Context: an optimization exercise on an open-source flow, tuned for small area and a short achievable clock period. The choices shown serve that exercise and are no tape-out recipe. RTL that was checked went through simulation tests only; none was proved equivalent to the original. Not every run is shown, and edits may drop behaviour that the tests do not exercise. For run 1, only the layout was checked, not whether the RTL still works. Power is estimated from default activity; no workload was simulated.

==> flow/design.v, too long to show whole: its modules and the start of the top module <==
// module rat_round: 4149 lines
module rat_round #(parameter WIDTH=32) (
        input clk,
        input rst,
        input [WIDTH-1:0] in_num,
        input [WIDTH-1:0] in_den,
        output wire [WIDTH-1:0] out_num,
        output wire [WIDTH-1:0] out_den,
        output wire rdy
    );
  // ...
==> flow/flow/run.sh <==
#!/bin/bash
# Own layout flow: the standard synthesis and layout (standard.sh), except
# that the input and output ports are buffered with buf_2 cells rather than the
# clkdlybuf4s50 delay buffer that buffer_ports picks by itself.
set -euo pipefail
cd "$(dirname "$(readlink -f "$0")")/.."
bash standard.sh synth > flow_synth.log 2>&1
bash standard.sh "BUFFER_PORTS_ARGS=-buffer_cell sky130_fd_sc_hd__buf_2" finish > flow_layout.log 2>&1
==> flow/standard.sh <==
#!/bin/bash
# synth_recipe.tcl (not shown) runs the flow's synth.tcl, then flattens the netlist and writes it again
# the make line also repeats each setting of config.mk as NAME=value (left out here)
make -C /OpenROAD-flow-scripts/flow DESIGN_CONFIG=/design/flow/config.mk WORK_HOME=/design/flow/orfs CLKGATE_MAP_FILE= SYNTH_SCRIPT=/design/flow/synth_recipe.tcl "${@:-finish}"
==> flow/config.mk <==
export PLATFORM = sky130hd
export DESIGN_NAME = rat_round
export DESIGN_NICKNAME = rat_round
export VERILOG_FILES = /design/flow/design.v
export SDC_FILE = /design/flow/constraint.sdc
export NUM_CORES = 4
export LEC_CHECK = 0
export ABC_AREA = 1
export CAP_MARGIN = 20
export CORE_MARGIN = 2
export CORE_UTILIZATION = 60
export CTS_BUF_LIST = sky130_fd_sc_hd__clkbuf_4 sky130_fd_sc_hd__clkbuf_8
export GPL_ROUTABILITY_DRIVEN = 0
export PLACE_DENSITY = 0.85
export SLEW_MARGIN = 80
==> flow/constraint.sdc <==
create_clock -name core_clock -period 72.0 [get_ports {clk}]
set_input_delay 14.4000 -clock core_clock [delete_from_list [all_inputs] [get_ports {clk}]]
set_output_delay 14.4000 -clock core_clock [all_outputs]
set_load 0.01 [all_outputs]
Figure 1. I/O nets highlighted (run 1).
Bar = 50 um.
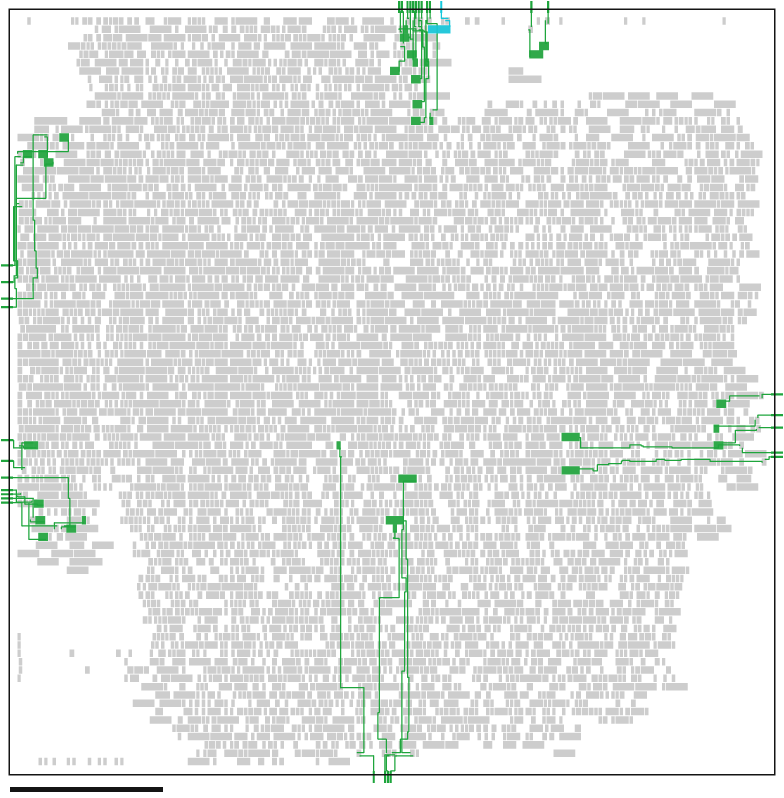
Key: `rdy` = cyan [bits 1, direction output, edge top, end cells 1, buffers 1, wire 8.20 um]; `out_num` = green [bits 32, direction output, edge 12 top, 11 left, 5 right, 4 bottom, end cells 32, buffers 32, wire 1290 um]

Figure 2. Routed metal, one color a layer (run 1).
Bar = 50 um.
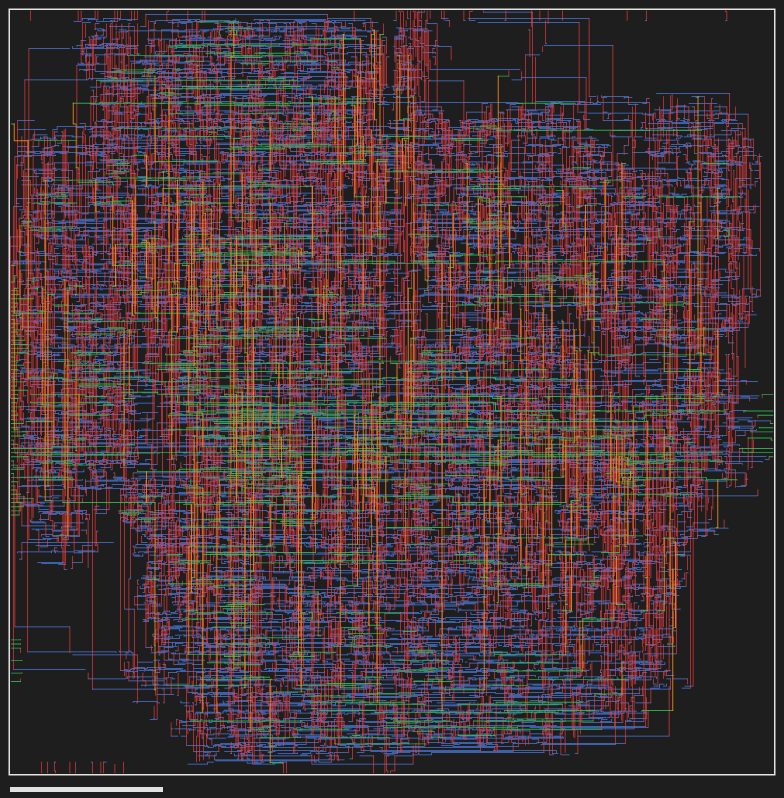
Key: metal 4 = orange [wire length 7320 um]; metal 1 = blue [wire length 41.8 mm]; metal 2 = red [wire length 49.5 mm]; metal 3 = green [wire length 9130 um]
Wirelength per Cell: 16.7 um
Total GRT Usage: 0.338
via count: 37200
Detailed Route WL: 108000 um

Figure 3. Met1 routing (run 1).
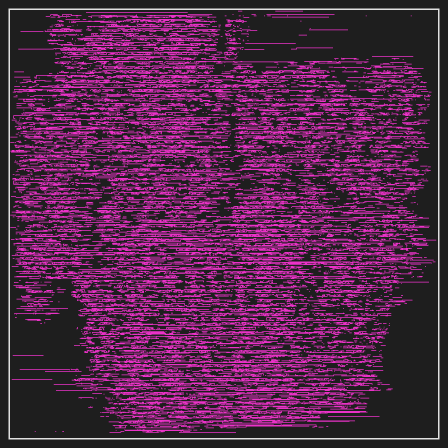
The layer carries 41.8 mm of wire. The wires run mostly horizontal. The layer holds 39% of the routed length.
GR Util met1: 0.394

==> summary.md, run 1 <==
| Metric | Value |
|---|---|
| Max Clk Rate | `38.8 MHz` |
| Die Footprint | `0.0624 mm2` |
| Initial core utilization | `0.604` |
| Clock root buffer | `clkbuf_8` |
| Sw frac | `0.524` |
| Critical Path AT | `26360 ps` |
| Status | `timing/DRC/antenna clean` |
| Max-slew violation count | `0` |
| Clk_skew | `54.9 ps` |
| Synth top area cells | `ha_1 (18%), nand2_1 (16%), dfxtp_1 (14%)` |
| Antenna Violating Nets Remaining | `0` |
| Top cell by count, worst path | `nand2_1` |
| Layout cells sized above 1 | `0.107` |
| Routed vias/inst | `5.75` |
| R2R cell count | `between 150 and 200` |
| Flop2flop setup slack | `47000 ps` |
| Simple-gate share of the synthesized area | `0.330` |
| Post-synth top area share | `0.181` |
| Synth Register Bits | `249` |
| Max Buffers Root-to-Sink | `3` |
| WHS Path Cells | `0` |
| Post-synthesis cell count | `5505` |
| Synthesis Warnings | `1` |
| PwrDens | `33.7 mW/mm2` |
| # IOs | `131` |
| Setup Fix Bufs, Post-CTS | `0` |
| Seq/Total Area, Yosys | `0.138` |
| Worst Hold Class | `reg -> reg` |
| First DRT Iteration DRCs | `2784` |
| CP max FO | `11` |
| Port Buffer Count | `98` |
| CP peak stage delay | `450 ps` |
| Internal power | `0.000647 W` |
| Ys flop type | `dfxtp_1` |
| Final HPWL DP | `85100 um` |
| Clock latency (worst-skew pair) | `690 ps` |
| CTS tree | `built` |
| Static Leakage | `21.6 nW` |
| Sink Count | `approximately 250` |
| Max Cap Viol | `0` |
| EDFF count, synth | `0` |
| Final setup fails | `0` |
| Clock share of power | `0.130` |
| Gr ovfl total | `0` |
| Async S/R FF share, synth | `0` |
| Register share of total power | `0.127` |
| Synth Area in Compound Gates | `0.102` |
| DRC | `0` |
| Syn Std Cell Area | `0.0362 mm2` |
| RSZ-0062 raised after global routing | `no` |
| Kind of end point of the critical path | `register` |
| Largest family of logic cells by synthesized area | `simple AND/OR/NAND/NOR gates` |
==> run 1: cell usage after synthesis, types with 20 or more instances <==
cell,instances
fa_1,128
nand3_1,601
nor3_1,45
a21oi_1,286
nand2_1,1501
clkbuf_1,49
nand4_1,50
nor4_1,20
and2_1,70
o21ai_0,199
nand3b_1,28
xor2_1,200
inv_1,768
nor2_1,234
a21o_1,31
dfxtp_1,249
xnor2_1,113
buf_4,33
buf_2,31
o21bai_1,37
ha_1,525
or2_2,90
==> run 1: per-stage QoR <==
| step | util | instances | setup WS, ps | hold slack (ps) | cell area [um2] |
|---|---|---|---|---|---|
| final | 0.671 | 6468 | 46260 | 309 | 40300 |
| after floorplan | - | 5535 | 47930 | 310 | 36400 |
| after detailed placement | 0.645 | 6373 | 45740 | 313 | 38700 |
| after global routing | 0.671 | 6466 | 44780 | 325 | 40300 |
| after global placement | 0.624 | 6327 | 45080 | 310 | 37500 |
| after CTS | 0.664 | 6458 | 46310 | 313 | 39900 |
==> run 1: final cells by class <==
type,instances,area [um2],area share
multi-input cells,4372,28700,0.713
flip-flops and latches,249,5050,0.125
inverters,789,3020,0.0749
repair buffers,188,1340,0.0333
well taps,782,978,0.0243
clock buffers,66,833,0.0207
clock inverters,19,320,0.00795
diodes,3,7.51,0.000186
==> run 1: per-layer routing <==
layer,wire [um],track usage
met1,41800,0.394
met2,49500,0.570
met3,9130,0.0653
met4,7320,0.214
met5,0,0
==> run 1: worst max-delay path, delay by kind of cell <==
kind / cells / cell delay (ps)
mux: 1 / 190
compound gates: 7 / 1340
fa+ha+maj: 9 / 2880
buf+inv: 11 / 1380
xor+xnor: 1 / 120
simple gates: 43 / 6050
==> run 1: kinds of logic (layout without fill, tap and decap cells) <==
group,after synthesis,in the layout
buffers and inverters,914,1062
flip-flops,249,249
AO/OA/AOI/OAI,660,660
adder cells (fa/ha/maj),653,653
XOR/XNOR,316,316
multiplexers,5,5
other,2,35
AND/OR/NAND/NOR,2706,2706
==> run 1: power groups by stage <==
stage                     Clock (W)  Combinational (W)  Sequential, W
after global routing       0.000182            0.00114       0.000173
final                      0.000176            0.00101       0.000173
after floorplan                   0           0.000722       0.000169
after global placement            0           0.000892       0.000174
after detailed placement          0           0.000970       0.000174
after CTS                  0.000177           0.000979       0.000172
==> run 1: layout by cell type, fill, tap and decap left out, types with 28 or more instances in the layout <==
cell         n
conb_1      32
ha_1       525
xor2_1     186
buf_2      103
nand3b_1    28
and2_1      70
clkbuf_8    57
o21ai_2     35
a21o_1      31
nor2_1     222
xnor2_1    110
o21ai_0    106
dfxtp_1    224
nand4_1     50
a21oi_1    272
nand3_1    592
o21bai_1    34
nand2_1   1490
nor3_1      32
inv_1      749
fa_1       128
o21ai_1     76
or2_2       90
--- run 2: outline of the changes from run 1 ---
flow/design.v: 4149 -> 3918 lines; modules unchanged: 0
  rat_round: edited, 4149 -> 3918 lines
==> flow/run.sh (new file) <==
#!/bin/bash
# synth_recipe.tcl (not shown) runs the flow's synth.tcl, then flattens the netlist and writes it again
# the make line also repeats each setting of config.mk as NAME=value (left out here)
make -C /OpenROAD-flow-scripts/flow DESIGN_CONFIG=/design/flow/config.mk WORK_HOME=/design/flow/orfs CLKGATE_MAP_FILE= SYNTH_SCRIPT=/design/flow/synth_recipe.tcl finish
==> flow/config.mk (replaced) <==
export PLATFORM = sky130hd
export DESIGN_NAME = rat_round
export DESIGN_NICKNAME = rat_round
export VERILOG_FILES = /design/flow/design.v
export SDC_FILE = /design/flow/constraint.sdc
export NUM_CORES = 4
export LEC_CHECK = 0
export ABC_AREA = 1
export CAP_MARGIN = 20
export CORE_MARGIN = 2
export CORE_UTILIZATION = 40
export SLEW_MARGIN = 20
removed: flow/flow/run.sh
removed: flow/standard.sh
Figure 4. Drive-strength map (run 2).
Bar = 100 um.
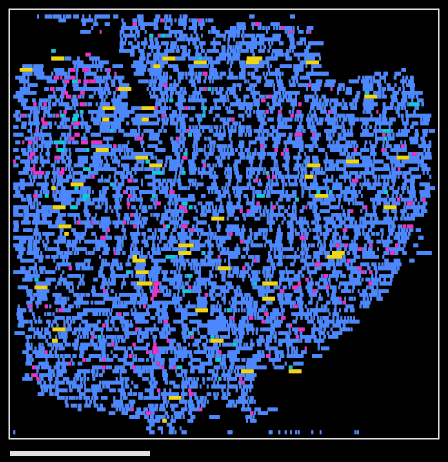
Key: _2 cells = magenta [cells 227, share 4.2%]; _0 and _1 cells = blue [cells 5131, share 94%]; _6 and larger = yellow [cells 49, share 0.90%]; _3 and _4 cells = cyan [cells 62, share 1.1%]

Figure 5. Static IR drop (run 2).
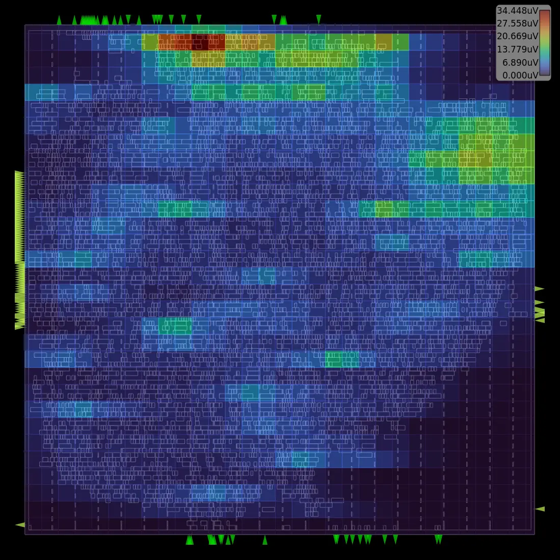
PwrDens: 30.3 mW/mm2
P_sw: 0.000601 W
Power Total: 0.00120 W

==> run 2 against run 1 <==
Net effect: via count is 8.9% lower; die area is 49% higher; design area is 1.8% lower; clock skew is 23 ps lower; power is 12% lower; critical path depth is 112 higher; clock-buffer cell count is 26 lower; sequential share of layout area is 0.11 points higher; flip-flop and latch count is 1 higher; sequential power is 3% higher; register-to-register slack worse by 5700 ps; global-route usage is 11 points lower.
==> summary.md, run 2 <==
| Metric | Value |
|---|---|
| CTS tree | `built (unchanged)` |
| Worst-path clk slew | `60 ps (was 70 ps)` |
| FILL cells | `9389 (was 4995)` |
| Max Cap Viol | `0 (unchanged)` |
| Final core utilization | `0.440 (was 0.671)` |
| Cell Rows | `110 (was 90)` |
| Kind of end point of the critical path | `register (unchanged)` |
| Final setup fails | `0 (unchanged)` |
| Syn-to-layout area delta | `9.01% (was 11.1%)` |
| Worst-Margin Slew | `between 1000 and 1500 ps` |
| Layout cells sized above 1 | `0.0618 (was 0.107)` |
| Most common cell in the netlist | `nand2_1 (unchanged)` |
| Initial antenna violation count | `1 (was 3)` |
| Die Height | `305 um (was 250 um)` |
| Max Clk Rate | `32.6 MHz (was 38.8 MHz)` |
| Via count | `33900 (was 37200)` |
| Flop2flop setup slack | `41340 ps (was 47000 ps)` |
| Clk_skew | `31.8 ps (was 54.9 ps)` |
| Max-slew violation count | `0 (unchanged)` |
| WHS Path Cells | `0 (unchanged)` |
| Peak supply drop | `0.0320 mV (was 0.0392 mV)` |
| H-tree levels | `2 (unchanged)` |
| RSZ-0062 raised after global routing | `no (unchanged)` |
| Final HPWL DP | `89600 um (was 85100 um)` |
| Largest net degree at the start of global routing | `58 (was 49)` |
| Antenna Violating Nets Remaining | `0 (unchanged)` |
| EDFF count, synth | `0 (unchanged)` |
| Critical Path AT | `31160 ps (was 26360 ps)` |
| Async S/R FF share, synth | `0 (unchanged)` |
| Sink Count | `250 (was 249)` |
| Final hold viol count | `0 (unchanged)` |
| DRC | `0 (unchanged)` |
| Max Buffers Root-to-Sink | `3 (unchanged)` |
| Worst EP required | `72500 ps (was 72620 ps)` |
| Drt first pass iters | `5 (was 9)` |
| Ys flop type | `dfxtp_1 (unchanged)` |
| Static Leakage | `20.7 nW (was 21.6 nW)` |
| First DRT Iteration DRCs | `1713 (was 2784)` |
| Final min period | `30660 ps (was 25740 ps)` |
| Relative slew margins | `0.297` |
| Synthesis Warnings | `1 (unchanged)` |
| Final net count | `6165 (was 6366)` |
| Crit Path Class | `reg -> reg (was in -> reg)` |
| Core box area | `0.0900 mm2 (was 0.0600 mm2)` |
| Port Buffer Count | `98 (unchanged)` |
| CP startpoint kind | `register (was input pin)` |
| Fin Hold WS | `316 ps (was 309 ps)` |
| Syn Std Cell Area | `0.0363 mm2 (was 0.0362 mm2)` |
| Cell taking the most area after synthesis | `ha_1 (unchanged)` |
| Gpl congestion | `0.913` |
| Die X | `305 um (was 250 um)` |
| R2R cell count | `184 (was 164)` |
| Clock root buffer | `clkbuf_16 (was clkbuf_8)` |
| Slowest library cell on the worst path | `dfxtp_1 (was fa_1)` |
| Wirelength per Cell | `16.1 um (was 16.7 um)` |
| First-pass GRT wire length | `173000 um (about the same)` |
| Routed vias/inst | `5.10 (was 5.75)` |
| Ant diodes | `0 (was 3)` |
| Cts hold-fix bufs | `0 (unchanged)` |
| Fin crit share | `0.426 (was 0.358)` |
| Seq/Total Area, Yosys | `0.138 (about the same)` |
| Total GRT Usage | `0.230 (was 0.338)` |
| Worst Hold Class | `reg -> reg (unchanged)` |
| Detailed Route WL | `107000 um (was 108000 um)` |
| Cell variety after synth | `77 (was 63)` |
| Post-synthesis cell count | `5366 (was 5505)` |
| Top post-synthesis cells by count | `nand2_1 (1295), inv_1 (720), ha_1 (528) (was nand2_1 (1501), inv_1 (768), nand3_1 (601))` |
| Cts repair resizes | `0 (unchanged)` |
| Top cell by count, worst path | `nand2_1 (unchanged)` |
| Synth Register Bits | `250 (was 249)` |
| Mapped Avg Cell Area | `6.76 um2 (was 6.58 um2)` |
| Die Footprint | `0.0932 mm2 (was 0.0624 mm2)` |
| Gr ovfl total | `0 (unchanged)` |
| Setup Fix Bufs, Post-CTS | `0 (unchanged)` |
| TritonCTS Buffers | `35 (was 47)` |
| Synth top area cells | `ha_1 (18%), dfxtp_1 (14%), nand2_1 (13%) (was ha_1 (18%), nand2_1 (16%), dfxtp_1 (14%))` |
| TNS Setup | `0 ps (unchanged)` |
| Vias in the first global route | `32500 (was 35800)` |
| CP max FO | `24 (was 11)` |
| Status | `timing/DRC/antenna clean (unchanged)` |
| Clock latency (worst-skew pair) | `580 ps (was 690 ps)` |
| # IOs | `131 (unchanged)` |
| Initial core utilization | `0.403 (was 0.604)` |
| Post-synth top area share | `0.182 (was 0.181)` |
| CP peak stage delay | `960 ps (was 450 ps)` |
| Most frequent cells in the layout | `nand2_1 (1295), inv_1 (720), ha_1 (528) (was nand2_1 (1490), inv_1 (749), nand3_1 (592))` |
| Commonest non-fill, non-tap cell in the layout | `nand2_1 (unchanged)` |
Figure 6. Routed metal, one color a layer (run 2).
Bar = 100 um.
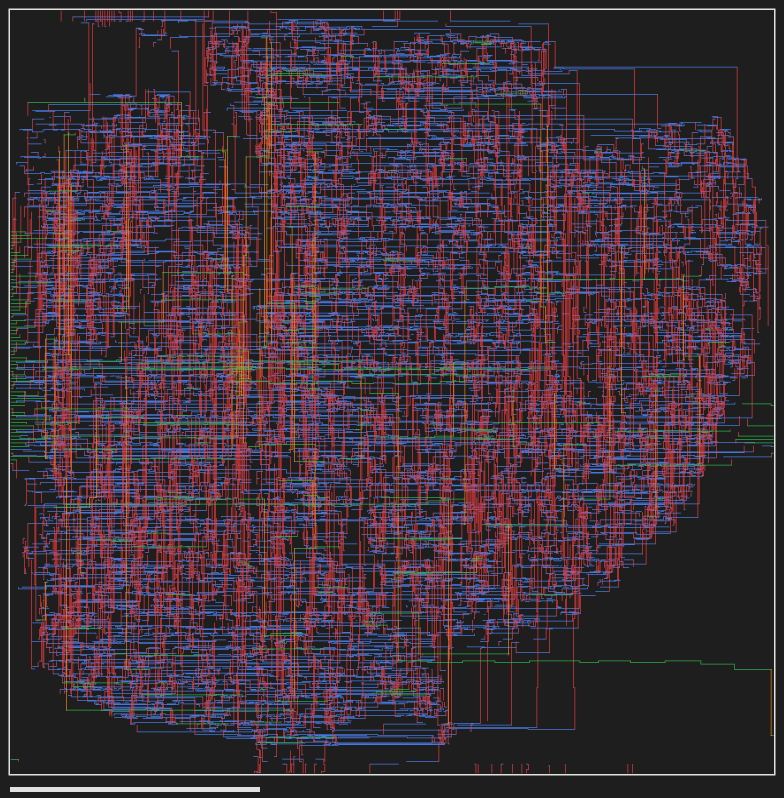
Key: metal 3 = green [wire length 3980 um]; metal 4 = orange [wire length 3190 um]; metal 2 = red [wire length 48.6 mm]; metal 1 = blue [wire length 51.2 mm]

Figure 7. Met1 routing (run 2).
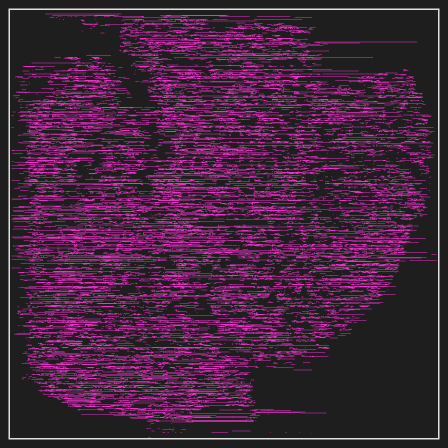
The layer holds 48% of the routed length. 5835 nets have wire on it. The layer carries 51.2 mm of wire. The wires run mostly horizontal. The longest straight run is 78.2 um.

run 2: area by class of cell:
class | count | area (um2) | area share
tap | 1176 | 1470 | 0.0372
multi-input combinational | 4274 | 27800 | 0.703
sequential | 250 | 5010 | 0.127
timing repair buffer | 133 | 1240 | 0.0313
inverter | 749 | 2810 | 0.0711
clock inverter | 23 | 300 | 0.00759
clock buffer | 40 | 925 | 0.0234
run 2: metrics by stage:
step           area, um2  setup WS, ps  std cells
2_1_floorplan      36400         48640       5396
3_3_place_gp       38300         41600       6582
3_5_place_dp       38300         41530       6582
4_1_cts            39600         41340       6645
5_1_grt            39600         37810       6645
6_report           39600         41340       6645
run 2: critical path, delay by kind of cell, from the launching register on:
kind                     cells  cell delay [ps]
AND/OR/NAND/NOR            119            14360
adder cells (fa/ha/maj)     16             5660
AO/OA/AOI/OAI               26             4880
buffers and inverters       23             4590
flip-flops                   1              960
run 2: cells by family (layout without fill, tap and decap cells):
group           after synthesis  after routing  synth area share
compound gates              700            700             0.111
xor+xnor                    335            335            0.0808
fa+ha+maj                   656            656             0.253
buf+inv                     872            945            0.0990
flops                       250            250             0.138
mux                           5              5           0.00138
other cells                   2             32          0.000207
simple gates               2546           2546             0.317
run 2: per-layer routing:
metal,routed length [um],track usage,part of all wire,vias up
met5,0,0,0,-
met4,3190,0.0671,0.030,0
met2,48600,0.391,0.45,577
met3,3980,0.0223,0.037,130
met1,51200,0.309,0.48,15600
li1,-,-,-,17600
run 2: power breakdown:
group	internal [W]	switching, W	leakage, nW
clock network	0.000109	0.0000751	0.583
logic	0.000331	0.000505	18.0
registers	0.000157	0.0000207	2.09
==> inputs of run 3 (changes only) <==
--- a/flow/config.mk
+++ b/flow/config.mk
@@ -11,2 +11,2 @@
 export CORE_UTILIZATION = 40
-export SLEW_MARGIN = 20
+export SLEW_MARGIN = 80
Figure 8. I/O nets highlighted (run 3).
Bar = 100 um.
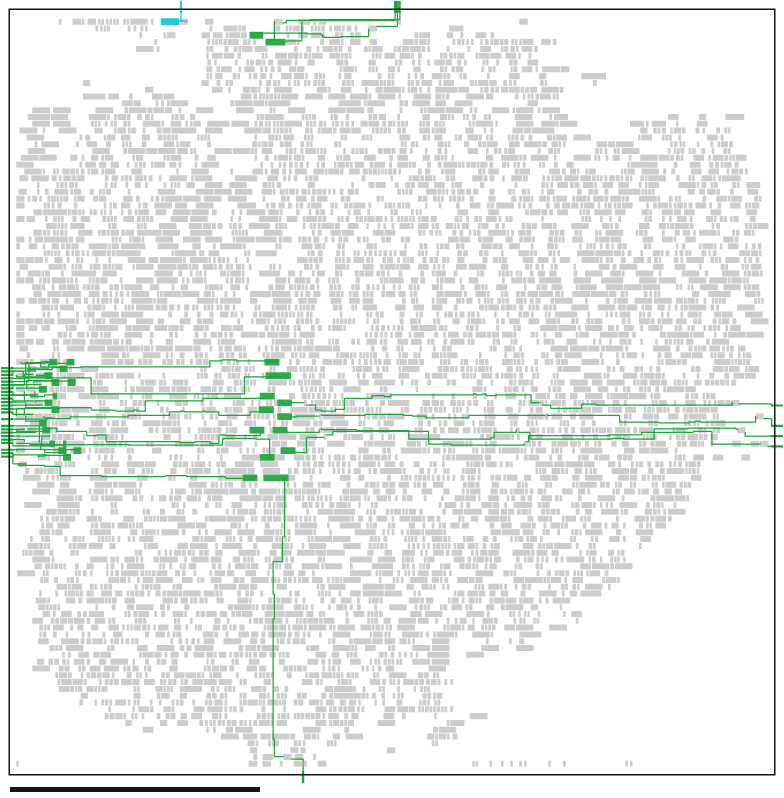
Key: `out_num` = green [bits 32, direction output, edge 24 left, 4 right, 3 top, 1 bottom, end cells 32, buffers 40, wire 2420 um]; `rdy` = cyan [bits 1, direction output, edge top, end cells 1, buffers 1, wire 8.20 um]

Figure 9. Routed metal, one color a layer (run 3).
Bar = 100 um.
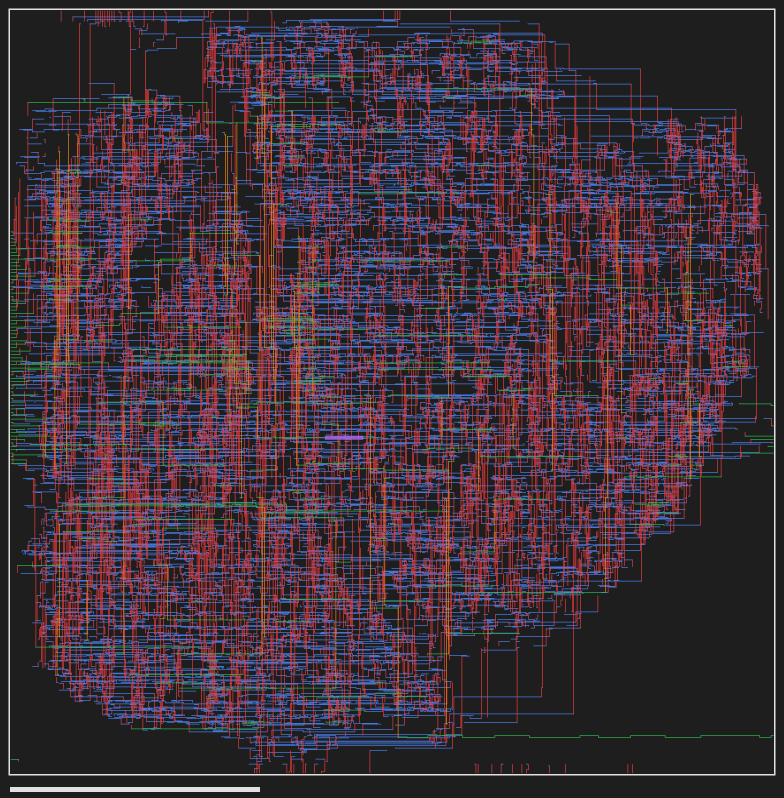
Key: metal 5 = purple [wire length 13.8 um]; metal 4 = orange [wire length 3270 um]; metal 1 = blue [wire length 51.2 mm]; metal 2 = red [wire length 49.3 mm]; metal 3 = green [wire length 4200 um]

==> run 3 against run 2 <==
Net effect: hold slack worse by 1.7 ps; combinational power grew 6.9%; still clean; critical path type unchanged; die area is the same; largest power group unchanged.
==> summary.md, run 3 <==
| Metric | Value |
|---|---|
| Status | `timing/DRC/antenna clean (unchanged)` |
| TritonCTS Buffers | `35 (unchanged)` |
| Ys flop type | `dfxtp_1 (unchanged)` |
| Cell variety after synth | `77 (unchanged)` |
| Clock latency (worst-skew pair) | `590 ps (was 580 ps)` |
| Routed vias/inst | `5.11 (was 5.10)` |
| CTS tree | `built (unchanged)` |
| Initial core utilization | `0.403 (unchanged)` |
| Cts repair resizes | `0 (unchanged)` |
| Buf+Inv Stages, Crit Path | `34 (was 23)` |
| Final net count | `6244 (was 6165)` |
| Final min period | `27350 ps (was 30660 ps)` |
| Final Cell Area | `0.0416 mm2 (was 0.0396 mm2)` |
| Drt first pass iters | `5 (unchanged)` |
| Most common cell in the netlist | `nand2_1 (unchanged)` |
| Internal power | `0.000623 W (was 0.000598 W)` |
| Cell Rows | `110 (unchanged)` |
| Vias in the first global route | `33200 (was 32500)` |
| Peak supply drop | `0.0326 mV (was 0.0320 mV)` |
| Max Clk Rate | `36.6 MHz (was 32.6 MHz)` |
| Final hold viol count | `0 (unchanged)` |
| Top post-synthesis cells by count | `nand2_1 (1295), inv_1 (720), ha_1 (528) (unchanged)` |
| Via count | `34400 (was 33900)` |
| Post-synthesis cell count | `5366 (unchanged)` |
| Crit Path Class | `reg -> reg (unchanged)` |
| Commonest non-fill, non-tap cell in the layout | `nand2_1 (unchanged)` |
| Stages on worst setup path | `181 (was 184)` |
| WHS Path Cells | `0 (unchanged)` |
| Die Height | `305 um (unchanged)` |
| Fin crit share | `0.380 (was 0.426)` |
| Final HPWL DP | `90700 um (was 89600 um)` |
| Port Buffer Count | `98 (unchanged)` |
| Largest net degree at the start of global routing | `40 (was 58)` |
| TNS Setup | `0 ps (unchanged)` |
| Antenna Violating Nets Remaining | `0 (unchanged)` |
| R2R cell count | `181 (was 184)` |
| Synthesis Warnings | `1 (unchanged)` |
| Max Buffers Root-to-Sink | `3 (unchanged)` |
| Synth Register Bits | `250 (unchanged)` |
| Post-synth top area share | `0.182 (unchanged)` |
| Multi-input combinational cell area | `0.0291 mm2 (was 0.0278 mm2)` |
| Worst Hold Class | `reg -> reg (unchanged)` |
| Simple-gate share of the synthesized area | `0.317 (unchanged)` |
| Total GRT Usage | `0.233 (was 0.230)` |
| Ant diodes | `0 (unchanged)` |
| Crit path max-delay family | `simple AND/OR/NAND/NOR gates (unchanged)` |
| Layout cells sized above 1 | `0.110 (was 0.0618)` |
| Async S/R FF share, synth | `0 (unchanged)` |
| Gr ovfl total | `0 (unchanged)` |
| Setup Fix Bufs, Post-CTS | `0 (unchanged)` |
| Register Area | `0.00511 mm2 (was 0.00501 mm2)` |
| DRC | `0 (unchanged)` |
| Gpl congestion | `0.913 (unchanged)` |
| Initial antenna violation count | `1 (unchanged)` |
| H-tree levels | `2 (unchanged)` |
| Die Footprint | `0.0932 mm2 (unchanged)` |
| Cell taking the most area after synthesis | `ha_1 (unchanged)` |
| CP peak stage delay | `490 ps (was 960 ps)` |
| Sink Count | `250 (unchanged)` |
| FILL cells | `9209 (was 9389)` |
| CP startpoint kind | `register (unchanged)` |
| Mapped Avg Cell Area | `6.76 um2 (unchanged)` |
| Slowest library cell on the worst path | `fa_1 (was dfxtp_1)` |
| Seq/Total Area, Yosys | `0.138 (unchanged)` |
| Top cell by count, worst path | `nand2_1 (unchanged)` |
| Post-Synth XOR/XNOR Area | `0.0808 (unchanged)` |
| Mux contribution to synthesized area | `0.00138 (unchanged)` |
| Syn Std Cell Area | `0.0363 mm2 (unchanged)` |
| First DRT Iteration DRCs | `1912 (was 1713)` |
| EDFF count, synth | `0 (unchanged)` |
| Kind of end point of the critical path | `register (unchanged)` |
| Wirelength per Cell | `16.1 um (about the same)` |
| CP max FO | `39 (was 24)` |
| Max Cap Viol | `0 (unchanged)` |
| Synth top area cells | `ha_1 (18%), dfxtp_1 (14%), nand2_1 (13%) (unchanged)` |
| Worst-path clk slew | `60 ps (about the same)` |
| Cts hold-fix bufs | `0 (unchanged)` |
| Synth Area in Compound Gates | `0.111 (unchanged)` |
| Static Leakage | `21.4 nW (was 20.7 nW)` |
Figure 10. Drive-strength map (run 3).
Bar = 100 um.
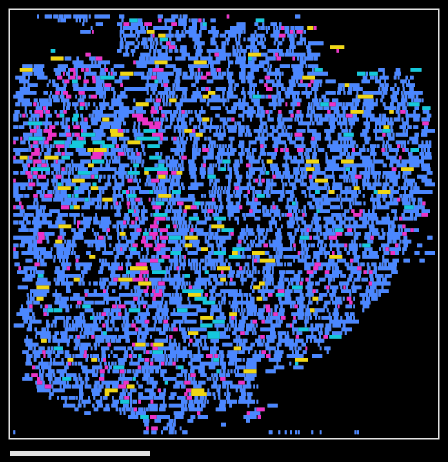
Key: _0 and _1 cells = blue [cells 4940, share 89%]; _3 and _4 cells = cyan [cells 126, share 2.3%]; _2 cells = magenta [cells 389, share 7.0%]; _6 and larger = yellow [cells 94, share 1.7%]

Figure 11. Static IR drop (run 3).
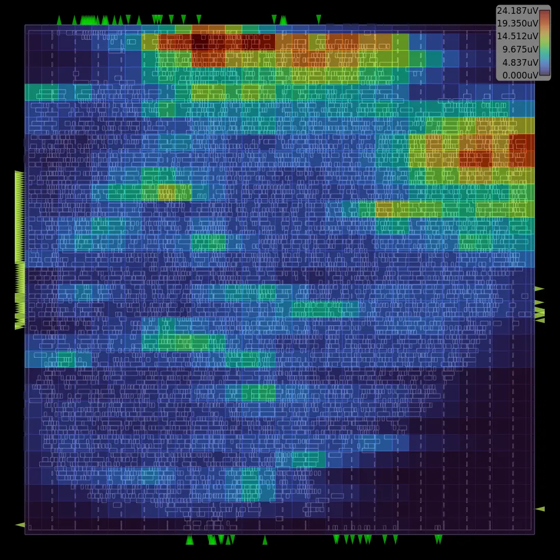
Power Total: 0.00125 W
PwrDens: 30.0 mW/mm2
P_sw: 0.000627 W

## run 3: cell counts after synthesis
Identical to the previous run, type by type.
## run 3: cell families after synthesis
kind of cell             Yosys count
flip-flops                       250
buffers and inverters            872
AO/OA/AOI/OAI                    700
XOR/XNOR                         335
adder cells (fa/ha/maj)          656
other                              2
AND/OR/NAND/NOR                 2546
multiplexers                       5
## run 3: area by class of cell
class | count | area share
Tap cell | 1176 | 0.0354
Clock buffer | 45 | 0.0232
Sequential cell | 250 | 0.123
Multi-Input combinational cell | 4274 | 0.699
Inverter | 749 | 0.0687
Timing Repair Buffer | 212 | 0.0462
Clock inverter | 19 | 0.00499
## run 3: through the flow
stage / utilization / instances / power [W] / setup WS (ps) / hold slack (ps)
global route: 0.462 / 6725 / 0.00140 / 41690 / 318
detailed placement: 0.443 / 6647 / 0.00105 / 44790 / 312
CTS: 0.456 / 6711 / 0.00124 / 44680 / 315
floorplan: - / 5396 / 0.000820 / 48640 / 310
global placement: 0.426 / 6582 / 0.00101 / 41600 / 310
finish: 0.462 / 6725 / 0.00125 / 44650 / 314
## run 3: power groups by stage
stage	Clock [W]	Sequential, W	Combinational [W]
2_1_floorplan	0	0.000175	0.000646
3_3_place_gp	0	0.000182	0.000824
3_5_place_dp	0	0.000181	0.000871
4_1_cts	0.000182	0.000179	0.000876
5_1_grt	0.000187	0.000181	0.00103
6_report	0.000177	0.000178	0.000895
## run 3: per-layer routing
| metal | GRT usage | vias up | share of wire |
|---|---|---|---|
| li1 | - | 17800 | - |
| met2 | 0.392 | 647 | 0.46 |
| met1 | 0.315 | 15800 | 0.47 |
| met3 | 0.0216 | 162 | 0.039 |
| met4 | 0.0693 | 2 | 0.030 |
| met5 | 0 | - | 0.00012 |
==> inputs of run 4 (changes only) <==
--- a/flow/design.v
+++ b/flow/design.v
@@ -151,28 +151,17 @@
     wire [31:26] qq26 = {qq27, q26};
-    reg [5:0] a_p;
-    reg [31:26] a_q;
-    reg [25:0] a_n;
-    reg [31:0] a_d;
-    always @(posedge clk) begin
-        a_p <= p26;
-        a_q <= qq26;
-        a_n <= n0[25:0];
-        a_d <= d0;
-    end
-    wire [31:0] a_nx = {6'b0, a_n};
-    wire [6:0] x25 = {a_p, a_nx[25]};
-    wire r25_g0 = ~x25[0] & a_d[0];
-    wire r25_e0 = ~(x25[0] ^ a_d[0]);
-    wire r25_g1 = ~x25[1] & a_d[1];
-    wire r25_e1 = ~(x25[1] ^ a_d[1]);
-    wire r25_g2 = ~x25[2] & a_d[2];
-    wire r25_e2 = ~(x25[2] ^ a_d[2]);
-    wire r25_g3 = ~x25[3] & a_d[3];
-    wire r25_e3 = ~(x25[3] ^ a_d[3]);
-    wire r25_g4 = ~x25[4] & a_d[4];
-    wire r25_e4 = ~(x25[4] ^ a_d[4]);
-    wire r25_g5 = ~x25[5] & a_d[5];
-    wire r25_e5 = ~(x25[5] ^ a_d[5]);
-    wire r25_g6 = ~x25[6] & a_d[6];
-    wire r25_e6 = ~(x25[6] ^ a_d[6]);
+    wire [6:0] x25 = {p26, n0[25]};
+    wire r25_g0 = ~x25[0] & d0[0];
+    wire r25_e0 = ~(x25[0] ^ d0[0]);
+    wire r25_g1 = ~x25[1] & d0[1];
+    wire r25_e1 = ~(x25[1] ^ d0[1]);
+    wire r25_g2 = ~x25[2] & d0[2];
+    wire r25_e2 = ~(x25[2] ^ d0[2]);
+    wire r25_g3 = ~x25[3] & d0[3];
+    wire r25_e3 = ~(x25[3] ^ d0[3]);
+    wire r25_g4 = ~x25[4] & d0[4];
+    wire r25_e4 = ~(x25[4] ^ d0[4]);
+    wire r25_g5 = ~x25[5] & d0[5];
+    wire r25_e5 = ~(x25[5] ^ d0[5]);
+    wire r25_g6 = ~x25[6] & d0[6];
+    wire r25_e6 = ~(x25[6] ^ d0[6]);
     wire r25g_39 = r25_g1 | (r25_e1 & r25_g0);
@@ -195,3 +184,3 @@
     wire r25p_56 = r25p_50 & r25p_48;
-    wire q25 = ~r25g_55 & ~|a_d[31:7];
+    wire q25 = ~r25g_55 & ~|d0[31:7];
     wire [6:0] p25;
@@ -204,4 +193,15 @@
     assign p25[6] = q25 ? (r25_e6 ~^ r25g_53) : x25[6];
-    wire [31:25] qq25 = {a_q, q25};
-    wire [7:0] x24 = {p25, a_nx[24]};
+    wire [31:25] qq25 = {qq26, q25};
+    reg [6:0] a_p;
+    reg [31:25] a_q;
+    reg [24:0] a_n;
+    reg [31:0] a_d;
+    always @(posedge clk) begin
+        a_p <= p25;
+        a_q <= qq25;
+        a_n <= n0[24:0];
+        a_d <= d0;
+    end
+    wire [31:0] a_nx = {7'b0, a_n};
+    wire [7:0] x24 = {a_p, a_nx[24]};
     wire r24_g0 = ~x24[0] & a_d[0];
@@ -256,3 +256,3 @@
     assign p24[7] = q24 ? (r24_e7 ~^ r24g_77) : x24[7];
-    wire [31:24] qq24 = {qq25, q24};
+    wire [31:24] qq24 = {a_q, q24};
     wire [8:0] x23 = {p24, a_nx[23]};
--- a/flow/config.mk
+++ b/flow/config.mk
@@ -10,3 +10,6 @@
 export CORE_MARGIN = 2
-export CORE_UTILIZATION = 40
+export CORE_UTILIZATION = 60
+export CTS_BUF_LIST = sky130_fd_sc_hd__clkbuf_4 sky130_fd_sc_hd__clkbuf_8
+export GPL_ROUTABILITY_DRIVEN = 0
+export PLACE_DENSITY = 0.85
 export SLEW_MARGIN = 80
Figure 12. Drive-strength map (run 4).
Bar = 100 um.
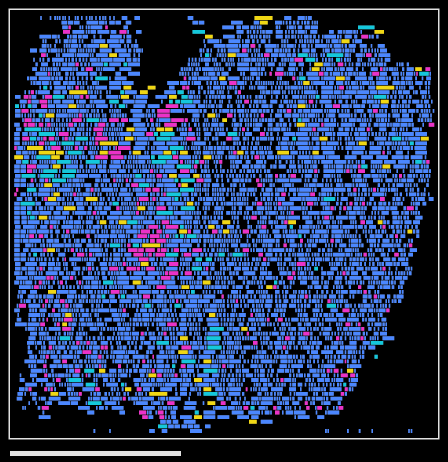
Key: _2 cells = magenta [cells 326, share 5.7%]; _0 and _1 cells = blue [cells 5188, share 90%]; _6 and larger = yellow [cells 97, share 1.7%]; _3 and _4 cells = cyan [cells 122, share 2.1%]

Figure 13. I/O nets highlighted (run 4).
Bar = 100 um.
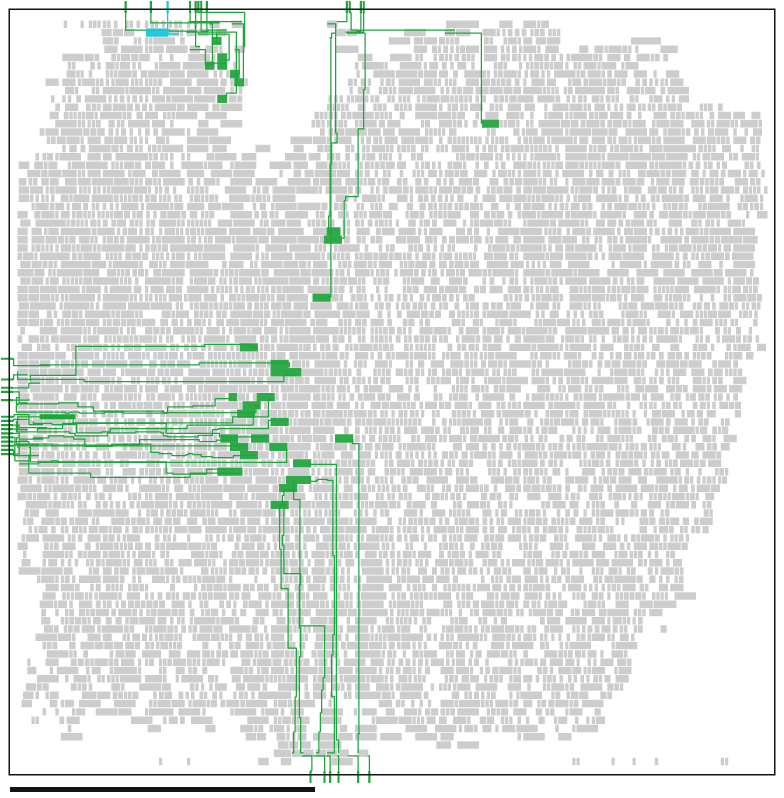
Key: `out_num` = green [bits 32, direction output, edge 15 left, 11 top, 6 bottom, end cells 32, buffers 32, wire 2720 um]; `rdy` = cyan [bits 1, direction output, edge top, end cells 1, buffers 1, wire 12.5 um]

==> run 4 against run 3 <==
Net effect: cell count is 3.1% lower; synthesized area rose by 0.75%; first-iteration DRC count rose by 45%; global-route usage increased by 9.8 points; routed wire length is 2.3% lower; design area is 0.86% lower; clock-buffer cell count grew 16; utilization is 22 points higher; clock skew is 5.6 ps higher; highest routed layer unchanged; setup slack better by 580 ps; flip-flop and latch count is 1 higher; sequential power barely moved.
==> summary.md, run 4 <==
| Metric | Value |
|---|---|
| Dpl ws | `45030 ps (was 44790 ps)` |
| Most common cell in the netlist | `nand2_1 (unchanged)` |
| Syn-to-layout area delta | `12.8% (was 14.7%)` |
| DRC | `0 (unchanged)` |
| Crit Path Class | `reg -> out (was reg -> reg)` |
| Final min period | `26770 ps (was 27350 ps)` |
| Synth Area in Adders | `0.251 (was 0.253)` |
| Initial antenna violation count | `2 (was 1)` |
| Simple-gate share of the synthesized area | `0.332 (was 0.317)` |
| WHS Path Cells | `0 (unchanged)` |
| Clock root buffer | `clkbuf_8 (was clkbuf_16)` |
| Fin Hold WS | `323 ps (was 314 ps)` |
| Mapped Avg Cell Area | `6.58 um2 (was 6.76 um2)` |
| CP peak stage delay | `600 ps (was 490 ps)` |
| Ys flop type | `dfxtp_1 (unchanged)` |
| Largest net degree at the start of global routing | `55 (was 40)` |
| FILL cells | `4955 (was 9209)` |
| Post-Synth XOR/XNOR Area | `0.0793 (was 0.0808)` |
| Worst-path clk slew | `60 ps (about the same)` |
| First-pass GRT wire length | `172000 um (was 175000 um)` |
| Drt first pass iters | `6 (was 5)` |
| Clk_skew | `49.1 ps (was 43.4 ps)` |
| Final hold viol count | `0 (unchanged)` |
| EDFF count, synth | `0 (unchanged)` |
| CP max FO | `54 (was 39)` |
| Top post-synthesis cells by count | `nand2_1 (1477), inv_1 (763), nand3_1 (590) (was nand2_1 (1295), inv_1 (720), ha_1 (528))` |
| Final core utilization | `0.683 (was 0.462)` |
| Synth Register Bits | `251 (was 250)` |
| Vias in the first global route | `35900 (was 33200)` |
| Die Height | `251 um (was 305 um)` |
| Peak supply drop | `0.0239 mV (was 0.0326 mV)` |
| Setup Fix Bufs, Post-CTS | `0 (unchanged)` |
| Max Cap Viol | `0 (unchanged)` |
| Largest family of logic cells by synthesized area | `simple AND/OR/NAND/NOR gates (unchanged)` |
| Gr ovfl total | `0 (unchanged)` |
| H-tree levels | `2 (unchanged)` |
| Kind of end point of the critical path | `primary output (was register)` |
| TNS Setup | `0 ps (unchanged)` |
| Worst Hold Class | `reg -> reg (unchanged)` |
| Routed vias/inst | `5.69 (was 5.11)` |
| # IOs | `131 (unchanged)` |
| Die Footprint | `0.0629 mm2 (was 0.0932 mm2)` |
| Ant diodes | `0 (unchanged)` |
| RSZ-0062 raised after global routing | `no (unchanged)` |
| Sink Count | `251 (was 250)` |
| Async S/R FF share, synth | `0 (unchanged)` |
| Final HPWL DP | `85100 um (was 90700 um)` |
| Syn Std Cell Area | `0.0366 mm2 (was 0.0363 mm2)` |
| Top cell by count, worst path | `nand2_1 (unchanged)` |
| Most frequent cells in the layout | `nand2_1 (1465), inv_1 (746), nand3_1 (579) (was nand2_1 (1286), inv_1 (708), ha_1 (527))` |
| Clock latency (worst-skew pair) | `660 ps (was 590 ps)` |
| Final net count | `6420 (was 6244)` |
| Cell Rows | `90 (was 110)` |
| Core box area | `0.0604 mm2 (was 0.0900 mm2)` |
| Cell variety after synth | `66 (was 77)` |
| Port Buffer Count | `98 (unchanged)` |
| Antenna Violating Nets Remaining | `0 (unchanged)` |
| Fin crit share | `0.372 (was 0.380)` |
| Max Clk Rate | `37.4 MHz (was 36.6 MHz)` |
| Flop2flop setup slack | `45290 ps (was 44650 ps)` |
| Multi-input combinational cell area | `0.0294 mm2 (was 0.0291 mm2)` |
| Commonest non-fill, non-tap cell in the layout | `nand2_1 (unchanged)` |
| Layout cells sized above 1 | `0.0951 (was 0.110)` |
| Mux contribution to synthesized area | `0.00164 (was 0.00138)` |
| Post-synthesis cell count | `5555 (was 5366)` |
| Static Leakage | `21.7 nW (was 21.4 nW)` |
| First DRT Iteration DRCs | `2765 (was 1912)` |
| Cts repair resizes | `0 (unchanged)` |
| Post-synth top area share | `0.181 (was 0.182)` |
| CP startpoint kind | `register (unchanged)` |
| TritonCTS Buffers | `46 (was 35)` |
| Register Area | `0.00514 mm2 (was 0.00511 mm2)` |
| Max-slew violation count | `0 (unchanged)` |
| Seq/Total Area, Yosys | `0.137 (was 0.138)` |
| Worst EP required | `57600 ps (was 72490 ps)` |
| Max Buffers Root-to-Sink | `3 (unchanged)` |
| Slowest library cell on the worst path | `clkdlybuf4s50_1 (was fa_1)` |
| CTS tree | `built (unchanged)` |
| Final setup fails | `0 (unchanged)` |
| R2R cell count | `171 (was 181)` |
| Synth top area cells | `ha_1 (18%), nand2_1 (15%), dfxtp_1 (14%) (was ha_1 (18%), dfxtp_1 (14%), nand2_1 (13%))` |
| Synthesis Warnings | `1 (unchanged)` |
| Status | `timing/DRC/antenna clean (unchanged)` |
| Initial core utilization | `0.606 (was 0.403)` |
| Critical Path AT | `12370 ps (was 27840 ps)` |
| Synth Area in Compound Gates | `0.100 (was 0.111)` |
Figure 14. Routed metal, one color a layer (run 4).
Bar = 100 um.
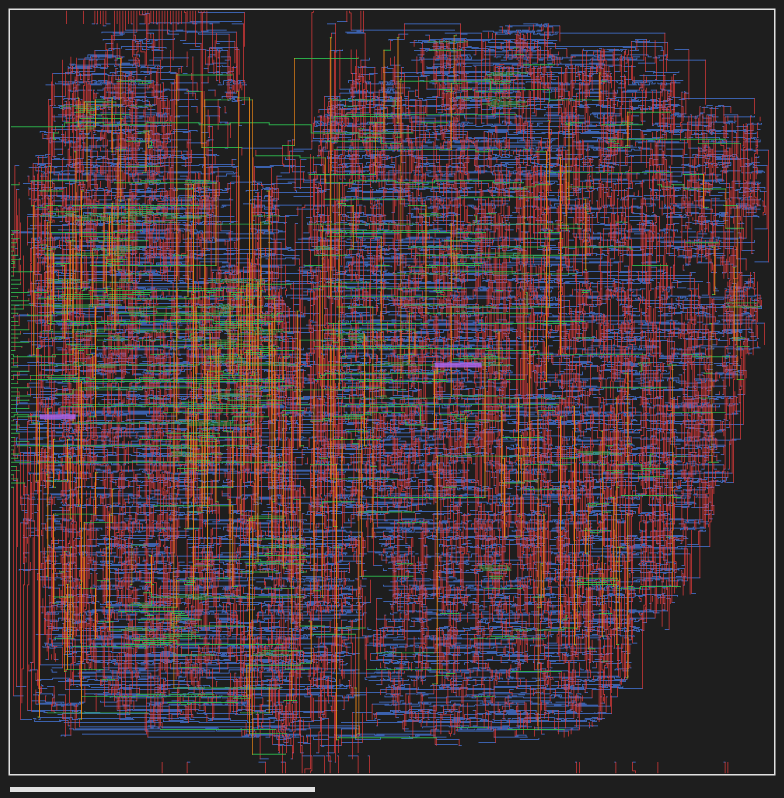
Key: metal 4 = orange [wire length 6420 um]; metal 2 = red [wire length 48.8 mm]; metal 5 = purple [wire length 23.9 um]; metal 3 = green [wire length 7690 um]; metal 1 = blue [wire length 42.5 mm]
via count: 37100
Detailed Route WL: 106000 um
Wirelength per Cell: 16.2 um
Total GRT Usage: 0.331

Figure 15. Static IR drop (run 4).
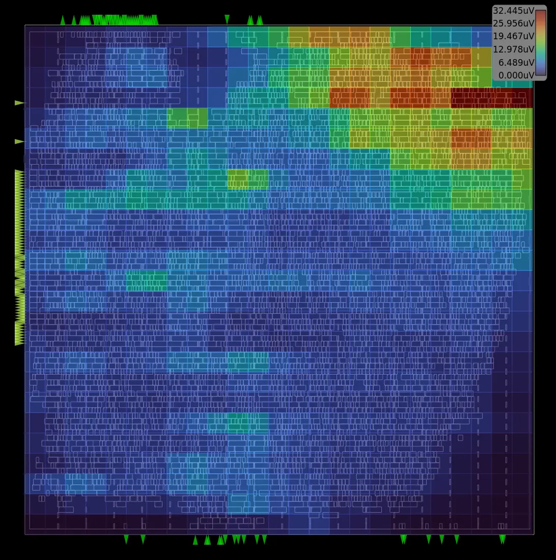
P_sw: 0.000635 W
Power Total: 0.00125 W
PwrDens: 30.4 mW/mm2
internal power: 0.000619 W

[run 4: changes by cell type after synthesis, moves of 13 or more]
cell,delta
clkbuf_1,+15
o211ai_1,-16
o21ai_2,-15
o21bai_1,+13
inv_1,+43
nor2_1,+26
nand3_1,+65
nand2_1,+182
o21ai_1,-32
a21o_1,+16
a21oi_1,-23
inv_2,-15
nand2_2,-18
[run 4: per-layer routing]
metal  vias up  GRT usage  share of wire
met5         -          0        0.00022
met4         4      0.173          0.061
met3       412     0.0489          0.073
met2      1350      0.573           0.46
met1     17000      0.397           0.40
li1      18300          -              -
[run 4: per-stage QoR]
stage	area, um2	std cells
final	41300	6515
after CTS	40700	6506
after floorplan	36700	5585
after global routing	41300	6515
after global placement	38200	6368
after detailed placement	39600	6423
[run 4: cells by family after synthesis]
| logic type | after synthesis |
|---|---|
| AND/OR/NAND/NOR | 2766 |
| buffers and inverters | 901 |
| adder cells (fa/ha/maj) | 656 |
| AO/OA/AOI/OAI | 642 |
| XOR/XNOR | 331 |
| flip-flops | 251 |
| multiplexers | 6 |
| other | 2 |
[run 4: cell type report]
type / instances / share of cell area
flip-flops and latches: 251 / 0.125
clock buffers: 61 / 0.0188
inverters: 776 / 0.0719
well taps: 782 / 0.0237
repair buffers: 190 / 0.0422
clock inverters: 22 / 0.00725
multi-input cells: 4433 / 0.712
[run 4: critical path: cells and delay by family, from the launching register on]
family,cells,cell delay [ps]
flip-flops,1,330
adder cells (fa/ha/maj),6,1800
buffers and inverters,9,2360
AND/OR/NAND/NOR,39,4760
AO/OA/AOI/OAI,16,2240
XOR/XNOR,1,170
[run 4: power by group]
group / total (W) / switching, W / internal (W)
Clock: 0.000162 / 0.0000691 / 0.0000932
Sequential: 0.000181 / 0.0000228 / 0.000158
Combinational: 0.000911 / 0.000543 / 0.000368
Total: 0.00125 / 0.000635 / 0.000619
==> inputs of run 5 (changes only) <==
--- a/flow/config.mk
+++ b/flow/config.mk
@@ -10,6 +10,4 @@
 export CORE_MARGIN = 2
-export CORE_UTILIZATION = 60
-export CTS_BUF_LIST = sky130_fd_sc_hd__clkbuf_4 sky130_fd_sc_hd__clkbuf_8
-export GPL_ROUTABILITY_DRIVEN = 0
-export PLACE_DENSITY = 0.85
+export CORE_UTILIZATION = 55
+export PLACE_DENSITY = 0.8
 export SLEW_MARGIN = 80
Figure 16. Drive-strength map (run 5).
Bar = 100 um.
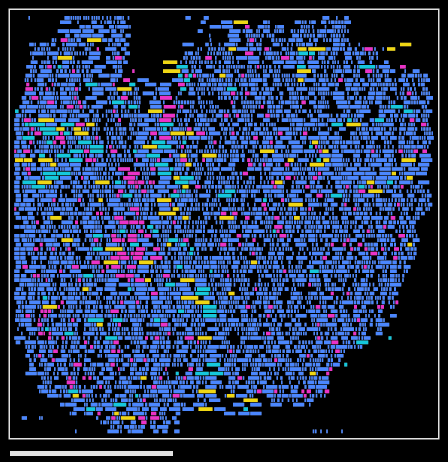
Key: _0 and _1 cells = blue [cells 5207, share 91%]; _6 and larger = yellow [cells 81, share 1.4%]; _2 cells = magenta [cells 311, share 5.5%]; _3 and _4 cells = cyan [cells 107, share 1.9%]
Syn-to-layout area delta: 13.0%
nonclk buf count: 190
setup ws final: 44640 ps
Final Cell Area: 0.0413 mm2

Figure 17. Static IR drop (run 5).
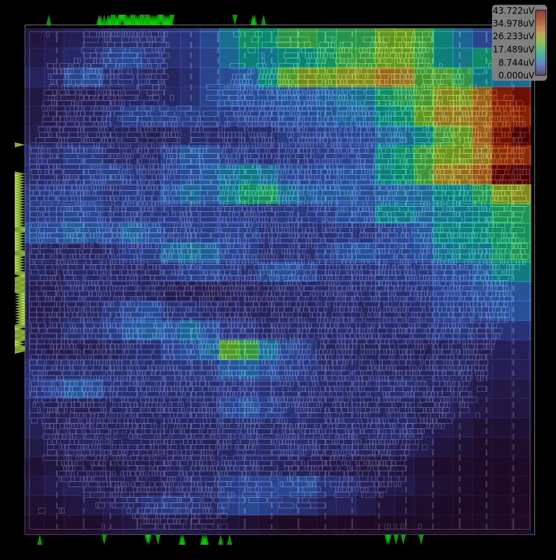
P_sw: 0.000629 W
internal power: 0.000627 W

==> run 5 against run 4 <==
Net effect: hold slack better by 3.0 ps; register-to-register slack got worse by 650 ps; clock-buffer cell count decreased by 25; routed wire length shrank 1.8%; maximum frequency fell by 2.1%; critical path type is now reg -> reg; highest routed layer unchanged.
==> summary.md, run 5 <==
| Metric | Value |
|---|---|
| Status | `timing/DRC/antenna clean (unchanged)` |
| H-tree levels | `1 (was 2)` |
| Total GRT Usage | `0.299 (was 0.331)` |
| Port Buffer Count | `98 (unchanged)` |
| DRC | `0 (unchanged)` |
| Static Leakage | `21.7 nW (about the same)` |
| CP max FO | `24 (was 54)` |
| Top cell by count, worst path | `nand2_1 (unchanged)` |
| Synth top area cells | `ha_1 (18%), nand2_1 (15%), dfxtp_1 (14%) (unchanged)` |
| Sink Count | `251 (unchanged)` |
| WHS Path Cells | `0 (unchanged)` |
| Flop2flop setup slack | `44640 ps (was 45290 ps)` |
| Dpl ws | `45100 ps (was 45030 ps)` |
| Clock latency (worst-skew pair) | `620 ps (was 660 ps)` |
| Most frequent cells in the layout | `nand2_1 (1465), inv_1 (750), nand3_1 (580) (was nand2_1 (1465), inv_1 (746), nand3_1 (579))` |
| Final HPWL DP | `84900 um (was 85100 um)` |
| RSZ-0062 raised after global routing | `no (unchanged)` |
| Final net count | `6404 (was 6420)` |
| Finished Layout Cells | `6570 (was 6515)` |
| Drt first pass iters | `6 (unchanged)` |
| Placed Instances | `6501 (was 6423)` |
| Kind of end point of the critical path | `register (was primary output)` |
| Mapped Avg Cell Area | `6.58 um2 (unchanged)` |
| Largest net degree at the start of global routing | `55 (unchanged)` |
| Top post-synthesis cells by count | `nand2_1 (1477), inv_1 (763), nand3_1 (590) (unchanged)` |
| CTS tree | `built (unchanged)` |
| Max-slew violation count | `0 (unchanged)` |
| Slowest library cell on the worst path | `clkdlybuf4s50_1 (unchanged)` |
| Peak supply drop | `0.0309 mV (was 0.0239 mV)` |
| Max Clk Rate | `36.6 MHz (was 37.4 MHz)` |
| Cell taking the most area after synthesis | `ha_1 (unchanged)` |
| Cell Rows | `94 (was 90)` |
| Final hold viol count | `0 (unchanged)` |
| Crit path max-delay family | `simple AND/OR/NAND/NOR gates (unchanged)` |
| Die Footprint | `0.0686 mm2 (was 0.0629 mm2)` |
| Seq/Total Area, Yosys | `0.137 (unchanged)` |
| Initial antenna violation count | `2 (unchanged)` |
| Cts hold-fix bufs | `0 (unchanged)` |
| CP peak stage delay | `560 ps (was 600 ps)` |
| Register Area | `0.00514 mm2 (about the same)` |
| Clock root buffer | `clkbuf_16 (was clkbuf_8)` |
| Stages on worst setup path | `163 (was 71)` |
| Initial core utilization | `0.556 (was 0.606)` |
| Worst EP required | `72470 ps (was 57600 ps)` |
| Multi-input combinational cell area | `0.0292 mm2 (was 0.0294 mm2)` |
| Worst-path clk slew | `60 ps (about the same)` |
| Async S/R FF share, synth | `0 (unchanged)` |
| TritonCTS Buffers | `30 (was 46)` |
| Die X | `262 um (was 251 um)` |
| Ys flop type | `dfxtp_1 (unchanged)` |
| First DRT Iteration DRCs | `2517 (was 2765)` |
| Core box area | `0.0657 mm2 (was 0.0604 mm2)` |
| Routed vias/inst | `5.52 (was 5.69)` |
| Setup Fix Bufs, Post-CTS | `0 (unchanged)` |
| Fin Hold WS | `326 ps (was 323 ps)` |
| Final setup fails | `0 (unchanged)` |
| Gr ovfl total | `0 (unchanged)` |
| First-pass GRT wire length | `168000 um (was 172000 um)` |
| TNS Setup | `0 ps (unchanged)` |
| Vias in the first global route | `34800 (was 35900)` |
| Worst Hold Class | `reg -> reg (unchanged)` |
| Crit Path Class | `reg -> reg (was reg -> out)` |
| Buf+Inv Stages, Crit Path | `28 (was 9)` |
| Die Height | `262 um (was 251 um)` |
| Synth Register Bits | `251 (unchanged)` |
| # IOs | `131 (unchanged)` |
| PwrDens | `30.4 mW/mm2 (about the same)` |
| Detailed Route WL | `104000 um (was 106000 um)` |
| EDFF count, synth | `0 (unchanged)` |
| CP startpoint kind | `register (unchanged)` |
| Post-synth top area share | `0.181 (unchanged)` |
| Max Buffers Root-to-Sink | `3 (unchanged)` |
| Cell variety after synth | `66 (unchanged)` |
| Syn Std Cell Area | `0.0366 mm2 (unchanged)` |
| Most common cell in the netlist | `nand2_1 (unchanged)` |
| Commonest non-fill, non-tap cell in the layout | `nand2_1 (unchanged)` |
| FILL cells | `5818 (was 4955)` |
| Final min period | `27360 ps (was 26770 ps)` |
| Critical Path AT | `27830 ps (was 12370 ps)` |
| Gpl congestion | `0.948` |
| Max Cap Viol | `0 (unchanged)` |
| Cts repair resizes | `0 (unchanged)` |
| Via count | `36300 (was 37100)` |
| R2R cell count | `163 (was 171)` |
| Post-synthesis cell count | `5555 (unchanged)` |
| Antenna Violating Nets Remaining | `0 (unchanged)` |
| Ant diodes | `0 (unchanged)` |
| Layout cells sized above 1 | `0.0875 (was 0.0951)` |
| Wirelength per Cell | `15.8 um (was 16.2 um)` |
| Synthesis Warnings | `1 (unchanged)` |
Figure 18. Met1 routing (run 5).
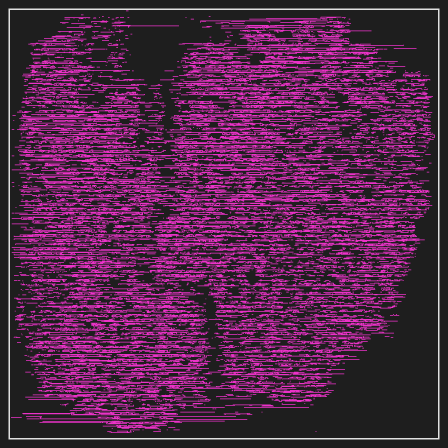
The layer holds 42% of the routed length. The longest straight run is 67.6 um. 6061 nets have wire on it. The layer carries 43.7 mm of wire.

Figure 19. Routed metal, one color a layer (run 5).
Bar = 100 um.
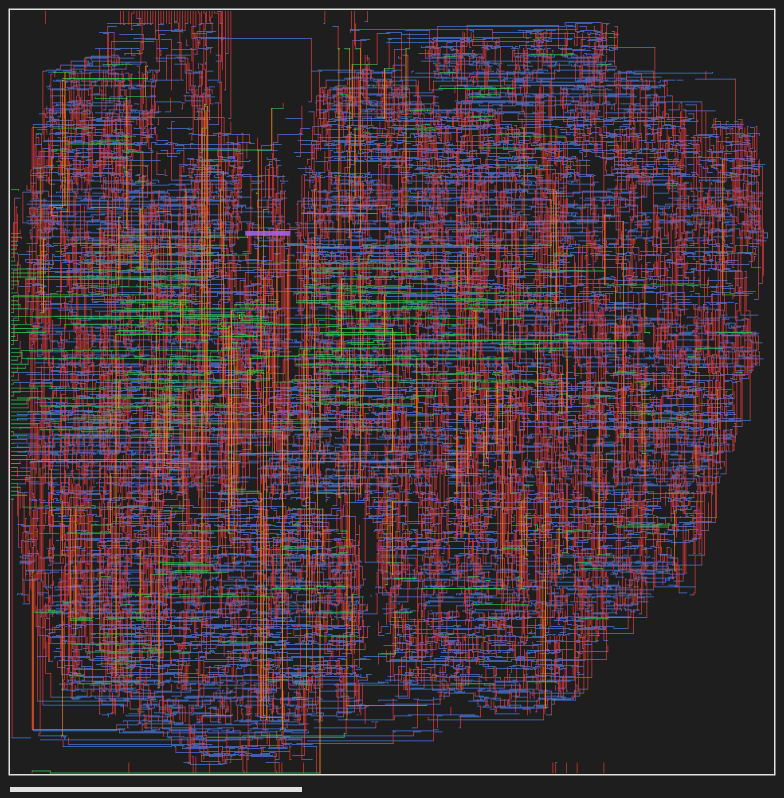
Key: metal 4 = orange [wire length 5050 um]; metal 5 = purple [wire length 13.8 um]; metal 3 = green [wire length 6340 um]; metal 1 = blue [wire length 43.7 mm]; metal 2 = red [wire length 48.5 mm]

run 5: cell counts after synthesis:
Identical to the previous run, type by type.
run 5: power by group:
group / switching [W] / internal (W)
Clock: 0.0000685 / 0.000101
Combinational: 0.000537 / 0.000368
Sequential: 0.0000232 / 0.000158
Total: 0.000629 / 0.000627
run 5: worst reg2reg max path, delay by kind of cell, from the launching register on:
family	cells	cell delay [ps]
buffers and inverters	28	6850
AOI/OAI and AO/OA	31	4930
DFF	1	430
adders and majority gates	15	5130
and+or+nand+nor	89	9860
run 5: routing by layer:
metal  up-vias  track usage  share of wire
li1      18200            -              -
met5         -            0        0.00013
met1     16700        0.369           0.42
met2      1080        0.525           0.47
met4         2        0.137          0.049
met3       285       0.0314          0.061
run 5: cells by family (layout without fill, tap and decap cells):
family | after synthesis | in the layout | synth area share
simple gates | 2766 | 2766 | 0.332
buf+inv | 901 | 1022 | 0.0983
fa+ha+maj | 656 | 656 | 0.251
compound gates | 642 | 642 | 0.100
xor+xnor | 331 | 331 | 0.0793
flops | 251 | 251 | 0.137
mux | 6 | 6 | 0.00164
other cells | 2 | 32 | 0.000205
run 5: metrics by stage:
stage	util	area [um2]	power, W
final	0.628	41300	0.00126
after global routing	0.628	41300	0.00140
after CTS	0.621	40800	0.00123
after detailed placement	0.604	39700	0.00106
after global placement	0.582	38300	0.00100
after floorplan	-	36700	0.000832
run 5: area by class of cell:
| cell class | instances | area share |
|---|---|---|
| Clock buffer | 36 | 0.0200 |
| Clock inverter | 20 | 0.00678 |
| Inverter | 776 | 0.0716 |
| Multi-Input combinational cell | 4433 | 0.707 |
| Sequential cell | 251 | 0.125 |
| Tap cell | 864 | 0.0262 |
| Timing Repair Buffer | 190 | 0.0437 |
==> inputs of run 6 (changes only) <==
==> flow/flow/run.sh (new file) <==
#!/bin/bash
# Own layout flow: the standard synthesis and layout (standard.sh), except
# that the input and output ports are buffered with buf_2 cells rather than the
# clkdlybuf4s50 delay buffer that buffer_ports picks by itself.
set -euo pipefail
cd "$(dirname "$(readlink -f "$0")")/.."
bash standard.sh synth > flow_synth.log 2>&1
bash standard.sh "BUFFER_PORTS_ARGS=-buffer_cell sky130_fd_sc_hd__buf_2" finish > flow_layout.log 2>&1
==> flow/standard.sh (new file) <==
#!/bin/bash
# synth_recipe.tcl (not shown) runs the flow's synth.tcl, then flattens the netlist and writes it again
# the make line also repeats each setting of config.mk as NAME=value (left out here)
make -C /OpenROAD-flow-scripts/flow DESIGN_CONFIG=/design/flow/config.mk WORK_HOME=/design/flow/orfs CLKGATE_MAP_FILE= SYNTH_SCRIPT=/design/flow/synth_recipe.tcl "${@:-finish}"
--- a/flow/config.mk
+++ b/flow/config.mk
@@ -10,4 +10,6 @@
 export CORE_MARGIN = 2
-export CORE_UTILIZATION = 55
-export PLACE_DENSITY = 0.8
+export CORE_UTILIZATION = 60
+export CTS_BUF_LIST = sky130_fd_sc_hd__clkbuf_4 sky130_fd_sc_hd__clkbuf_8
+export GPL_ROUTABILITY_DRIVEN = 0
+export PLACE_DENSITY = 0.85
 export SLEW_MARGIN = 80
removed: flow/run.sh
Figure 20. Routed metal, one color a layer (run 6).
Bar = 100 um.
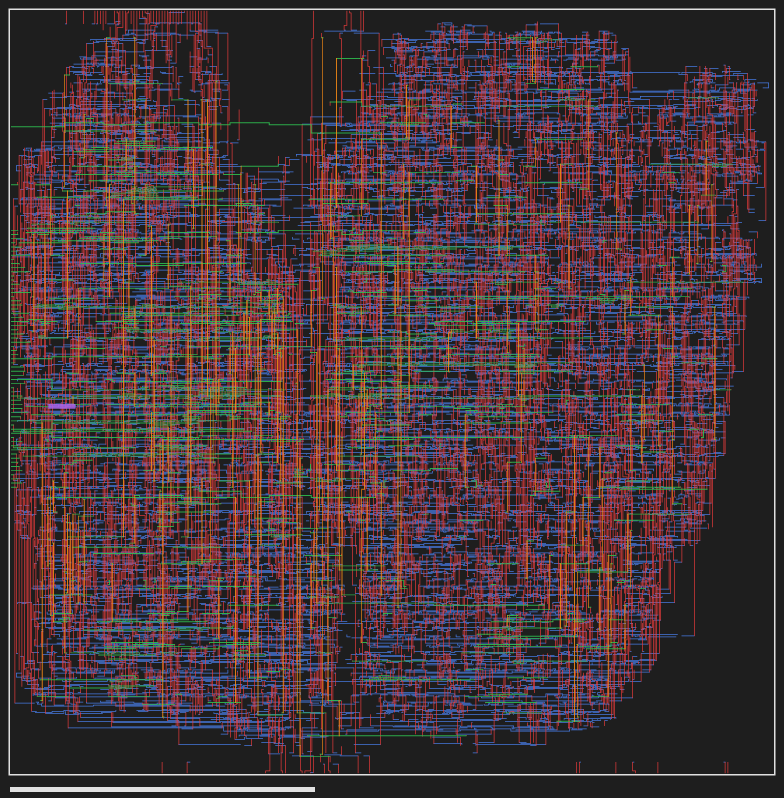
Key: metal 1 = blue [wire length 42.2 mm]; metal 3 = green [wire length 7950 um]; metal 5 = purple [wire length 7.40 um]; metal 2 = red [wire length 49.1 mm]; metal 4 = orange [wire length 5990 um]
Wirelength per Cell: 16.2 um
via count: 37000
Total GRT Usage: 0.326

Figure 21. I/O nets highlighted (run 6).
Bar = 100 um.
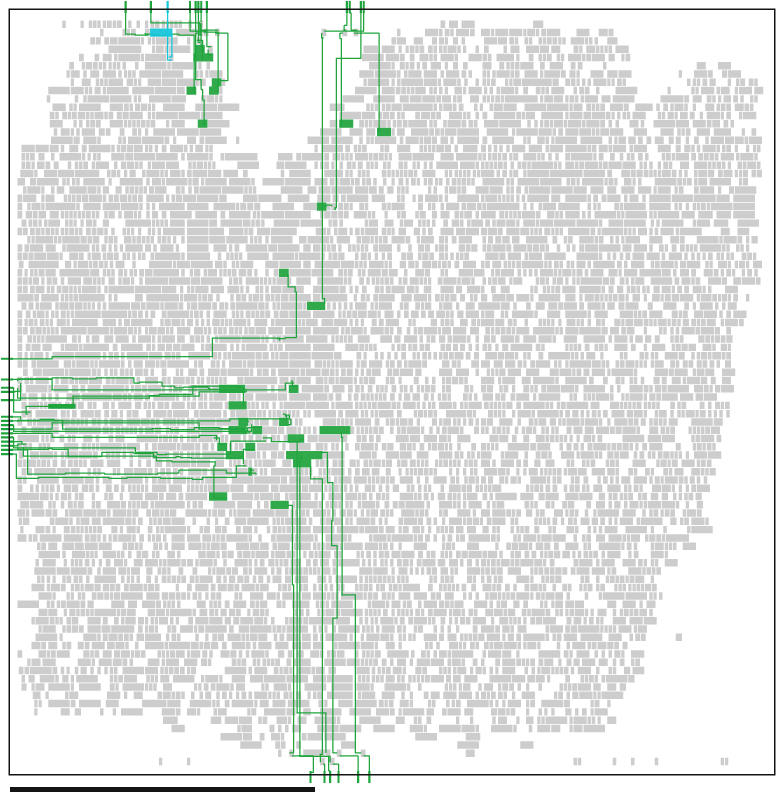
Key: `out_num` = green [bits 32, direction output, edge 15 left, 11 top, 6 bottom, end cells 32, buffers 32, wire 2590 um]; `rdy` = cyan [bits 1, direction output, edge top, end cells 1, buffers 1, wire 25.6 um]
# IOs: 131
Port Buffer Count: 98

==> run 6 against run 5 <==
Net effect: design area decreased by 1.7%; sequential share of layout area increased by 0.18 points; maximum frequency increased by 3.1%; cell count decreased by 0.82%; critical path type is now reg -> out; register-to-register slack improved by 1100 ps.
==> summary.md, run 6 <==
| Metric | Value |
|---|---|
| Clock latency (worst-skew pair) | `660 ps (was 620 ps)` |
| Antenna Violating Nets Remaining | `0 (unchanged)` |
| TritonCTS Buffers | `45 (was 30)` |
| Multi-input combinational cell area | `0.0291 mm2 (was 0.0292 mm2)` |
| Syn Std Cell Area | `0.0366 mm2 (unchanged)` |
| Max-slew violation count | `0 (unchanged)` |
| Static Leakage | `21.8 nW (was 21.7 nW)` |
| Die Footprint | `0.0629 mm2 (was 0.0686 mm2)` |
| Core box area | `0.0604 mm2 (was 0.0657 mm2)` |
| Post-synthesis cell count | `5555 (unchanged)` |
| Final hold viol count | `0 (unchanged)` |
| Die X | `251 um (was 262 um)` |
| TNS Setup | `0 ps (unchanged)` |
| Commonest non-fill, non-tap cell in the layout | `nand2_1 (unchanged)` |
| DRC | `0 (unchanged)` |
| Flop2flop setup slack | `45700 ps (was 44640 ps)` |
| Mapped Avg Cell Area | `6.58 um2 (unchanged)` |
| CP max FO | `54 (was 24)` |
| Seq/Total Area, Yosys | `0.137 (unchanged)` |
| Max Cap Viol | `0 (unchanged)` |
| Synth top area cells | `ha_1 (18%), nand2_1 (15%), dfxtp_1 (14%) (unchanged)` |
| Post-synth top area share | `0.181 (unchanged)` |
| Syn-to-layout area delta | `11.1% (was 13.0%)` |
| Synth Register Bits | `251 (unchanged)` |
| Final Cell Area | `0.0406 mm2 (was 0.0413 mm2)` |
| Clk_skew | `40.9 ps (was 32.4 ps)` |
| Final net count | `6419 (was 6404)` |
| Vias in the first global route | `35200 (was 34800)` |
| Die Height | `251 um (was 262 um)` |
| Clock root buffer | `clkbuf_8 (was clkbuf_16)` |
| Gr ovfl total | `0 (unchanged)` |
| Worst EP required | `57600 ps (was 72470 ps)` |
| Async S/R FF share, synth | `0 (unchanged)` |
| Drt first pass iters | `6 (unchanged)` |
| Status | `timing/DRC/antenna clean (unchanged)` |
| CTS tree | `built (unchanged)` |
| First DRT Iteration DRCs | `2740 (was 2517)` |
| Routed vias/inst | `5.68 (was 5.52)` |
| Detailed Route WL | `105000 um (was 104000 um)` |
| Max Buffers Root-to-Sink | `3 (unchanged)` |
| Largest net degree at the start of global routing | `55 (unchanged)` |
| Crit Path Class | `reg -> out (was reg -> reg)` |
| Peak supply drop | `0.0273 mV (was 0.0309 mV)` |
| Dpl ws | `45230 ps (was 45100 ps)` |
| Setup Fix Bufs, Post-CTS | `0 (unchanged)` |
| Initial antenna violation count | `2 (unchanged)` |
| Slowest library cell on the worst path | `clkdlybuf4s50_1 (unchanged)` |
| WHS Path Cells | `0 (unchanged)` |
| Cell taking the most area after synthesis | `ha_1 (unchanged)` |
| Fin crit share | `0.369 (was 0.380)` |
| Cell variety after synth | `66 (unchanged)` |
| Top post-synthesis cells by count | `nand2_1 (1477), inv_1 (763), nand3_1 (590) (unchanged)` |
| Max Clk Rate | `37.7 MHz (was 36.6 MHz)` |
| Cell Rows | `90 (was 94)` |
| Cts hold-fix bufs | `0 (unchanged)` |
| Layout cells sized above 1 | `0.104 (was 0.0875)` |
| CP peak stage delay | `550 ps (was 560 ps)` |
| Ys flop type | `dfxtp_1 (unchanged)` |
| EDFF count, synth | `0 (unchanged)` |
| Kind of end point of the critical path | `primary output (was register)` |
| Sink Count | `251 (unchanged)` |
| FILL cells | `5022 (was 5818)` |
| Placement Cell Area | `0.0390 mm2 (was 0.0397 mm2)` |
| Worst Hold Class | `reg -> reg (unchanged)` |
| Critical Path AT | `12140 ps (was 27830 ps)` |
| Synthesis Warnings | `1 (unchanged)` |
| CP startpoint kind | `register (unchanged)` |
| Final HPWL DP | `84200 um (was 84900 um)` |
| Register Area | `0.00513 mm2 (was 0.00514 mm2)` |
| Most common cell in the netlist | `nand2_1 (unchanged)` |
| Most frequent cells in the layout | `nand2_1 (1467), inv_1 (746), nand3_1 (581) (was nand2_1 (1465), inv_1 (750), nand3_1 (580))` |
| Final min period | `26540 ps (was 27360 ps)` |
| Initial core utilization | `0.606 (was 0.556)` |
| R2R cell count | `169 (was 163)` |
| First-pass GRT wire length | `169000 um (was 168000 um)` |
| Ant diodes | `0 (unchanged)` |
| Cts repair resizes | `0 (unchanged)` |
| H-tree levels | `2 (was 1)` |
| Setup ws final | `45460 ps (was 44640 ps)` |
| RSZ-0062 raised after global routing | `no (unchanged)` |
| Worst-path clk slew | `70 ps (was 60 ps)` |
| Top cell by count, worst path | `nand2_1 (unchanged)` |
| Final setup fails | `0 (unchanged)` |
Figure 22. Drive-strength map (run 6).
Bar = 100 um.
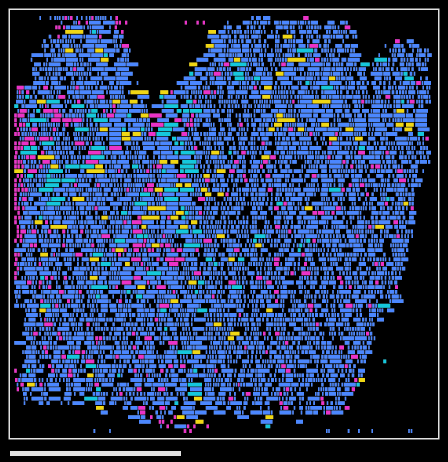
Key: _0 and _1 cells = blue [cells 5138, share 90%]; _6 and larger = yellow [cells 95, share 1.7%]; _2 cells = magenta [cells 375, share 6.5%]; _3 and _4 cells = cyan [cells 126, share 2.2%]

Figure 23. Static IR drop (run 6).
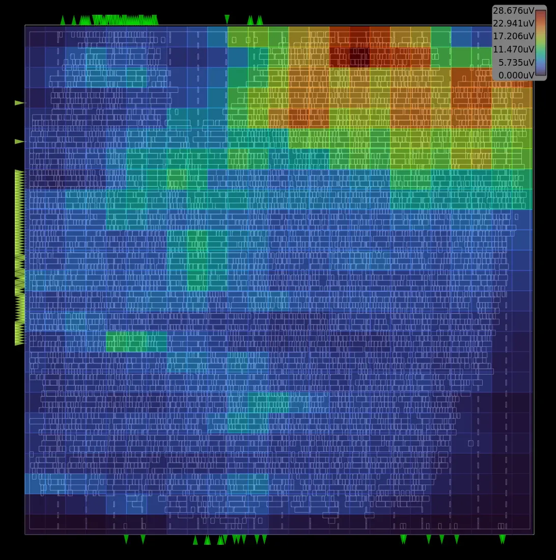
Power Total: 0.00124 W
PwrDens: 30.6 mW/mm2
internal power: 0.000611 W
P_sw: 0.000630 W

[run 6: cell counts after synthesis]
No cell type changed its count.
[run 6: layout make-up]
class / instances / area share
clock buffer: 59 / 0.0185
multi-input combinational: 4433 / 0.717
timing repair buffer: 190 / 0.0316
tap: 782 / 0.0241
sequential: 251 / 0.126
inverter: 776 / 0.0731
clock inverter: 25 / 0.00900
[run 6: cells by family (layout without fill, tap and decap cells)]
group	Yosys count	count (layout)	share of synthesized area
compound gates	642	642	0.100
xor+xnor	331	331	0.0793
fa+ha+maj	656	656	0.251
buf+inv	901	1050	0.0983
flops	251	251	0.137
mux	6	6	0.00164
other cells	2	32	0.000205
simple gates	2766	2766	0.332
[run 6: through the flow]
step / instances / hold WS (ps) / util
finish: 6516 / 326 / 0.673
global route: 6516 / 329 / 0.673
CTS: 6506 / 320 / 0.664
detailed placement: 6422 / 312 / 0.645
global placement: 6372 / 311 / 0.625
floorplan: 5585 / 310 / -
[run 6: metal layers]
| metal | vias to the layer above | GRT usage | share of wire |
|---|---|---|---|
| met3 | 390 | 0.0539 | 0.075 |
| li1 | 18300 | - | - |
| met1 | 16900 | 0.387 | 0.40 |
| met5 | - | 0 | 0.000066 |
| met2 | 1406 | 0.567 | 0.47 |
| met4 | 2 | 0.164 | 0.057 |
[run 6: power by group]
group	internal [W]	switching, W	total [W]
Sequential	0.000158	0.0000215	0.000180
Clock	0.0000987	0.0000702	0.000169
Combinational	0.000354	0.000538	0.000892
Total	0.000611	0.000630	0.00124
[run 6: worst max-delay path, delay by kind of cell, from the launching register on]
| kind | cells | cell delay (ps) |
|---|---|---|
| AND/OR/NAND/NOR | 39 | 4790 |
| AO/OA/AOI/OAI | 16 | 2250 |
| buffers and inverters | 10 | 2060 |
| adder cells (fa/ha/maj) | 6 | 1850 |
| flip-flops | 1 | 350 |
| XOR/XNOR | 1 | 140 |
==> inputs of run 7 (changes only) <==
==> flow/flow/run.sh (replaced) <==
#!/bin/bash
# Own layout flow: the standard synthesis and layout (standard.sh), except
# that the input and output ports are buffered with buf_2 cells rather than the
# clkdlybuf4s50 delay buffer that buffer_ports picks by itself, and that global
# placement reweights a larger share of the most timing-critical nets.
set -euo pipefail
cd "$(dirname "$(readlink -f "$0")")/.."
bash standard.sh synth > flow_synth.log 2>&1
bash standard.sh "BUFFER_PORTS_ARGS=-buffer_cell sky130_fd_sc_hd__buf_2" \
  "GLOBAL_PLACEMENT_ARGS=-timing_driven_nets_percentage 30 -timing_driven_net_weight_max 5" \
  finish > flow_layout.log 2>&1
Figure 24. Routed metal, one color a layer (run 7).
Bar = 100 um.
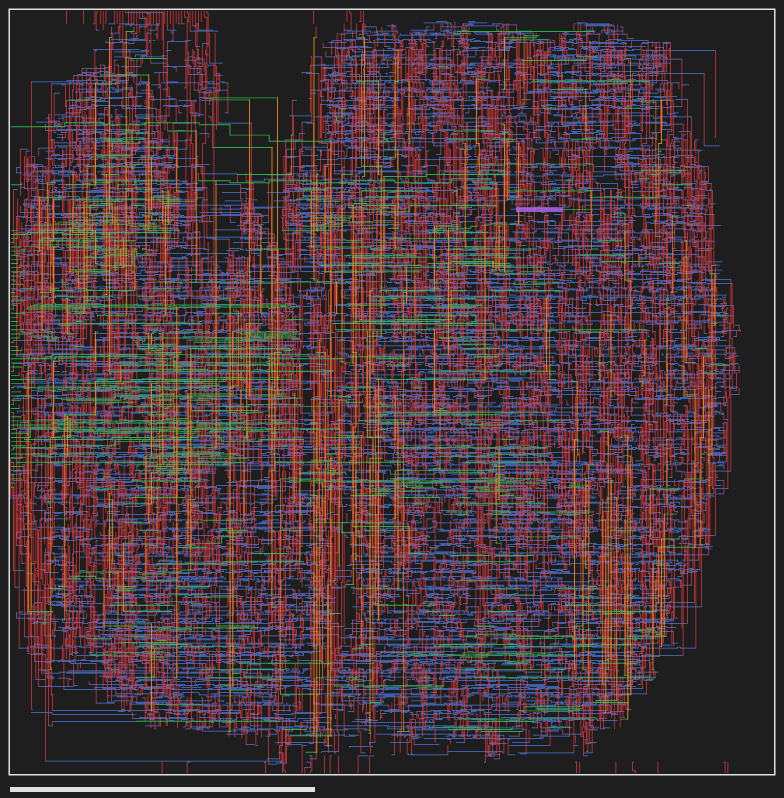
Key: metal 2 = red [wire length 49.9 mm]; metal 5 = purple [wire length 13.8 um]; metal 4 = orange [wire length 7180 um]; metal 3 = green [wire length 8520 um]; metal 1 = blue [wire length 42.8 mm]
Wirelength per Cell: 16.6 um
via count: 37400
Detailed Route WL: 108000 um
Total GRT Usage: 0.336

Figure 25. Drive-strength map (run 7).
Bar = 100 um.
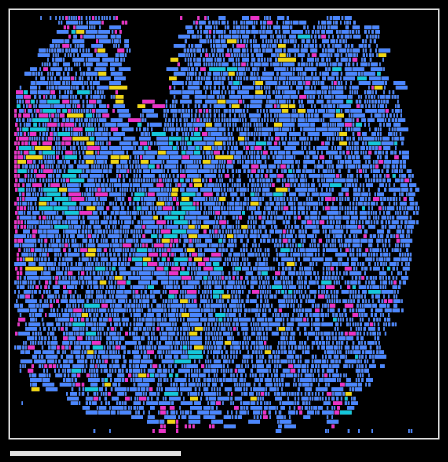
Key: _2 cells = magenta [cells 402, share 7.0%]; _0 and _1 cells = blue [cells 5110, share 89%]; _6 and larger = yellow [cells 94, share 1.6%]; _3 and _4 cells = cyan [cells 133, share 2.3%]
Syn-to-layout area delta: 11.6%
nonclk buf count: 194
setup ws final: 44610 ps
Final Cell Area: 0.0408 mm2

==> run 7 against run 6 <==
Net effect: clock skew is 1.1 ps lower; sequential power hardly changed; critical endpoint is now b_p[18]$_DFF_P_; non-clock buffer count increased by 4; setup slack lost 860 ps; still clean; die area unchanged; highest routed layer unchanged.
==> summary.md, run 7 <==
| Metric | Value |
|---|---|
| Peak supply drop | `0.0312 mV (was 0.0273 mV)` |
| Post-synthesis cell count | `5555 (unchanged)` |
| Fin Hold WS | `318 ps (was 326 ps)` |
| Port Buffer Count | `98 (unchanged)` |
| Cts hold-fix bufs | `0 (unchanged)` |
| First-pass GRT wire length | `175000 um (was 169000 um)` |
| Comb pwr share | `0.724 (was 0.719)` |
| Largest family of logic cells by synthesized area | `simple AND/OR/NAND/NOR gates (unchanged)` |
| Kind of end point of the critical path | `register (was primary output)` |
| Max Cap Viol | `0 (unchanged)` |
| Post-synth top area share | `0.181 (unchanged)` |
| Cts repair resizes | `0 (unchanged)` |
| Cell variety after synth | `66 (unchanged)` |
| Flop2flop setup slack | `44610 ps (was 45700 ps)` |
| Routed vias/inst | `5.73 (was 5.68)` |
| RSZ-0062 raised after global routing | `no (unchanged)` |
| Final net count | `6424 (was 6419)` |
| WHS Path Cells | `0 (unchanged)` |
| Clock share of power | `0.129 (was 0.136)` |
| CP startpoint kind | `register (unchanged)` |
| Register share of total power | `0.146 (was 0.145)` |
| Synth Area in Adders | `0.251 (unchanged)` |
| First DRT Iteration DRCs | `3181 (was 2740)` |
| Setup Fix Bufs, Post-CTS | `0 (unchanged)` |
| Critical Path AT | `27990 ps (was 12140 ps)` |
| EDFF count, synth | `0 (unchanged)` |
| Initial antenna violation count | `2 (unchanged)` |
| Post-Synth XOR/XNOR Area | `0.0793 (unchanged)` |
| Max Clk Rate | `36.5 MHz (was 37.7 MHz)` |
| TritonCTS Buffers | `46 (was 45)` |
| P_sw | `0.000635 W (was 0.000630 W)` |
| Antenna Violating Nets Remaining | `0 (unchanged)` |
| Gr ovfl total | `0 (unchanged)` |
| CTS tree | `built (unchanged)` |
| H-tree levels | `2 (unchanged)` |
| Final HPWL DP | `86800 um (was 84200 um)` |
| DRC | `0 (unchanged)` |
| Die Footprint | `0.0629 mm2 (unchanged)` |
| Drt first pass iters | `8 (was 6)` |
| Ys flop type | `dfxtp_1 (unchanged)` |
| Most common cell in the netlist | `nand2_1 (unchanged)` |
| Simple-gate share of the synthesized area | `0.332 (unchanged)` |
| Layout cells sized above 1 | `0.110 (was 0.104)` |
| Vias in the first global route | `36100 (was 35200)` |
| Worst Hold Class | `reg -> reg (unchanged)` |
| Top cell by count, worst path | `nand2_1 (unchanged)` |
| Die Height | `251 um (unchanged)` |
| Power Total | `0.00124 W (about the same)` |
| Clk_skew | `39.7 ps (was 40.9 ps)` |
| Max-slew violation count | `0 (unchanged)` |
| Synth Register Bits | `251 (unchanged)` |
| Cell Rows | `90 (unchanged)` |
| Worst EP required | `72600 ps (was 57600 ps)` |
| Async S/R FF share, synth | `0 (unchanged)` |
| Crit Path Class | `reg -> reg (was reg -> out)` |
| Max Buffers Root-to-Sink | `3 (unchanged)` |
| Slowest library cell on the worst path | `clkdlybuf4s50_1 (unchanged)` |
| # IOs | `131 (unchanged)` |
| Final hold viol count | `0 (unchanged)` |
| Synth top area cells | `ha_1 (18%), nand2_1 (15%), dfxtp_1 (14%) (unchanged)` |
| Dpl ws | `44980 ps (was 45230 ps)` |
| Internal power | `0.000601 W (was 0.000611 W)` |
| Clock latency (worst-skew pair) | `670 ps (was 660 ps)` |
| Syn Std Cell Area | `0.0366 mm2 (unchanged)` |
| PwrDens | `30.3 mW/mm2 (was 30.6 mW/mm2)` |
| R2R cell count | `172 (was 169)` |
| Final setup fails | `0 (unchanged)` |
| TNS Setup | `0 ps (unchanged)` |
| Cell taking the most area after synthesis | `ha_1 (unchanged)` |
| Seq/Total Area, Yosys | `0.137 (unchanged)` |
| Core box area | `0.0604 mm2 (unchanged)` |
| Sw frac | `0.514 (was 0.507)` |
| Synthesis Warnings | `1 (unchanged)` |
| Initial core utilization | `0.606 (unchanged)` |
| Largest net degree at the start of global routing | `55 (unchanged)` |
| Commonest non-fill, non-tap cell in the layout | `nand2_1 (unchanged)` |
| Worst-path clk slew | `70 ps (about the same)` |
| CP peak stage delay | `580 ps (was 550 ps)` |
| CP max FO | `24 (was 54)` |
| Most frequent cells in the layout | `nand2_1 (1468), inv_1 (747), nand3_1 (579) (was nand2_1 (1467), inv_1 (746), nand3_1 (581))` |
| Final min period | `27390 ps (was 26540 ps)` |
| Fin crit share | `0.380 (was 0.369)` |
| Placement Cell Area | `0.0393 mm2 (was 0.0390 mm2)` |
| Die X | `251 um (unchanged)` |
| Sink Count | `251 (unchanged)` |
| Status | `timing/DRC/antenna clean (unchanged)` |
| Top post-synthesis cells by count | `nand2_1 (1477), inv_1 (763), nand3_1 (590) (unchanged)` |
| Mux contribution to synthesized area | `0.00164 (unchanged)` |
| Clock root buffer | `clkbuf_8 (unchanged)` |
| Synth Area in Compound Gates | `0.100 (unchanged)` |
| Static Leakage | `21.8 nW (about the same)` |
| Mapped Avg Cell Area | `6.58 um2 (unchanged)` |
Figure 26. Met1 routing (run 7).
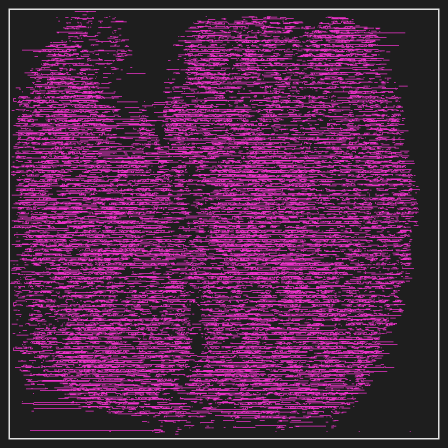
6125 nets have wire on it. The layer carries 42.8 mm of wire.

Figure 27. I/O nets highlighted (run 7).
Bar = 100 um.
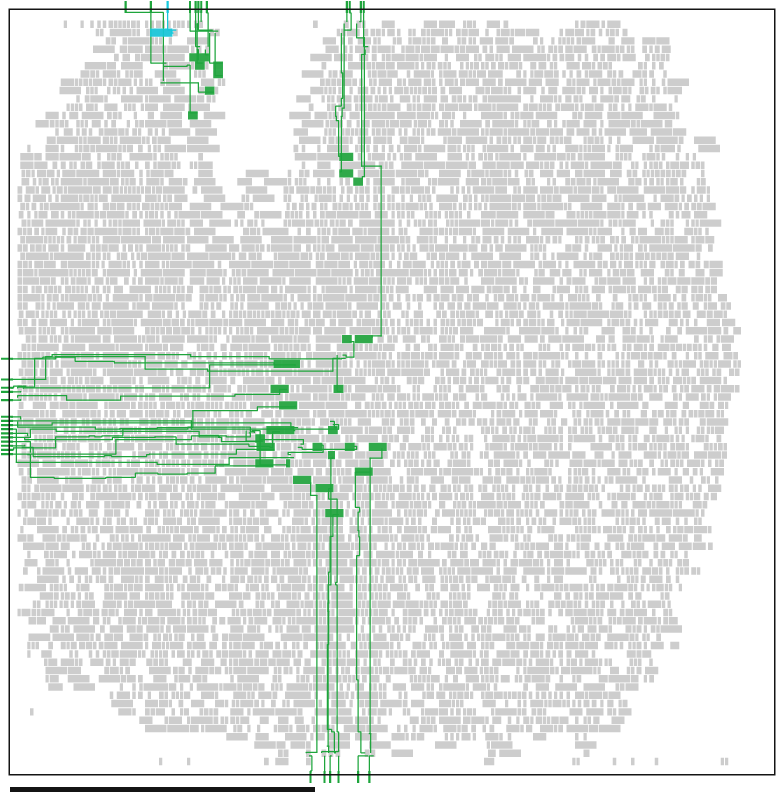
Key: `out_num` = green [bits 32, direction output, edge 15 left, 11 top, 6 bottom, end cells 32, buffers 32, wire 2760 um]; `rdy` = cyan [bits 1, direction output, edge top, end cells 1, buffers 1, wire 10.2 um]

[run 7: cell count changes in the layout (fill, tap and decap cells not counted), sizes merged]
cell / before / now
clkinv: 16 / 18
clkdlybuf4s50: 8 / 9
bufinv: 8 / 4
clkbuf: 66 / 68
buf: 174 / 180
inv: 773 / 771
diode: 0 / 2
[run 7: cell families (layout without fill, tap and decap cells)]
group                      after synthesis  in the layout
and+or+nand+nor                       2766           2766
buffers and inverters                  901           1055
adders and majority gates              656            656
AOI/OAI and AO/OA                      642            642
xor gates and xnor gates               331            331
DFF                                    251            251
muxes                                    6              6
other                                    2             34
[run 7: worst max-delay path, delay by kind of cell (launching register included)]
kind	cells	cell delay [ps]
simple gates	101	11490
buf+inv	25	5250
fa+ha+maj	15	5120
compound gates	31	4940
flops	1	430
[run 7: power groups by stage]
stage / clock network, W / logic (W) / registers (W)
final: 0.000160 / 0.000896 / 0.000181
after global routing: 0.000167 / 0.00102 / 0.000182
after CTS: 0.000161 / 0.000871 / 0.000180
after detailed placement: 0 / 0.000862 / 0.000183
after global placement: 0 / 0.000801 / 0.000183
after floorplan: 0 / 0.000658 / 0.000174
[run 7: cell type report]
class                      count  area [um2]
multi-input combinational   4433       29400
fill                        4919       19500
sequential                   251        5120
inverter                     776        2970
timing repair buffer         194        1320
tap                          782         978
clock buffer                  64         812
clock inverter                21         246
antenna                        2        5.00
[run 7: per-layer routing]
metal  global-route usage  part of all wire  vias up
met5                    0           0.00012        -
li1                     -                 -    18300
met1                0.400              0.39    17100
met4                0.196             0.066        2
met2                0.572              0.46     1524
met3               0.0581             0.079      440
[run 7: stage by stage]
step | cells | utilization
floorplan | 5585 | -
global placement | 6371 | 0.625
detailed placement | 6430 | 0.650
CTS | 6515 | 0.668
global route | 6521 | 0.676
finish | 6523 | 0.676
==> inputs of run 8 (changes only) <==
==> flow/flow/run.sh (replaced) <==
#!/bin/bash
# Own layout flow: the standard synthesis and layout (standard.sh), except
# that the input and output ports are buffered with buf_2 cells rather than the
# clkdlybuf4s50 delay buffer that buffer_ports picks by itself, and that the
# layout steps after synthesis may not use the delay cells (clkdlybuf, dlygate,
# dlymetal) as ordinary buffers either.  The platform's own don't-use list is
# repeated because a make variable on the command line replaces it.
set -euo pipefail
cd "$(dirname "$(readlink -f "$0")")/.."
bash standard.sh synth > flow_synth.log 2>&1
DU="sky130_fd_sc_hd__probe_p_8 sky130_fd_sc_hd__probec_p_8 sky130_fd_sc_hd__lpflow_bleeder_1 sky130_fd_sc_hd__lpflow_clkbufkapwr_1 sky130_fd_sc_hd__lpflow_clkbufkapwr_16 sky130_fd_sc_hd__lpflow_clkbufkapwr_2 sky130_fd_sc_hd__lpflow_clkbufkapwr_4 sky130_fd_sc_hd__lpflow_clkbufkapwr_8 sky130_fd_sc_hd__lpflow_clkinvkapwr_1 sky130_fd_sc_hd__lpflow_clkinvkapwr_16 sky130_fd_sc_hd__lpflow_clkinvkapwr_2 sky130_fd_sc_hd__lpflow_clkinvkapwr_4 sky130_fd_sc_hd__lpflow_clkinvkapwr_8 sky130_fd_sc_hd__lpflow_decapkapwr_12 sky130_fd_sc_hd__lpflow_decapkapwr_3 sky130_fd_sc_hd__lpflow_decapkapwr_4 sky130_fd_sc_hd__lpflow_decapkapwr_6 sky130_fd_sc_hd__lpflow_decapkapwr_8 sky130_fd_sc_hd__lpflow_inputiso0n_1 sky130_fd_sc_hd__lpflow_inputiso0p_1 sky130_fd_sc_hd__lpflow_inputiso1n_1 sky130_fd_sc_hd__lpflow_inputiso1p_1 sky130_fd_sc_hd__lpflow_inputisolatch_1 sky130_fd_sc_hd__lpflow_isobufsrc_1 sky130_fd_sc_hd__lpflow_isobufsrc_16 sky130_fd_sc_hd__lpflow_isobufsrc_2 sky130_fd_sc_hd__lpflow_isobufsrc_4 sky130_fd_sc_hd__lpflow_isobufsrc_8 sky130_fd_sc_hd__lpflow_isobufsrckapwr_16 sky130_fd_sc_hd__lpflow_lsbuf_lh_hl_isowell_tap_1 sky130_fd_sc_hd__lpflow_lsbuf_lh_hl_isowell_tap_2 sky130_fd_sc_hd__lpflow_lsbuf_lh_hl_isowell_tap_4 sky130_fd_sc_hd__lpflow_lsbuf_lh_isowell_4 sky130_fd_sc_hd__lpflow_lsbuf_lh_isowell_tap_1 sky130_fd_sc_hd__lpflow_lsbuf_lh_isowell_tap_2 sky130_fd_sc_hd__lpflow_lsbuf_lh_isowell_tap_4"
DLY="sky130_fd_sc_hd__clkdlybuf4s15_1 sky130_fd_sc_hd__clkdlybuf4s15_2 sky130_fd_sc_hd__clkdlybuf4s18_1 sky130_fd_sc_hd__clkdlybuf4s18_2 sky130_fd_sc_hd__clkdlybuf4s25_1 sky130_fd_sc_hd__clkdlybuf4s25_2 sky130_fd_sc_hd__clkdlybuf4s50_1 sky130_fd_sc_hd__clkdlybuf4s50_2 sky130_fd_sc_hd__dlygate4sd1_1 sky130_fd_sc_hd__dlygate4sd2_1 sky130_fd_sc_hd__dlygate4sd3_1 sky130_fd_sc_hd__dlymetal6s2s_1 sky130_fd_sc_hd__dlymetal6s4s_1 sky130_fd_sc_hd__dlymetal6s6s_1"
bash standard.sh "BUFFER_PORTS_ARGS=-buffer_cell sky130_fd_sc_hd__buf_2" \
  "DONT_USE_CELLS=$DU $DLY" \
  finish > flow_layout.log 2>&1
Figure 28. Static IR drop (run 8).
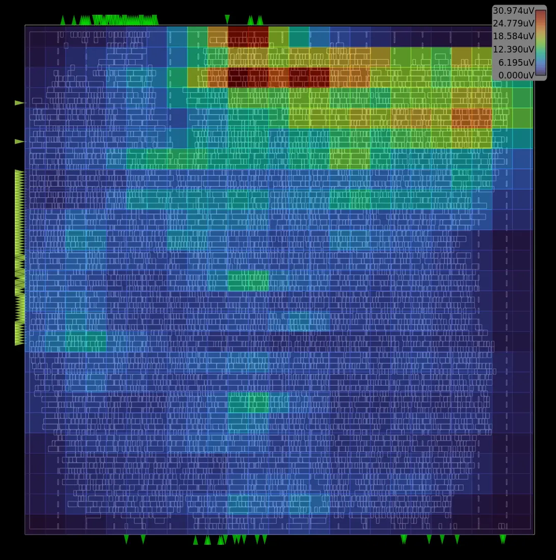
PwrDens: 30.4 mW/mm2
internal power: 0.000604 W
Power Total: 0.00124 W
P_sw: 0.000633 W

Figure 29. Drive-strength map (run 8).
Bar = 100 um.
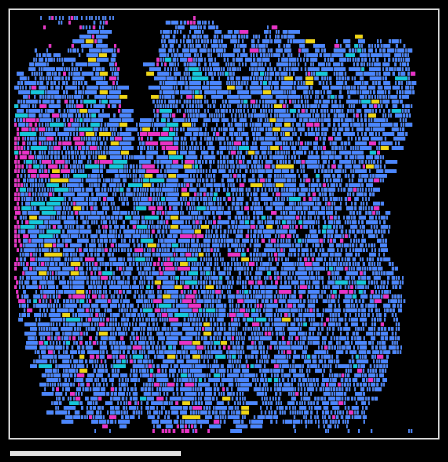
Key: _3 and _4 cells = cyan [cells 139, share 2.4%]; _6 and larger = yellow [cells 84, share 1.5%]; _2 cells = magenta [cells 434, share 7.5%]; _0 and _1 cells = blue [cells 5116, share 89%]
Syn-to-layout area delta: 11.3%
nonclk buf count: 227
Final Cell Area: 0.0407 mm2
setup ws final: 45560 ps

==> run 8 against run 7 <==
Net effect: still clean on timing, DRC and antenna; setup slack gained 960 ps; maximum frequency is 3.6% higher; power is essentially flat; critical path type unchanged; critical endpoint is now c_p[4]$_DFF_P_.
==> summary.md, run 8 <==
| Metric | Value |
|---|---|
| DRC | `0 (unchanged)` |
| Sw frac | `0.512 (was 0.514)` |
| Synth top area cells | `ha_1 (18%), nand2_1 (15%), dfxtp_1 (14%) (unchanged)` |
| RSZ-0062 raised after global routing | `no (unchanged)` |
| Cts hold-fix bufs | `0 (unchanged)` |
| CP max FO | `34 (was 24)` |
| Seq/Total Area, Yosys | `0.137 (unchanged)` |
| Ys flop type | `dfxtp_1 (unchanged)` |
| Register share of total power | `0.147 (was 0.146)` |
| Gr ovfl total | `0 (unchanged)` |
| Layout cells sized above 1 | `0.114 (was 0.110)` |
| Mapped Avg Cell Area | `6.58 um2 (unchanged)` |
| Final net count | `6458 (was 6424)` |
| Die Footprint | `0.0629 mm2 (unchanged)` |
| CP startpoint kind | `register (unchanged)` |
| Port Buffer Count | `98 (unchanged)` |
| EDFF count, synth | `0 (unchanged)` |
| Max Buffers Root-to-Sink | `3 (unchanged)` |
| Placement Cell Area | `0.0391 mm2 (was 0.0393 mm2)` |
| Die Height | `251 um (unchanged)` |
| Worst-path clk slew | `70 ps (about the same)` |
| Grt met2 use | `0.567 (was 0.572)` |
| Kind of end point of the critical path | `register (unchanged)` |
| Max Cap Viol | `0 (unchanged)` |
| Max Clk Rate | `37.8 MHz (was 36.5 MHz)` |
| H-tree levels | `2 (unchanged)` |
| Slowest library cell on the worst path | `dfxtp_2 (was clkdlybuf4s50_1)` |
| Syn Std Cell Area | `0.0366 mm2 (unchanged)` |
| CP peak stage delay | `500 ps (was 580 ps)` |
| Largest net degree at the start of global routing | `55 (unchanged)` |
| Top cell by count, worst path | `nand2_1 (unchanged)` |
| Status | `timing/DRC/antenna clean (unchanged)` |
| Clock latency (worst-skew pair) | `650 ps (was 670 ps)` |
| Most frequent cells in the layout | `nand2_1 (1466), inv_1 (744), nand3_1 (574) (was nand2_1 (1468), inv_1 (747), nand3_1 (579))` |
| WHS Path Cells | `0 (unchanged)` |
| Initial core utilization | `0.606 (unchanged)` |
| FILL cells | `4942 (was 4919)` |
| Static Leakage | `21.8 nW (about the same)` |
| # IOs | `131 (unchanged)` |
| Final setup fails | `0 (unchanged)` |
| Final min period | `26440 ps (was 27390 ps)` |
| Die X | `251 um (unchanged)` |
| R2R cell count | `163 (was 172)` |
Figure 30. Routed metal, one color a layer (run 8).
Bar = 100 um.
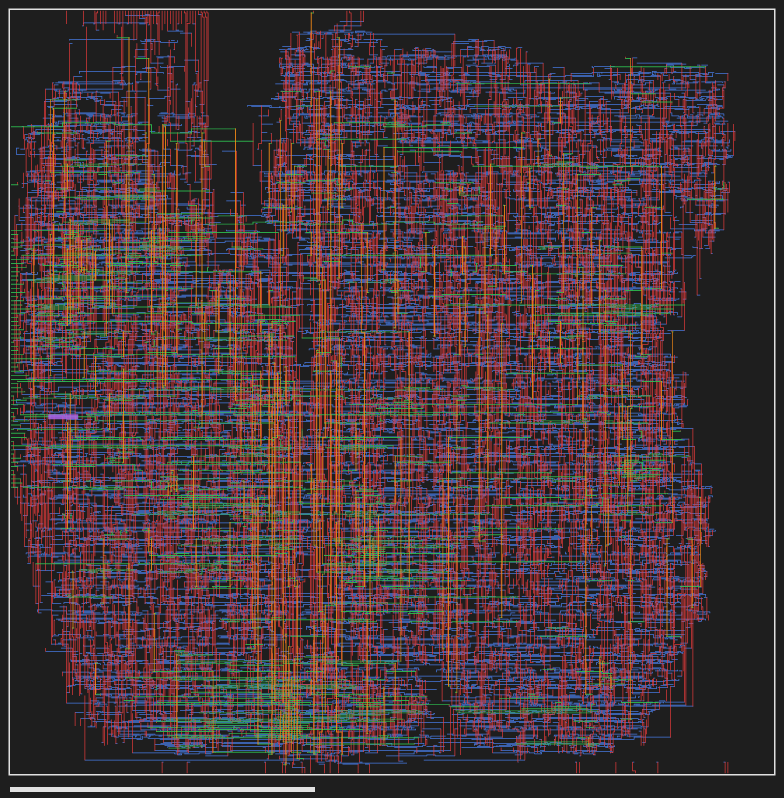
Key: metal 3 = green [wire length 9100 um]; metal 5 = purple [wire length 8.30 um]; metal 1 = blue [wire length 42.8 mm]; metal 4 = orange [wire length 6630 um]; metal 2 = red [wire length 49.7 mm]
Total GRT Usage: 0.333
Wirelength per Cell: 16.5 um
via count: 37600
Detailed Route WL: 108000 um

Figure 31. Met1 routing (run 8).
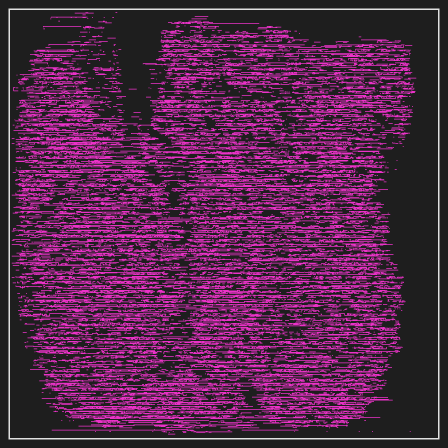
The longest straight run is 70.4 um. 6160 nets have wire on it. The layer holds 40% of the routed length.
GR Util met1: 0.400

==> run 8: cell count changes in the layout (fill, tap and decap cells not counted), sizes merged <==
cell,change
clkinv,-1
inv,+5
clkdlybuf4s50,-9
buf,+44
clkinvlp,-2
clkdlybuf4s25,-1
clkbuf,-2
==> run 8: per-stage QoR <==
stage / hold slack (ps) / power, W / instances / util / worst slack [ps]
floorplan: 310 / 0.000832 / 5585 / - / 47710
global placement: 310 / 0.000982 / 6383 / 0.624 / 41110
detailed placement: 312 / 0.00104 / 6462 / 0.648 / 45680
CTS: 326 / 0.00121 / 6548 / 0.666 / 45680
global route: 330 / 0.00137 / 6555 / 0.674 / 43340
finish: 325 / 0.00124 / 6557 / 0.674 / 45560
==> run 8: cell families after synthesis <==
group | count (synthesis) | share of synthesized area
compound gates | 642 | 0.100
xor+xnor | 331 | 0.0793
fa+ha+maj | 656 | 0.251
buf+inv | 901 | 0.0983
flops | 251 | 0.137
mux | 6 | 0.00164
other cells | 2 | 0.000205
simple gates | 2766 | 0.332
==> run 8: cell type report <==
type                    instances  area share
multi-input cells            4433       0.718
inverters                     776      0.0729
clock inverters                23     0.00630
repair buffers                227      0.0322
diodes                          2    0.000123
clock buffers                  63      0.0205
well taps                     782      0.0240
flip-flops and latches        251       0.126
==> run 8: power by group through the flow <==
stage	Combinational, W	Clock (W)	Sequential (W)
6_report	0.000892	0.000163	0.000182
5_1_grt	0.00101	0.000170	0.000183
2_1_floorplan	0.000658	0	0.000174
3_3_place_gp	0.000799	0	0.000183
3_5_place_dp	0.000861	0	0.000184
4_1_cts	0.000869	0.000164	0.000181
==> run 8: worst max-delay path: cells and delay by family (launching register included) <==
family	cells	cell delay (ps)
adder cells (fa/ha/maj)	12	3770
AO/OA/AOI/OAI	25	4280
flip-flops	1	500
AND/OR/NAND/NOR	94	12310
buffers and inverters	32	5390
==> run 8: routing by layer <==
metal | up-vias | share of wire | wire length [um]
met3 | 452 | 0.084 | 9100
li1 | 18400 | - | -
met5 | - | 0.000074 | 8
met1 | 17200 | 0.40 | 42800
met2 | 1579 | 0.46 | 49700
met4 | 2 | 0.061 | 6630
==> run 9: too many edits to list; what changed since run 8 <==
flow/design.v: 3918 -> 3925 lines; modules unchanged: 0
  rat_round: edited, 3918 -> 3925 lines
==> flow/flow/run.sh (replaced) <==
#!/bin/bash
# Own layout flow: the standard synthesis and layout (standard.sh), except
# that the input and output ports are buffered with buf_2 cells rather than the
# clkdlybuf4s50 delay buffer that buffer_ports picks by itself.
set -euo pipefail
cd "$(dirname "$(readlink -f "$0")")/.."
bash standard.sh synth > flow_synth.log 2>&1
bash standard.sh "BUFFER_PORTS_ARGS=-buffer_cell sky130_fd_sc_hd__buf_2" finish > flow_layout.log 2>&1
--- a/flow/config.mk
+++ b/flow/config.mk
@@ -10,5 +10,7 @@
 export CORE_MARGIN = 2
 export CORE_UTILIZATION = 60
-export CTS_BUF_LIST = sky130_fd_sc_hd__clkbuf_4 sky130_fd_sc_hd__clkbuf_8
+export CTS_BUF_LIST = sky130_fd_sc_hd__clkbuf_16
+export CTS_CLUSTER_DIAMETER = 80
+export CTS_CLUSTER_SIZE = 16
 export GPL_ROUTABILITY_DRIVEN = 0
 export PLACE_DENSITY = 0.85
Figure 32. Static IR drop (run 9).
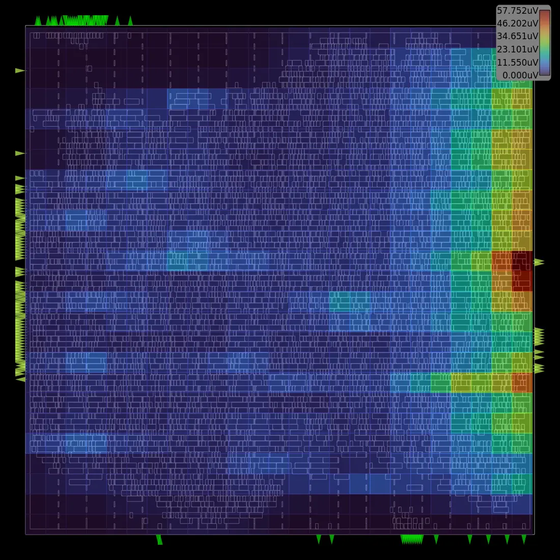
PwrDens: 33.2 mW/mm2
Power Total: 0.00133 W
P_sw: 0.000707 W
internal power: 0.000621 W

Figure 33. Routed metal, one color a layer (run 9).
Bar = 100 um.
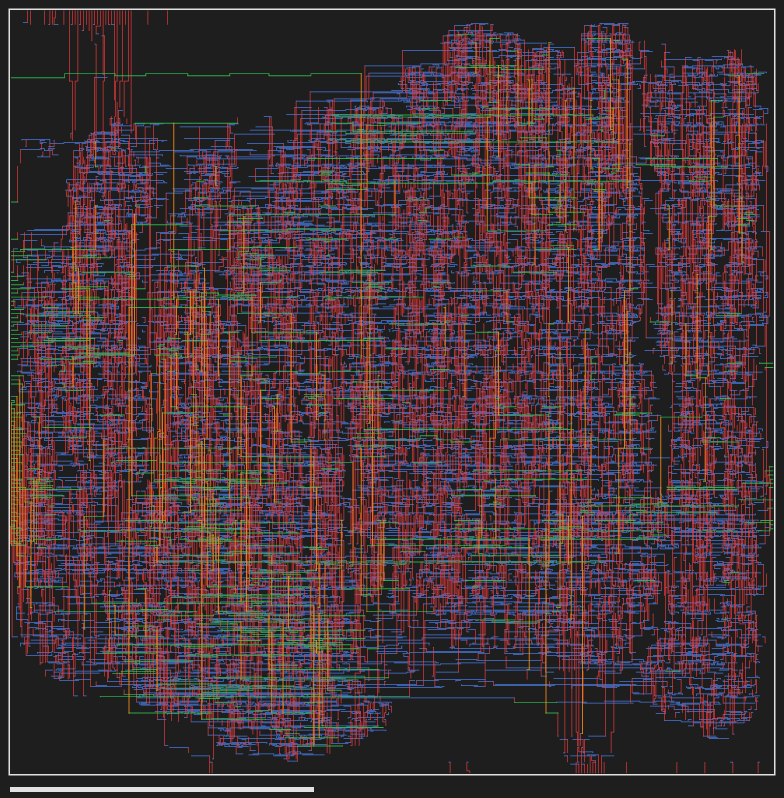
Key: metal 2 = red [wire length 48.4 mm]; metal 1 = blue [wire length 39.4 mm]; metal 4 = orange [wire length 5050 um]; metal 3 = green [wire length 6380 um]

==> run 9 against run 8 <==
Net effect: utilization is 1.2 points lower; synthesized area rose by 0.20%; clock skew shrank 7.5 ps; critical path depth decreased by 93; hold slack worse by 5.5 ps; largest cell class unchanged.
==> summary.md, run 9 <==
| Metric | Value |
|---|---|
| Async S/R FF share, synth | `0 (unchanged)` |
| Slowest library cell on the worst path | `fa_1 (was dfxtp_2)` |
| Routed vias/inst | `5.64 (was 5.74)` |
| Sink Count | `249 (was 251)` |
| Cell taking the most area after synthesis | `ha_1 (unchanged)` |
| Die Footprint | `0.0631 mm2 (was 0.0629 mm2)` |
| Max-slew violation count | `0 (unchanged)` |
| Clock root buffer | `clkbuf_16 (was clkbuf_8)` |
| Cts repair resizes | `0 (unchanged)` |
| Synth Register Bits | `249 (was 251)` |
| Synth top area cells | `ha_1 (18%), nand2_1 (15%), dfxtp_1 (14%) (unchanged)` |
| DRC | `0 (unchanged)` |
| Status | `timing/DRC/antenna clean (unchanged)` |
| Most frequent cells in the layout | `nand2_1 (1467), inv_1 (781), nand3_1 (598) (was nand2_1 (1466), inv_1 (744), nand3_1 (574))` |
| CP startpoint kind | `input pin (was register)` |
| Die X | `251 um (about the same)` |
| Post-synth top area share | `0.180 (was 0.181)` |
| Largest net degree at the start of global routing | `51 (was 55)` |
| H-tree levels | `1 (was 2)` |
| Final min period | `25780 ps (was 26440 ps)` |
| Initial core utilization | `0.607 (was 0.606)` |
| Cell variety after synth | `67 (was 66)` |
| RSZ-0062 raised after global routing | `no (unchanged)` |
| Top cell by count, worst path | `nand2_1 (unchanged)` |
| WL met1 | `39400 um (was 42800 um)` |
| Commonest non-fill, non-tap cell in the layout | `nand2_1 (unchanged)` |
| First DRT Iteration DRCs | `2500 (was 3408)` |
| Final net count | `6403 (was 6458)` |
| Gr ovfl total | `0 (unchanged)` |
| Worst EP required | `72420 ps (was 72580 ps)` |
| Final Cell Area | `0.0400 mm2 (was 0.0407 mm2)` |
| Flop2flop setup slack | `47610 ps (was 45560 ps)` |
| Worst Hold Class | `reg -> reg (unchanged)` |
| Via count | `36500 (was 37600)` |
| Detailed Route WL | `99200 um (was 108000 um)` |
| CP max FO | `9 (was 34)` |
| Max Buffers Root-to-Sink | `3 (unchanged)` |
| Wirelength per Cell | `15.3 um (was 16.5 um)` |
| Total GRT Usage | `0.311 (was 0.333)` |
| Max Clk Rate | `38.8 MHz (was 37.8 MHz)` |
| Setup Fix Bufs, Post-CTS | `0 (unchanged)` |
| Clk_skew | `14.6 ps (was 22.1 ps)` |
| Final HPWL DP | `83700 um (was 87900 um)` |
| Initial antenna violation count | `7 (was 3)` |
| Most common cell in the netlist | `nand2_1 (unchanged)` |
| Max Cap Viol | `0 (unchanged)` |
| Ys flop type | `dfxtp_1 (unchanged)` |
| EDFF count, synth | `0 (unchanged)` |
| Die Height | `251 um (about the same)` |
| Port Buffer Count | `98 (unchanged)` |
| Top layer in use | `met4 (was met5)` |
| Peak supply drop | `0.0267 mV (was 0.0272 mV)` |
| Vias in the first global route | `35900 (was 35500)` |
| Worst-path clk slew | `70 ps (about the same)` |
| Core box area | `0.0604 mm2 (unchanged)` |
| # IOs | `131 (unchanged)` |
| Mapped Avg Cell Area | `6.56 um2 (was 6.58 um2)` |
| Fin crit share | `0.358 (was 0.367)` |
| Seq/Total Area, Yosys | `0.136 (was 0.137)` |
Figure 34. I/O nets highlighted (run 9).
Bar = 100 um.
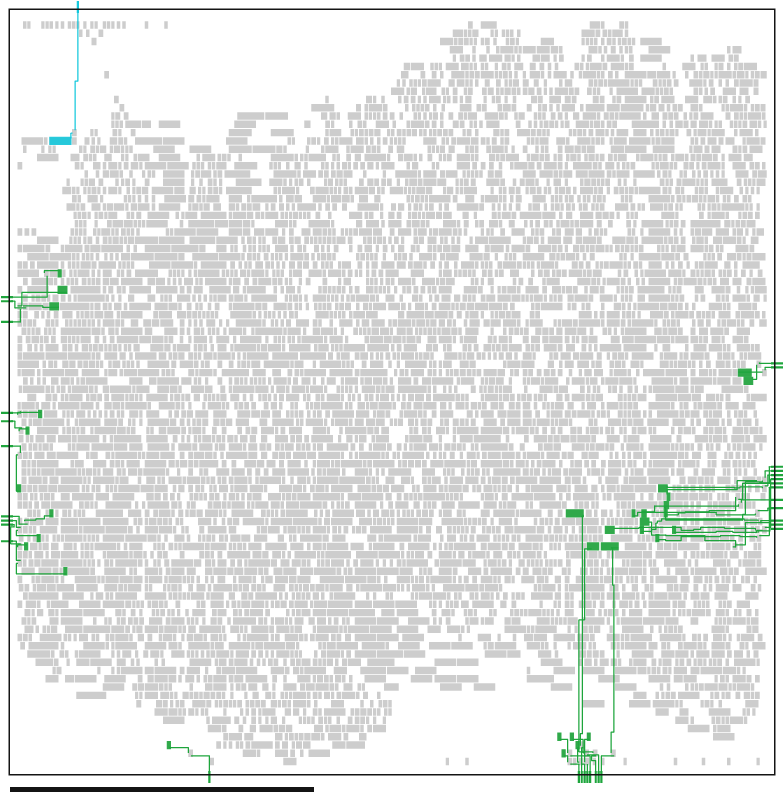
Key: `out_num` = green [bits 32, direction output, edge 13 right, 10 left, 9 bottom, end cells 32, buffers 32, wire 1090 um]; `rdy` = cyan [bits 1, direction output, edge top, end cells 1, buffers 1, wire 42.3 um]

Figure 35. Drive-strength map (run 9).
Bar = 100 um.
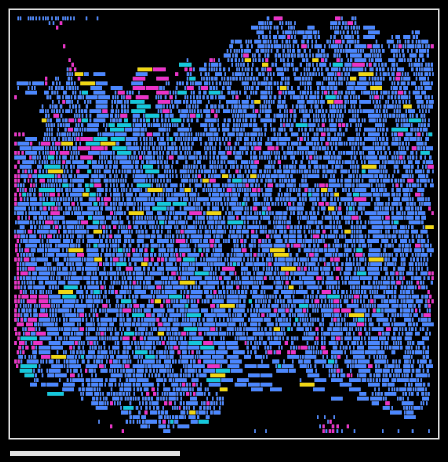
Key: _6 and larger = yellow [cells 52, share 0.91%]; _3 and _4 cells = cyan [cells 106, share 1.9%]; _0 and _1 cells = blue [cells 5118, share 90%]; _2 cells = magenta [cells 418, share 7.3%]

[run 9: power by group]
part           internal [W]  switching (W)  total (W)
Sequential         0.000155      0.0000189   0.000174
Clock             0.0000527      0.0000514   0.000104
Combinational      0.000413       0.000637    0.00105
[run 9: area by class of cell]
class,instances,area (um2)
flip-flops and latches,249,5090
inverters,812,3120
repair buffers,170,1110
well taps,782,978
multi-input cells,4429,29100
clock buffers,21,526
clock inverters,13,58.8
fillers,5166,20400
diodes,5,12.5
[run 9: worst max-delay path, delay by kind of cell]
family	cells	cell delay (ps)
AND/OR/NAND/NOR	42	5490
XOR/XNOR	1	160
buffers and inverters	9	1260
AO/OA/AOI/OAI	9	1790
adder cells (fa/ha/maj)	9	3090
[run 9: cell families after synthesis]
logic type                 synth area share
and+or+nand+nor                       0.333
muxes                               0.00109
other                              0.000205
adders and majority gates             0.250
DFF                                   0.136
xor gates and xnor gates             0.0739
buffers and inverters                 0.102
AOI/OAI and AO/OA                     0.104
[run 9: metrics by stage]
stage	std cells	setup slack [ps]	total power, W	hold WS (ps)	util
detailed placement	6437	45800	0.00120	312	0.646
global placement	6395	44570	0.00114	310	0.625
global route	6481	45220	0.00149	328	0.663
CTS	6471	46280	0.00131	321	0.656
finish	6481	46220	0.00133	320	0.663
floorplan	5613	47510	0.000963	310	-
[run 9: metal layers]
metal | global-route usage | up-vias
met3 | 0.0413 | 367
met4 | 0.152 | 0
li1 | - | 18300
met5 | 0 | -
met2 | 0.574 | 1207
met1 | 0.351 | 16700
==> inputs of run 10 (changes only) <==
--- a/flow/config.mk
+++ b/flow/config.mk
@@ -10,3 +10,3 @@
 export CORE_MARGIN = 2
-export CORE_UTILIZATION = 60
+export CORE_UTILIZATION = 70
 export CTS_BUF_LIST = sky130_fd_sc_hd__clkbuf_16
@@ -15,3 +15,3 @@
 export GPL_ROUTABILITY_DRIVEN = 0
-export PLACE_DENSITY = 0.85
+export PLACE_DENSITY = 0.9
 export SLEW_MARGIN = 80
Figure 36. Static IR drop (run 10).
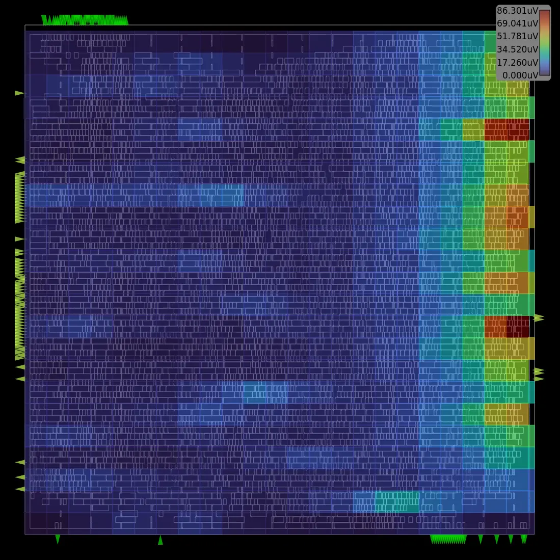
internal power: 0.000637 W
Power Total: 0.00137 W
P_sw: 0.000735 W
PwrDens: 34.3 mW/mm2

Figure 37. I/O nets highlighted (run 10).
Bar = 50 um.
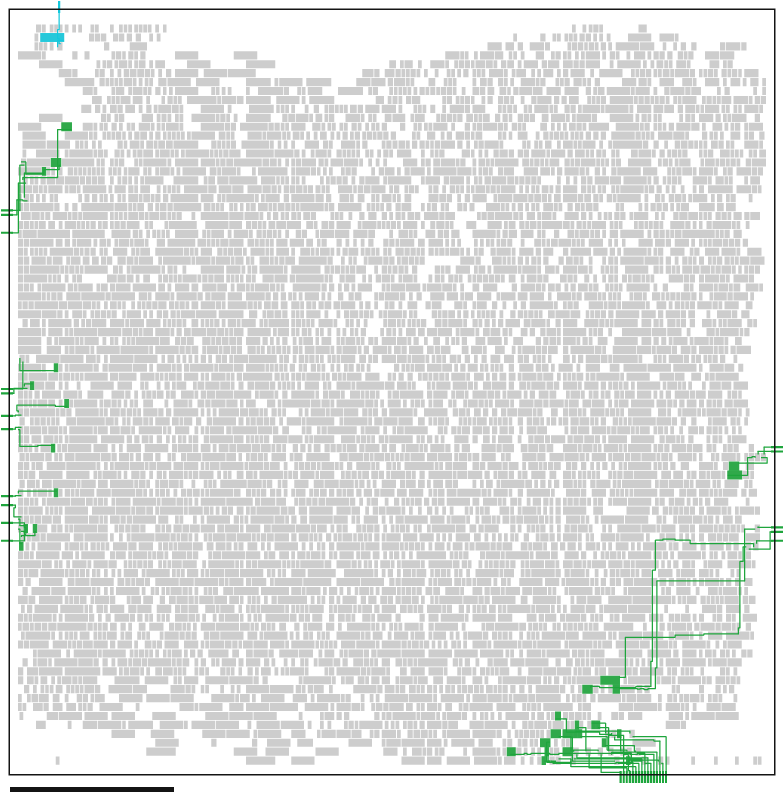
Key: `rdy` = cyan [bits 1, direction output, edge top, end cells 1, buffers 1, wire 15.3 um]; `out_num` = green [bits 32, direction output, edge 16 bottom, 11 left, 5 right, end cells 32, buffers 32, wire 1050 um]

==> run 10 against run 9 <==
Net effect: global-route usage increased by 7.5 points; design area about the same; combinational power about the same; power increased by 3.3%; synthesized cell count unchanged; utilization increased by 11 points; flip-flop and latch count unchanged; clock skew increased by 23 ps; synthesized area unchanged; largest power group unchanged; setup slack got worse by 500 ps; highest routed layer unchanged.
==> summary.md, run 10 <==
| Metric | Value |
|---|---|
| Status | `timing/DRC/antenna clean (unchanged)` |
| Final HPWL DP | `86800 um (was 83700 um)` |
| Total GRT Usage | `0.386 (was 0.311)` |
| Worst EP required | `72440 ps (was 72420 ps)` |
| Initial core utilization | `0.711 (was 0.607)` |
| Via count | `38100 (was 36500)` |
| Commonest non-fill, non-tap cell in the layout | `nand2_1 (unchanged)` |
| Antenna Violating Nets Remaining | `0 (unchanged)` |
| Drt first pass iters | `6 (unchanged)` |
| CP startpoint kind | `input pin (unchanged)` |
| Routed vias/inst | `5.96 (was 5.64)` |
| Die X | `233 um (was 251 um)` |
| Max Buffers Root-to-Sink | `3 (unchanged)` |
| Mapped Avg Cell Area | `6.56 um2 (unchanged)` |
| Ys flop type | `dfxtp_1 (unchanged)` |
| Cts hold-fix bufs | `0 (unchanged)` |
| WL met3 | `8040 um (was 6380 um)` |
Figure 38. Routed metal, one color a layer (run 10).
Bar = 50 um.
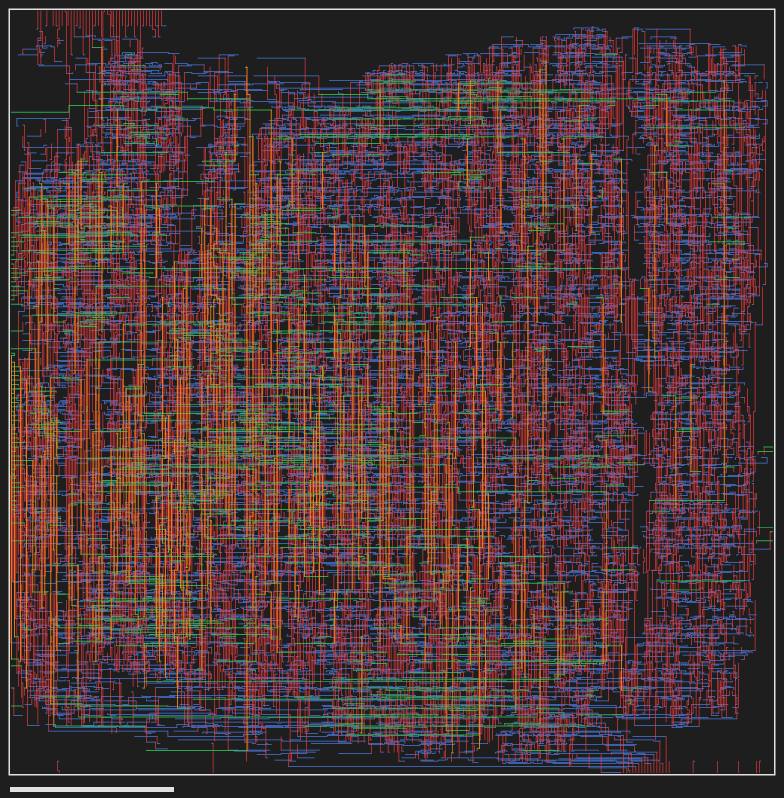
Key: metal 1 = blue [wire length 38.1 mm]; metal 2 = red [wire length 51.3 mm]; metal 3 = green [wire length 8040 um]; metal 4 = orange [wire length 9170 um]

Figure 39. Drive-strength map (run 10).
Bar = 50 um.
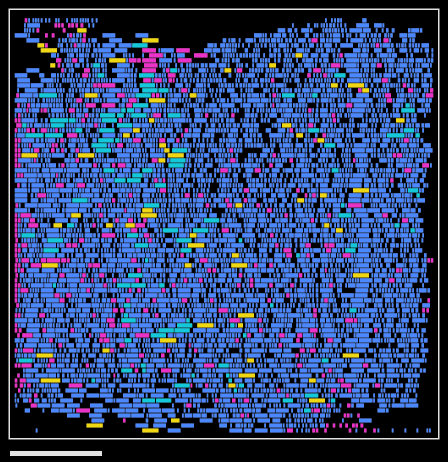
Key: _3 and _4 cells = cyan [cells 112, share 2.0%]; _6 and larger = yellow [cells 63, share 1.1%]; _2 cells = magenta [cells 415, share 7.3%]; _0 and _1 cells = blue [cells 5117, share 90%]

==> run 10: cell counts after synthesis <==
Identical to the previous run, type by type.
==> run 10: cells by family (layout without fill, tap and decap cells) <==
kind of cell / Yosys count / after routing / synth area share
simple gates: 2751 / 2751 / 0.333
buf+inv: 935 / 1029 / 0.102
compound gates: 678 / 678 / 0.104
fa+ha+maj: 655 / 655 / 0.250
xor+xnor: 309 / 309 / 0.0739
flops: 249 / 249 / 0.136
mux: 4 / 4 / 0.00109
other cells: 2 / 38 / 0.000205
==> run 10: critical path: cells and delay by family <==
family	cells	cell delay, ps
AOI/OAI and AO/OA	11	2130
xor gates and xnor gates	1	250
adders and majority gates	9	2920
buffers and inverters	8	1100
and+or+nand+nor	42	5840
==> run 10: final cells by class <==
class	instances	area, um2
fill	3763	11500
timing repair buffer	176	1130
antenna	6	15.0
tap	680	851
clock inverter	18	150
sequential	249	5120
clock buffer	23	576
inverter	812	3120
multi-input combinational	4429	29100

==> layout pictures side by side <==
I/O nets highlighted.
Bar = 100 um.
shot_01.png
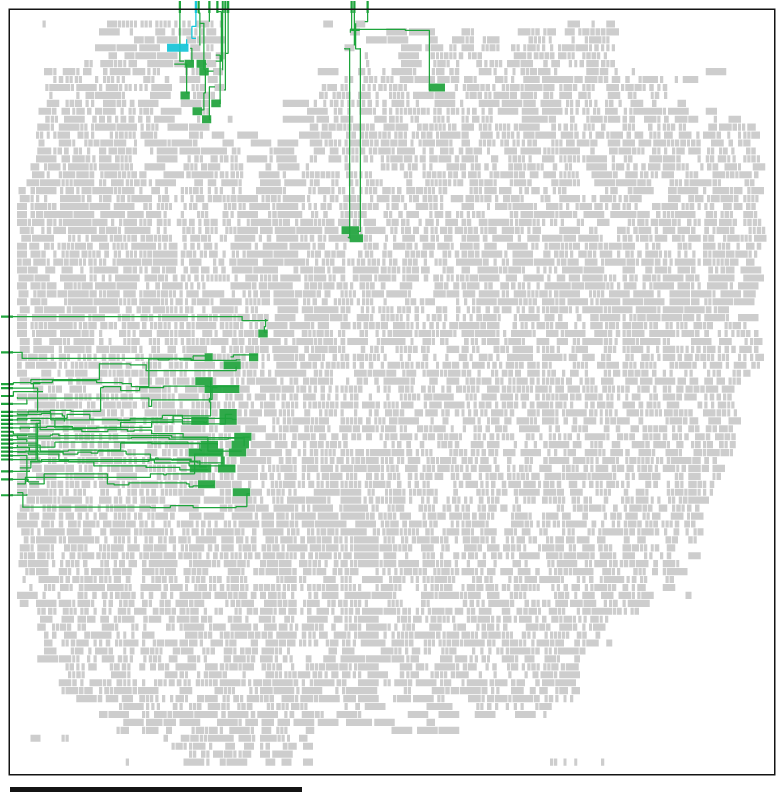
shot_02.png
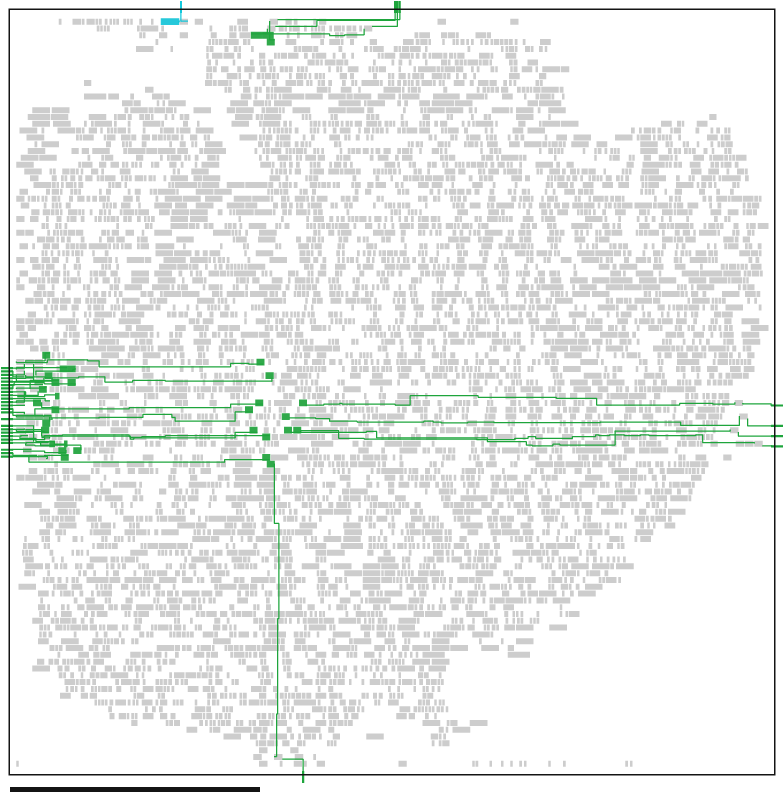
shot_03.png
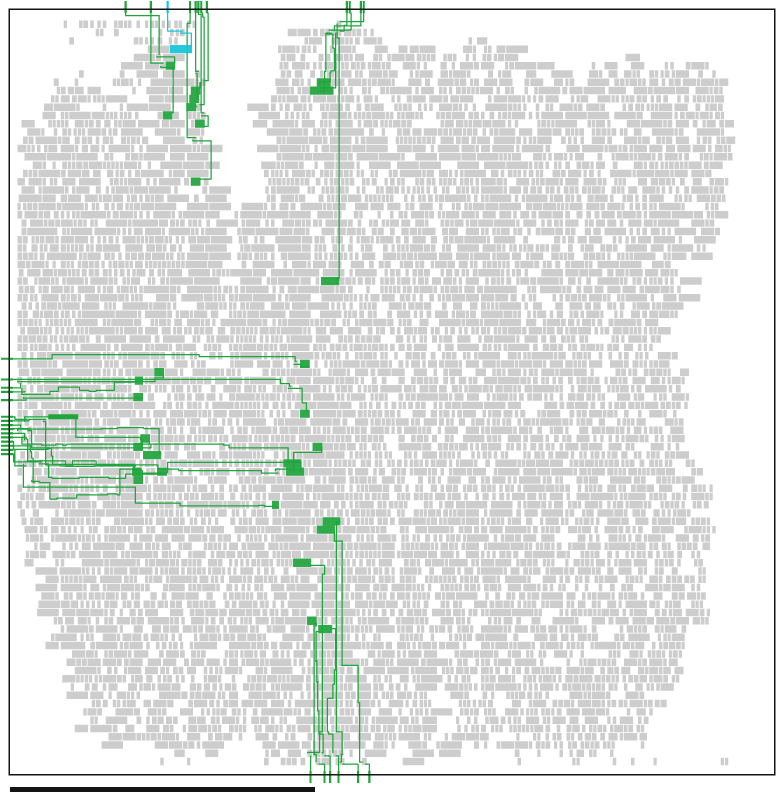
- largest die: shot_02.png
run 2: shot_02.png
run 8: shot_03.png
run 5: shot_01.png


==> layout pictures side by side <==
Met1 routing.
picture 1
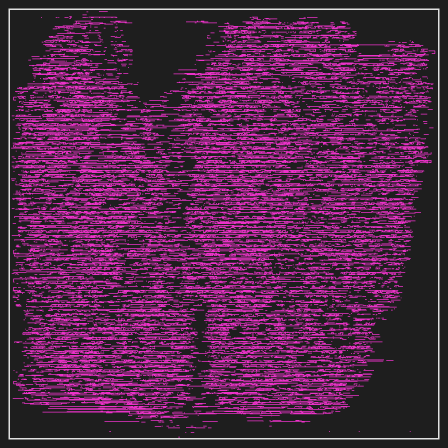
picture 2
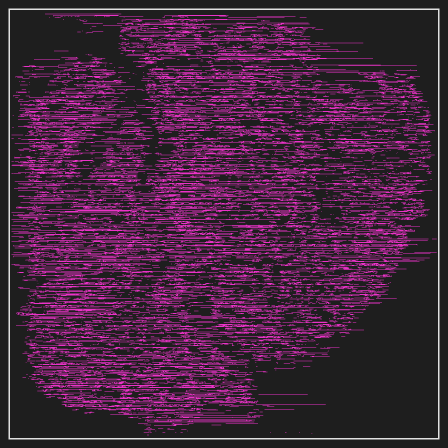
picture 3
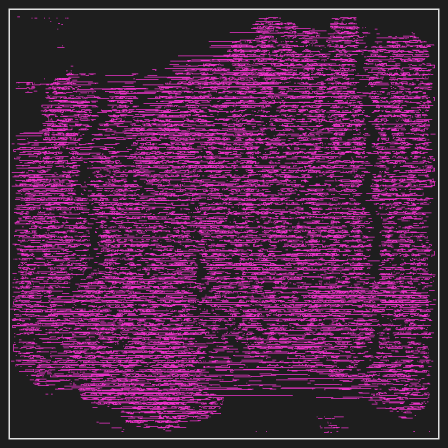
picture 4
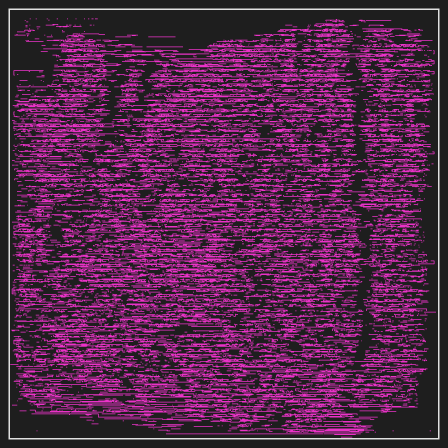
Run 6 is picture 1.
Run 3 is picture 2.
Run 10 is picture 4.
Run 9 is picture 3.

Key to picture 2:
5946 nets have wire on it. The layer carries 51.2 mm of wire. The layer holds 47% of the routed length.

[what the ideal ports hide]
How much do the figures lean on ideal ports? The routed layouts below were timed once more, with nothing changed but the port constraints.
Step 1: set_driving_cell puts a clkbuf_16 on clk and a buf_2 on each other input, an assumption about the parent block.
Step 2 times the ports against the registers' clock, not the clock port: input delays grow and output delays shrink by t, the midpoint of the rising clock arrivals with the driver on.
a / b / c = no drivers / after step 1 / after step 2; a / b = the first two.
run	t, ns	slack for setup (ns)
run 1	0.726	46.259 / 46.299 / 45.573
run 2	0.637	41.336 / 41.336 / 41.336
run 3	0.641	44.651 / 44.651 / 44.651
run 4	0.698	45.226 / 45.168 / 44.901
run 5	0.665	44.640 / 44.640 / 44.640
run 6	0.695	45.462 / 45.405 / 44.927
run 7	0.704	44.606 / 44.606 / 44.606
run 8	0.702	45.562 / 45.562 / 45.248
run 9	0.583	46.225 / 46.262 / 45.679
run 10	0.625	45.729 / 45.745 / 45.120
After both steps setup and hold are still met in every run listed.
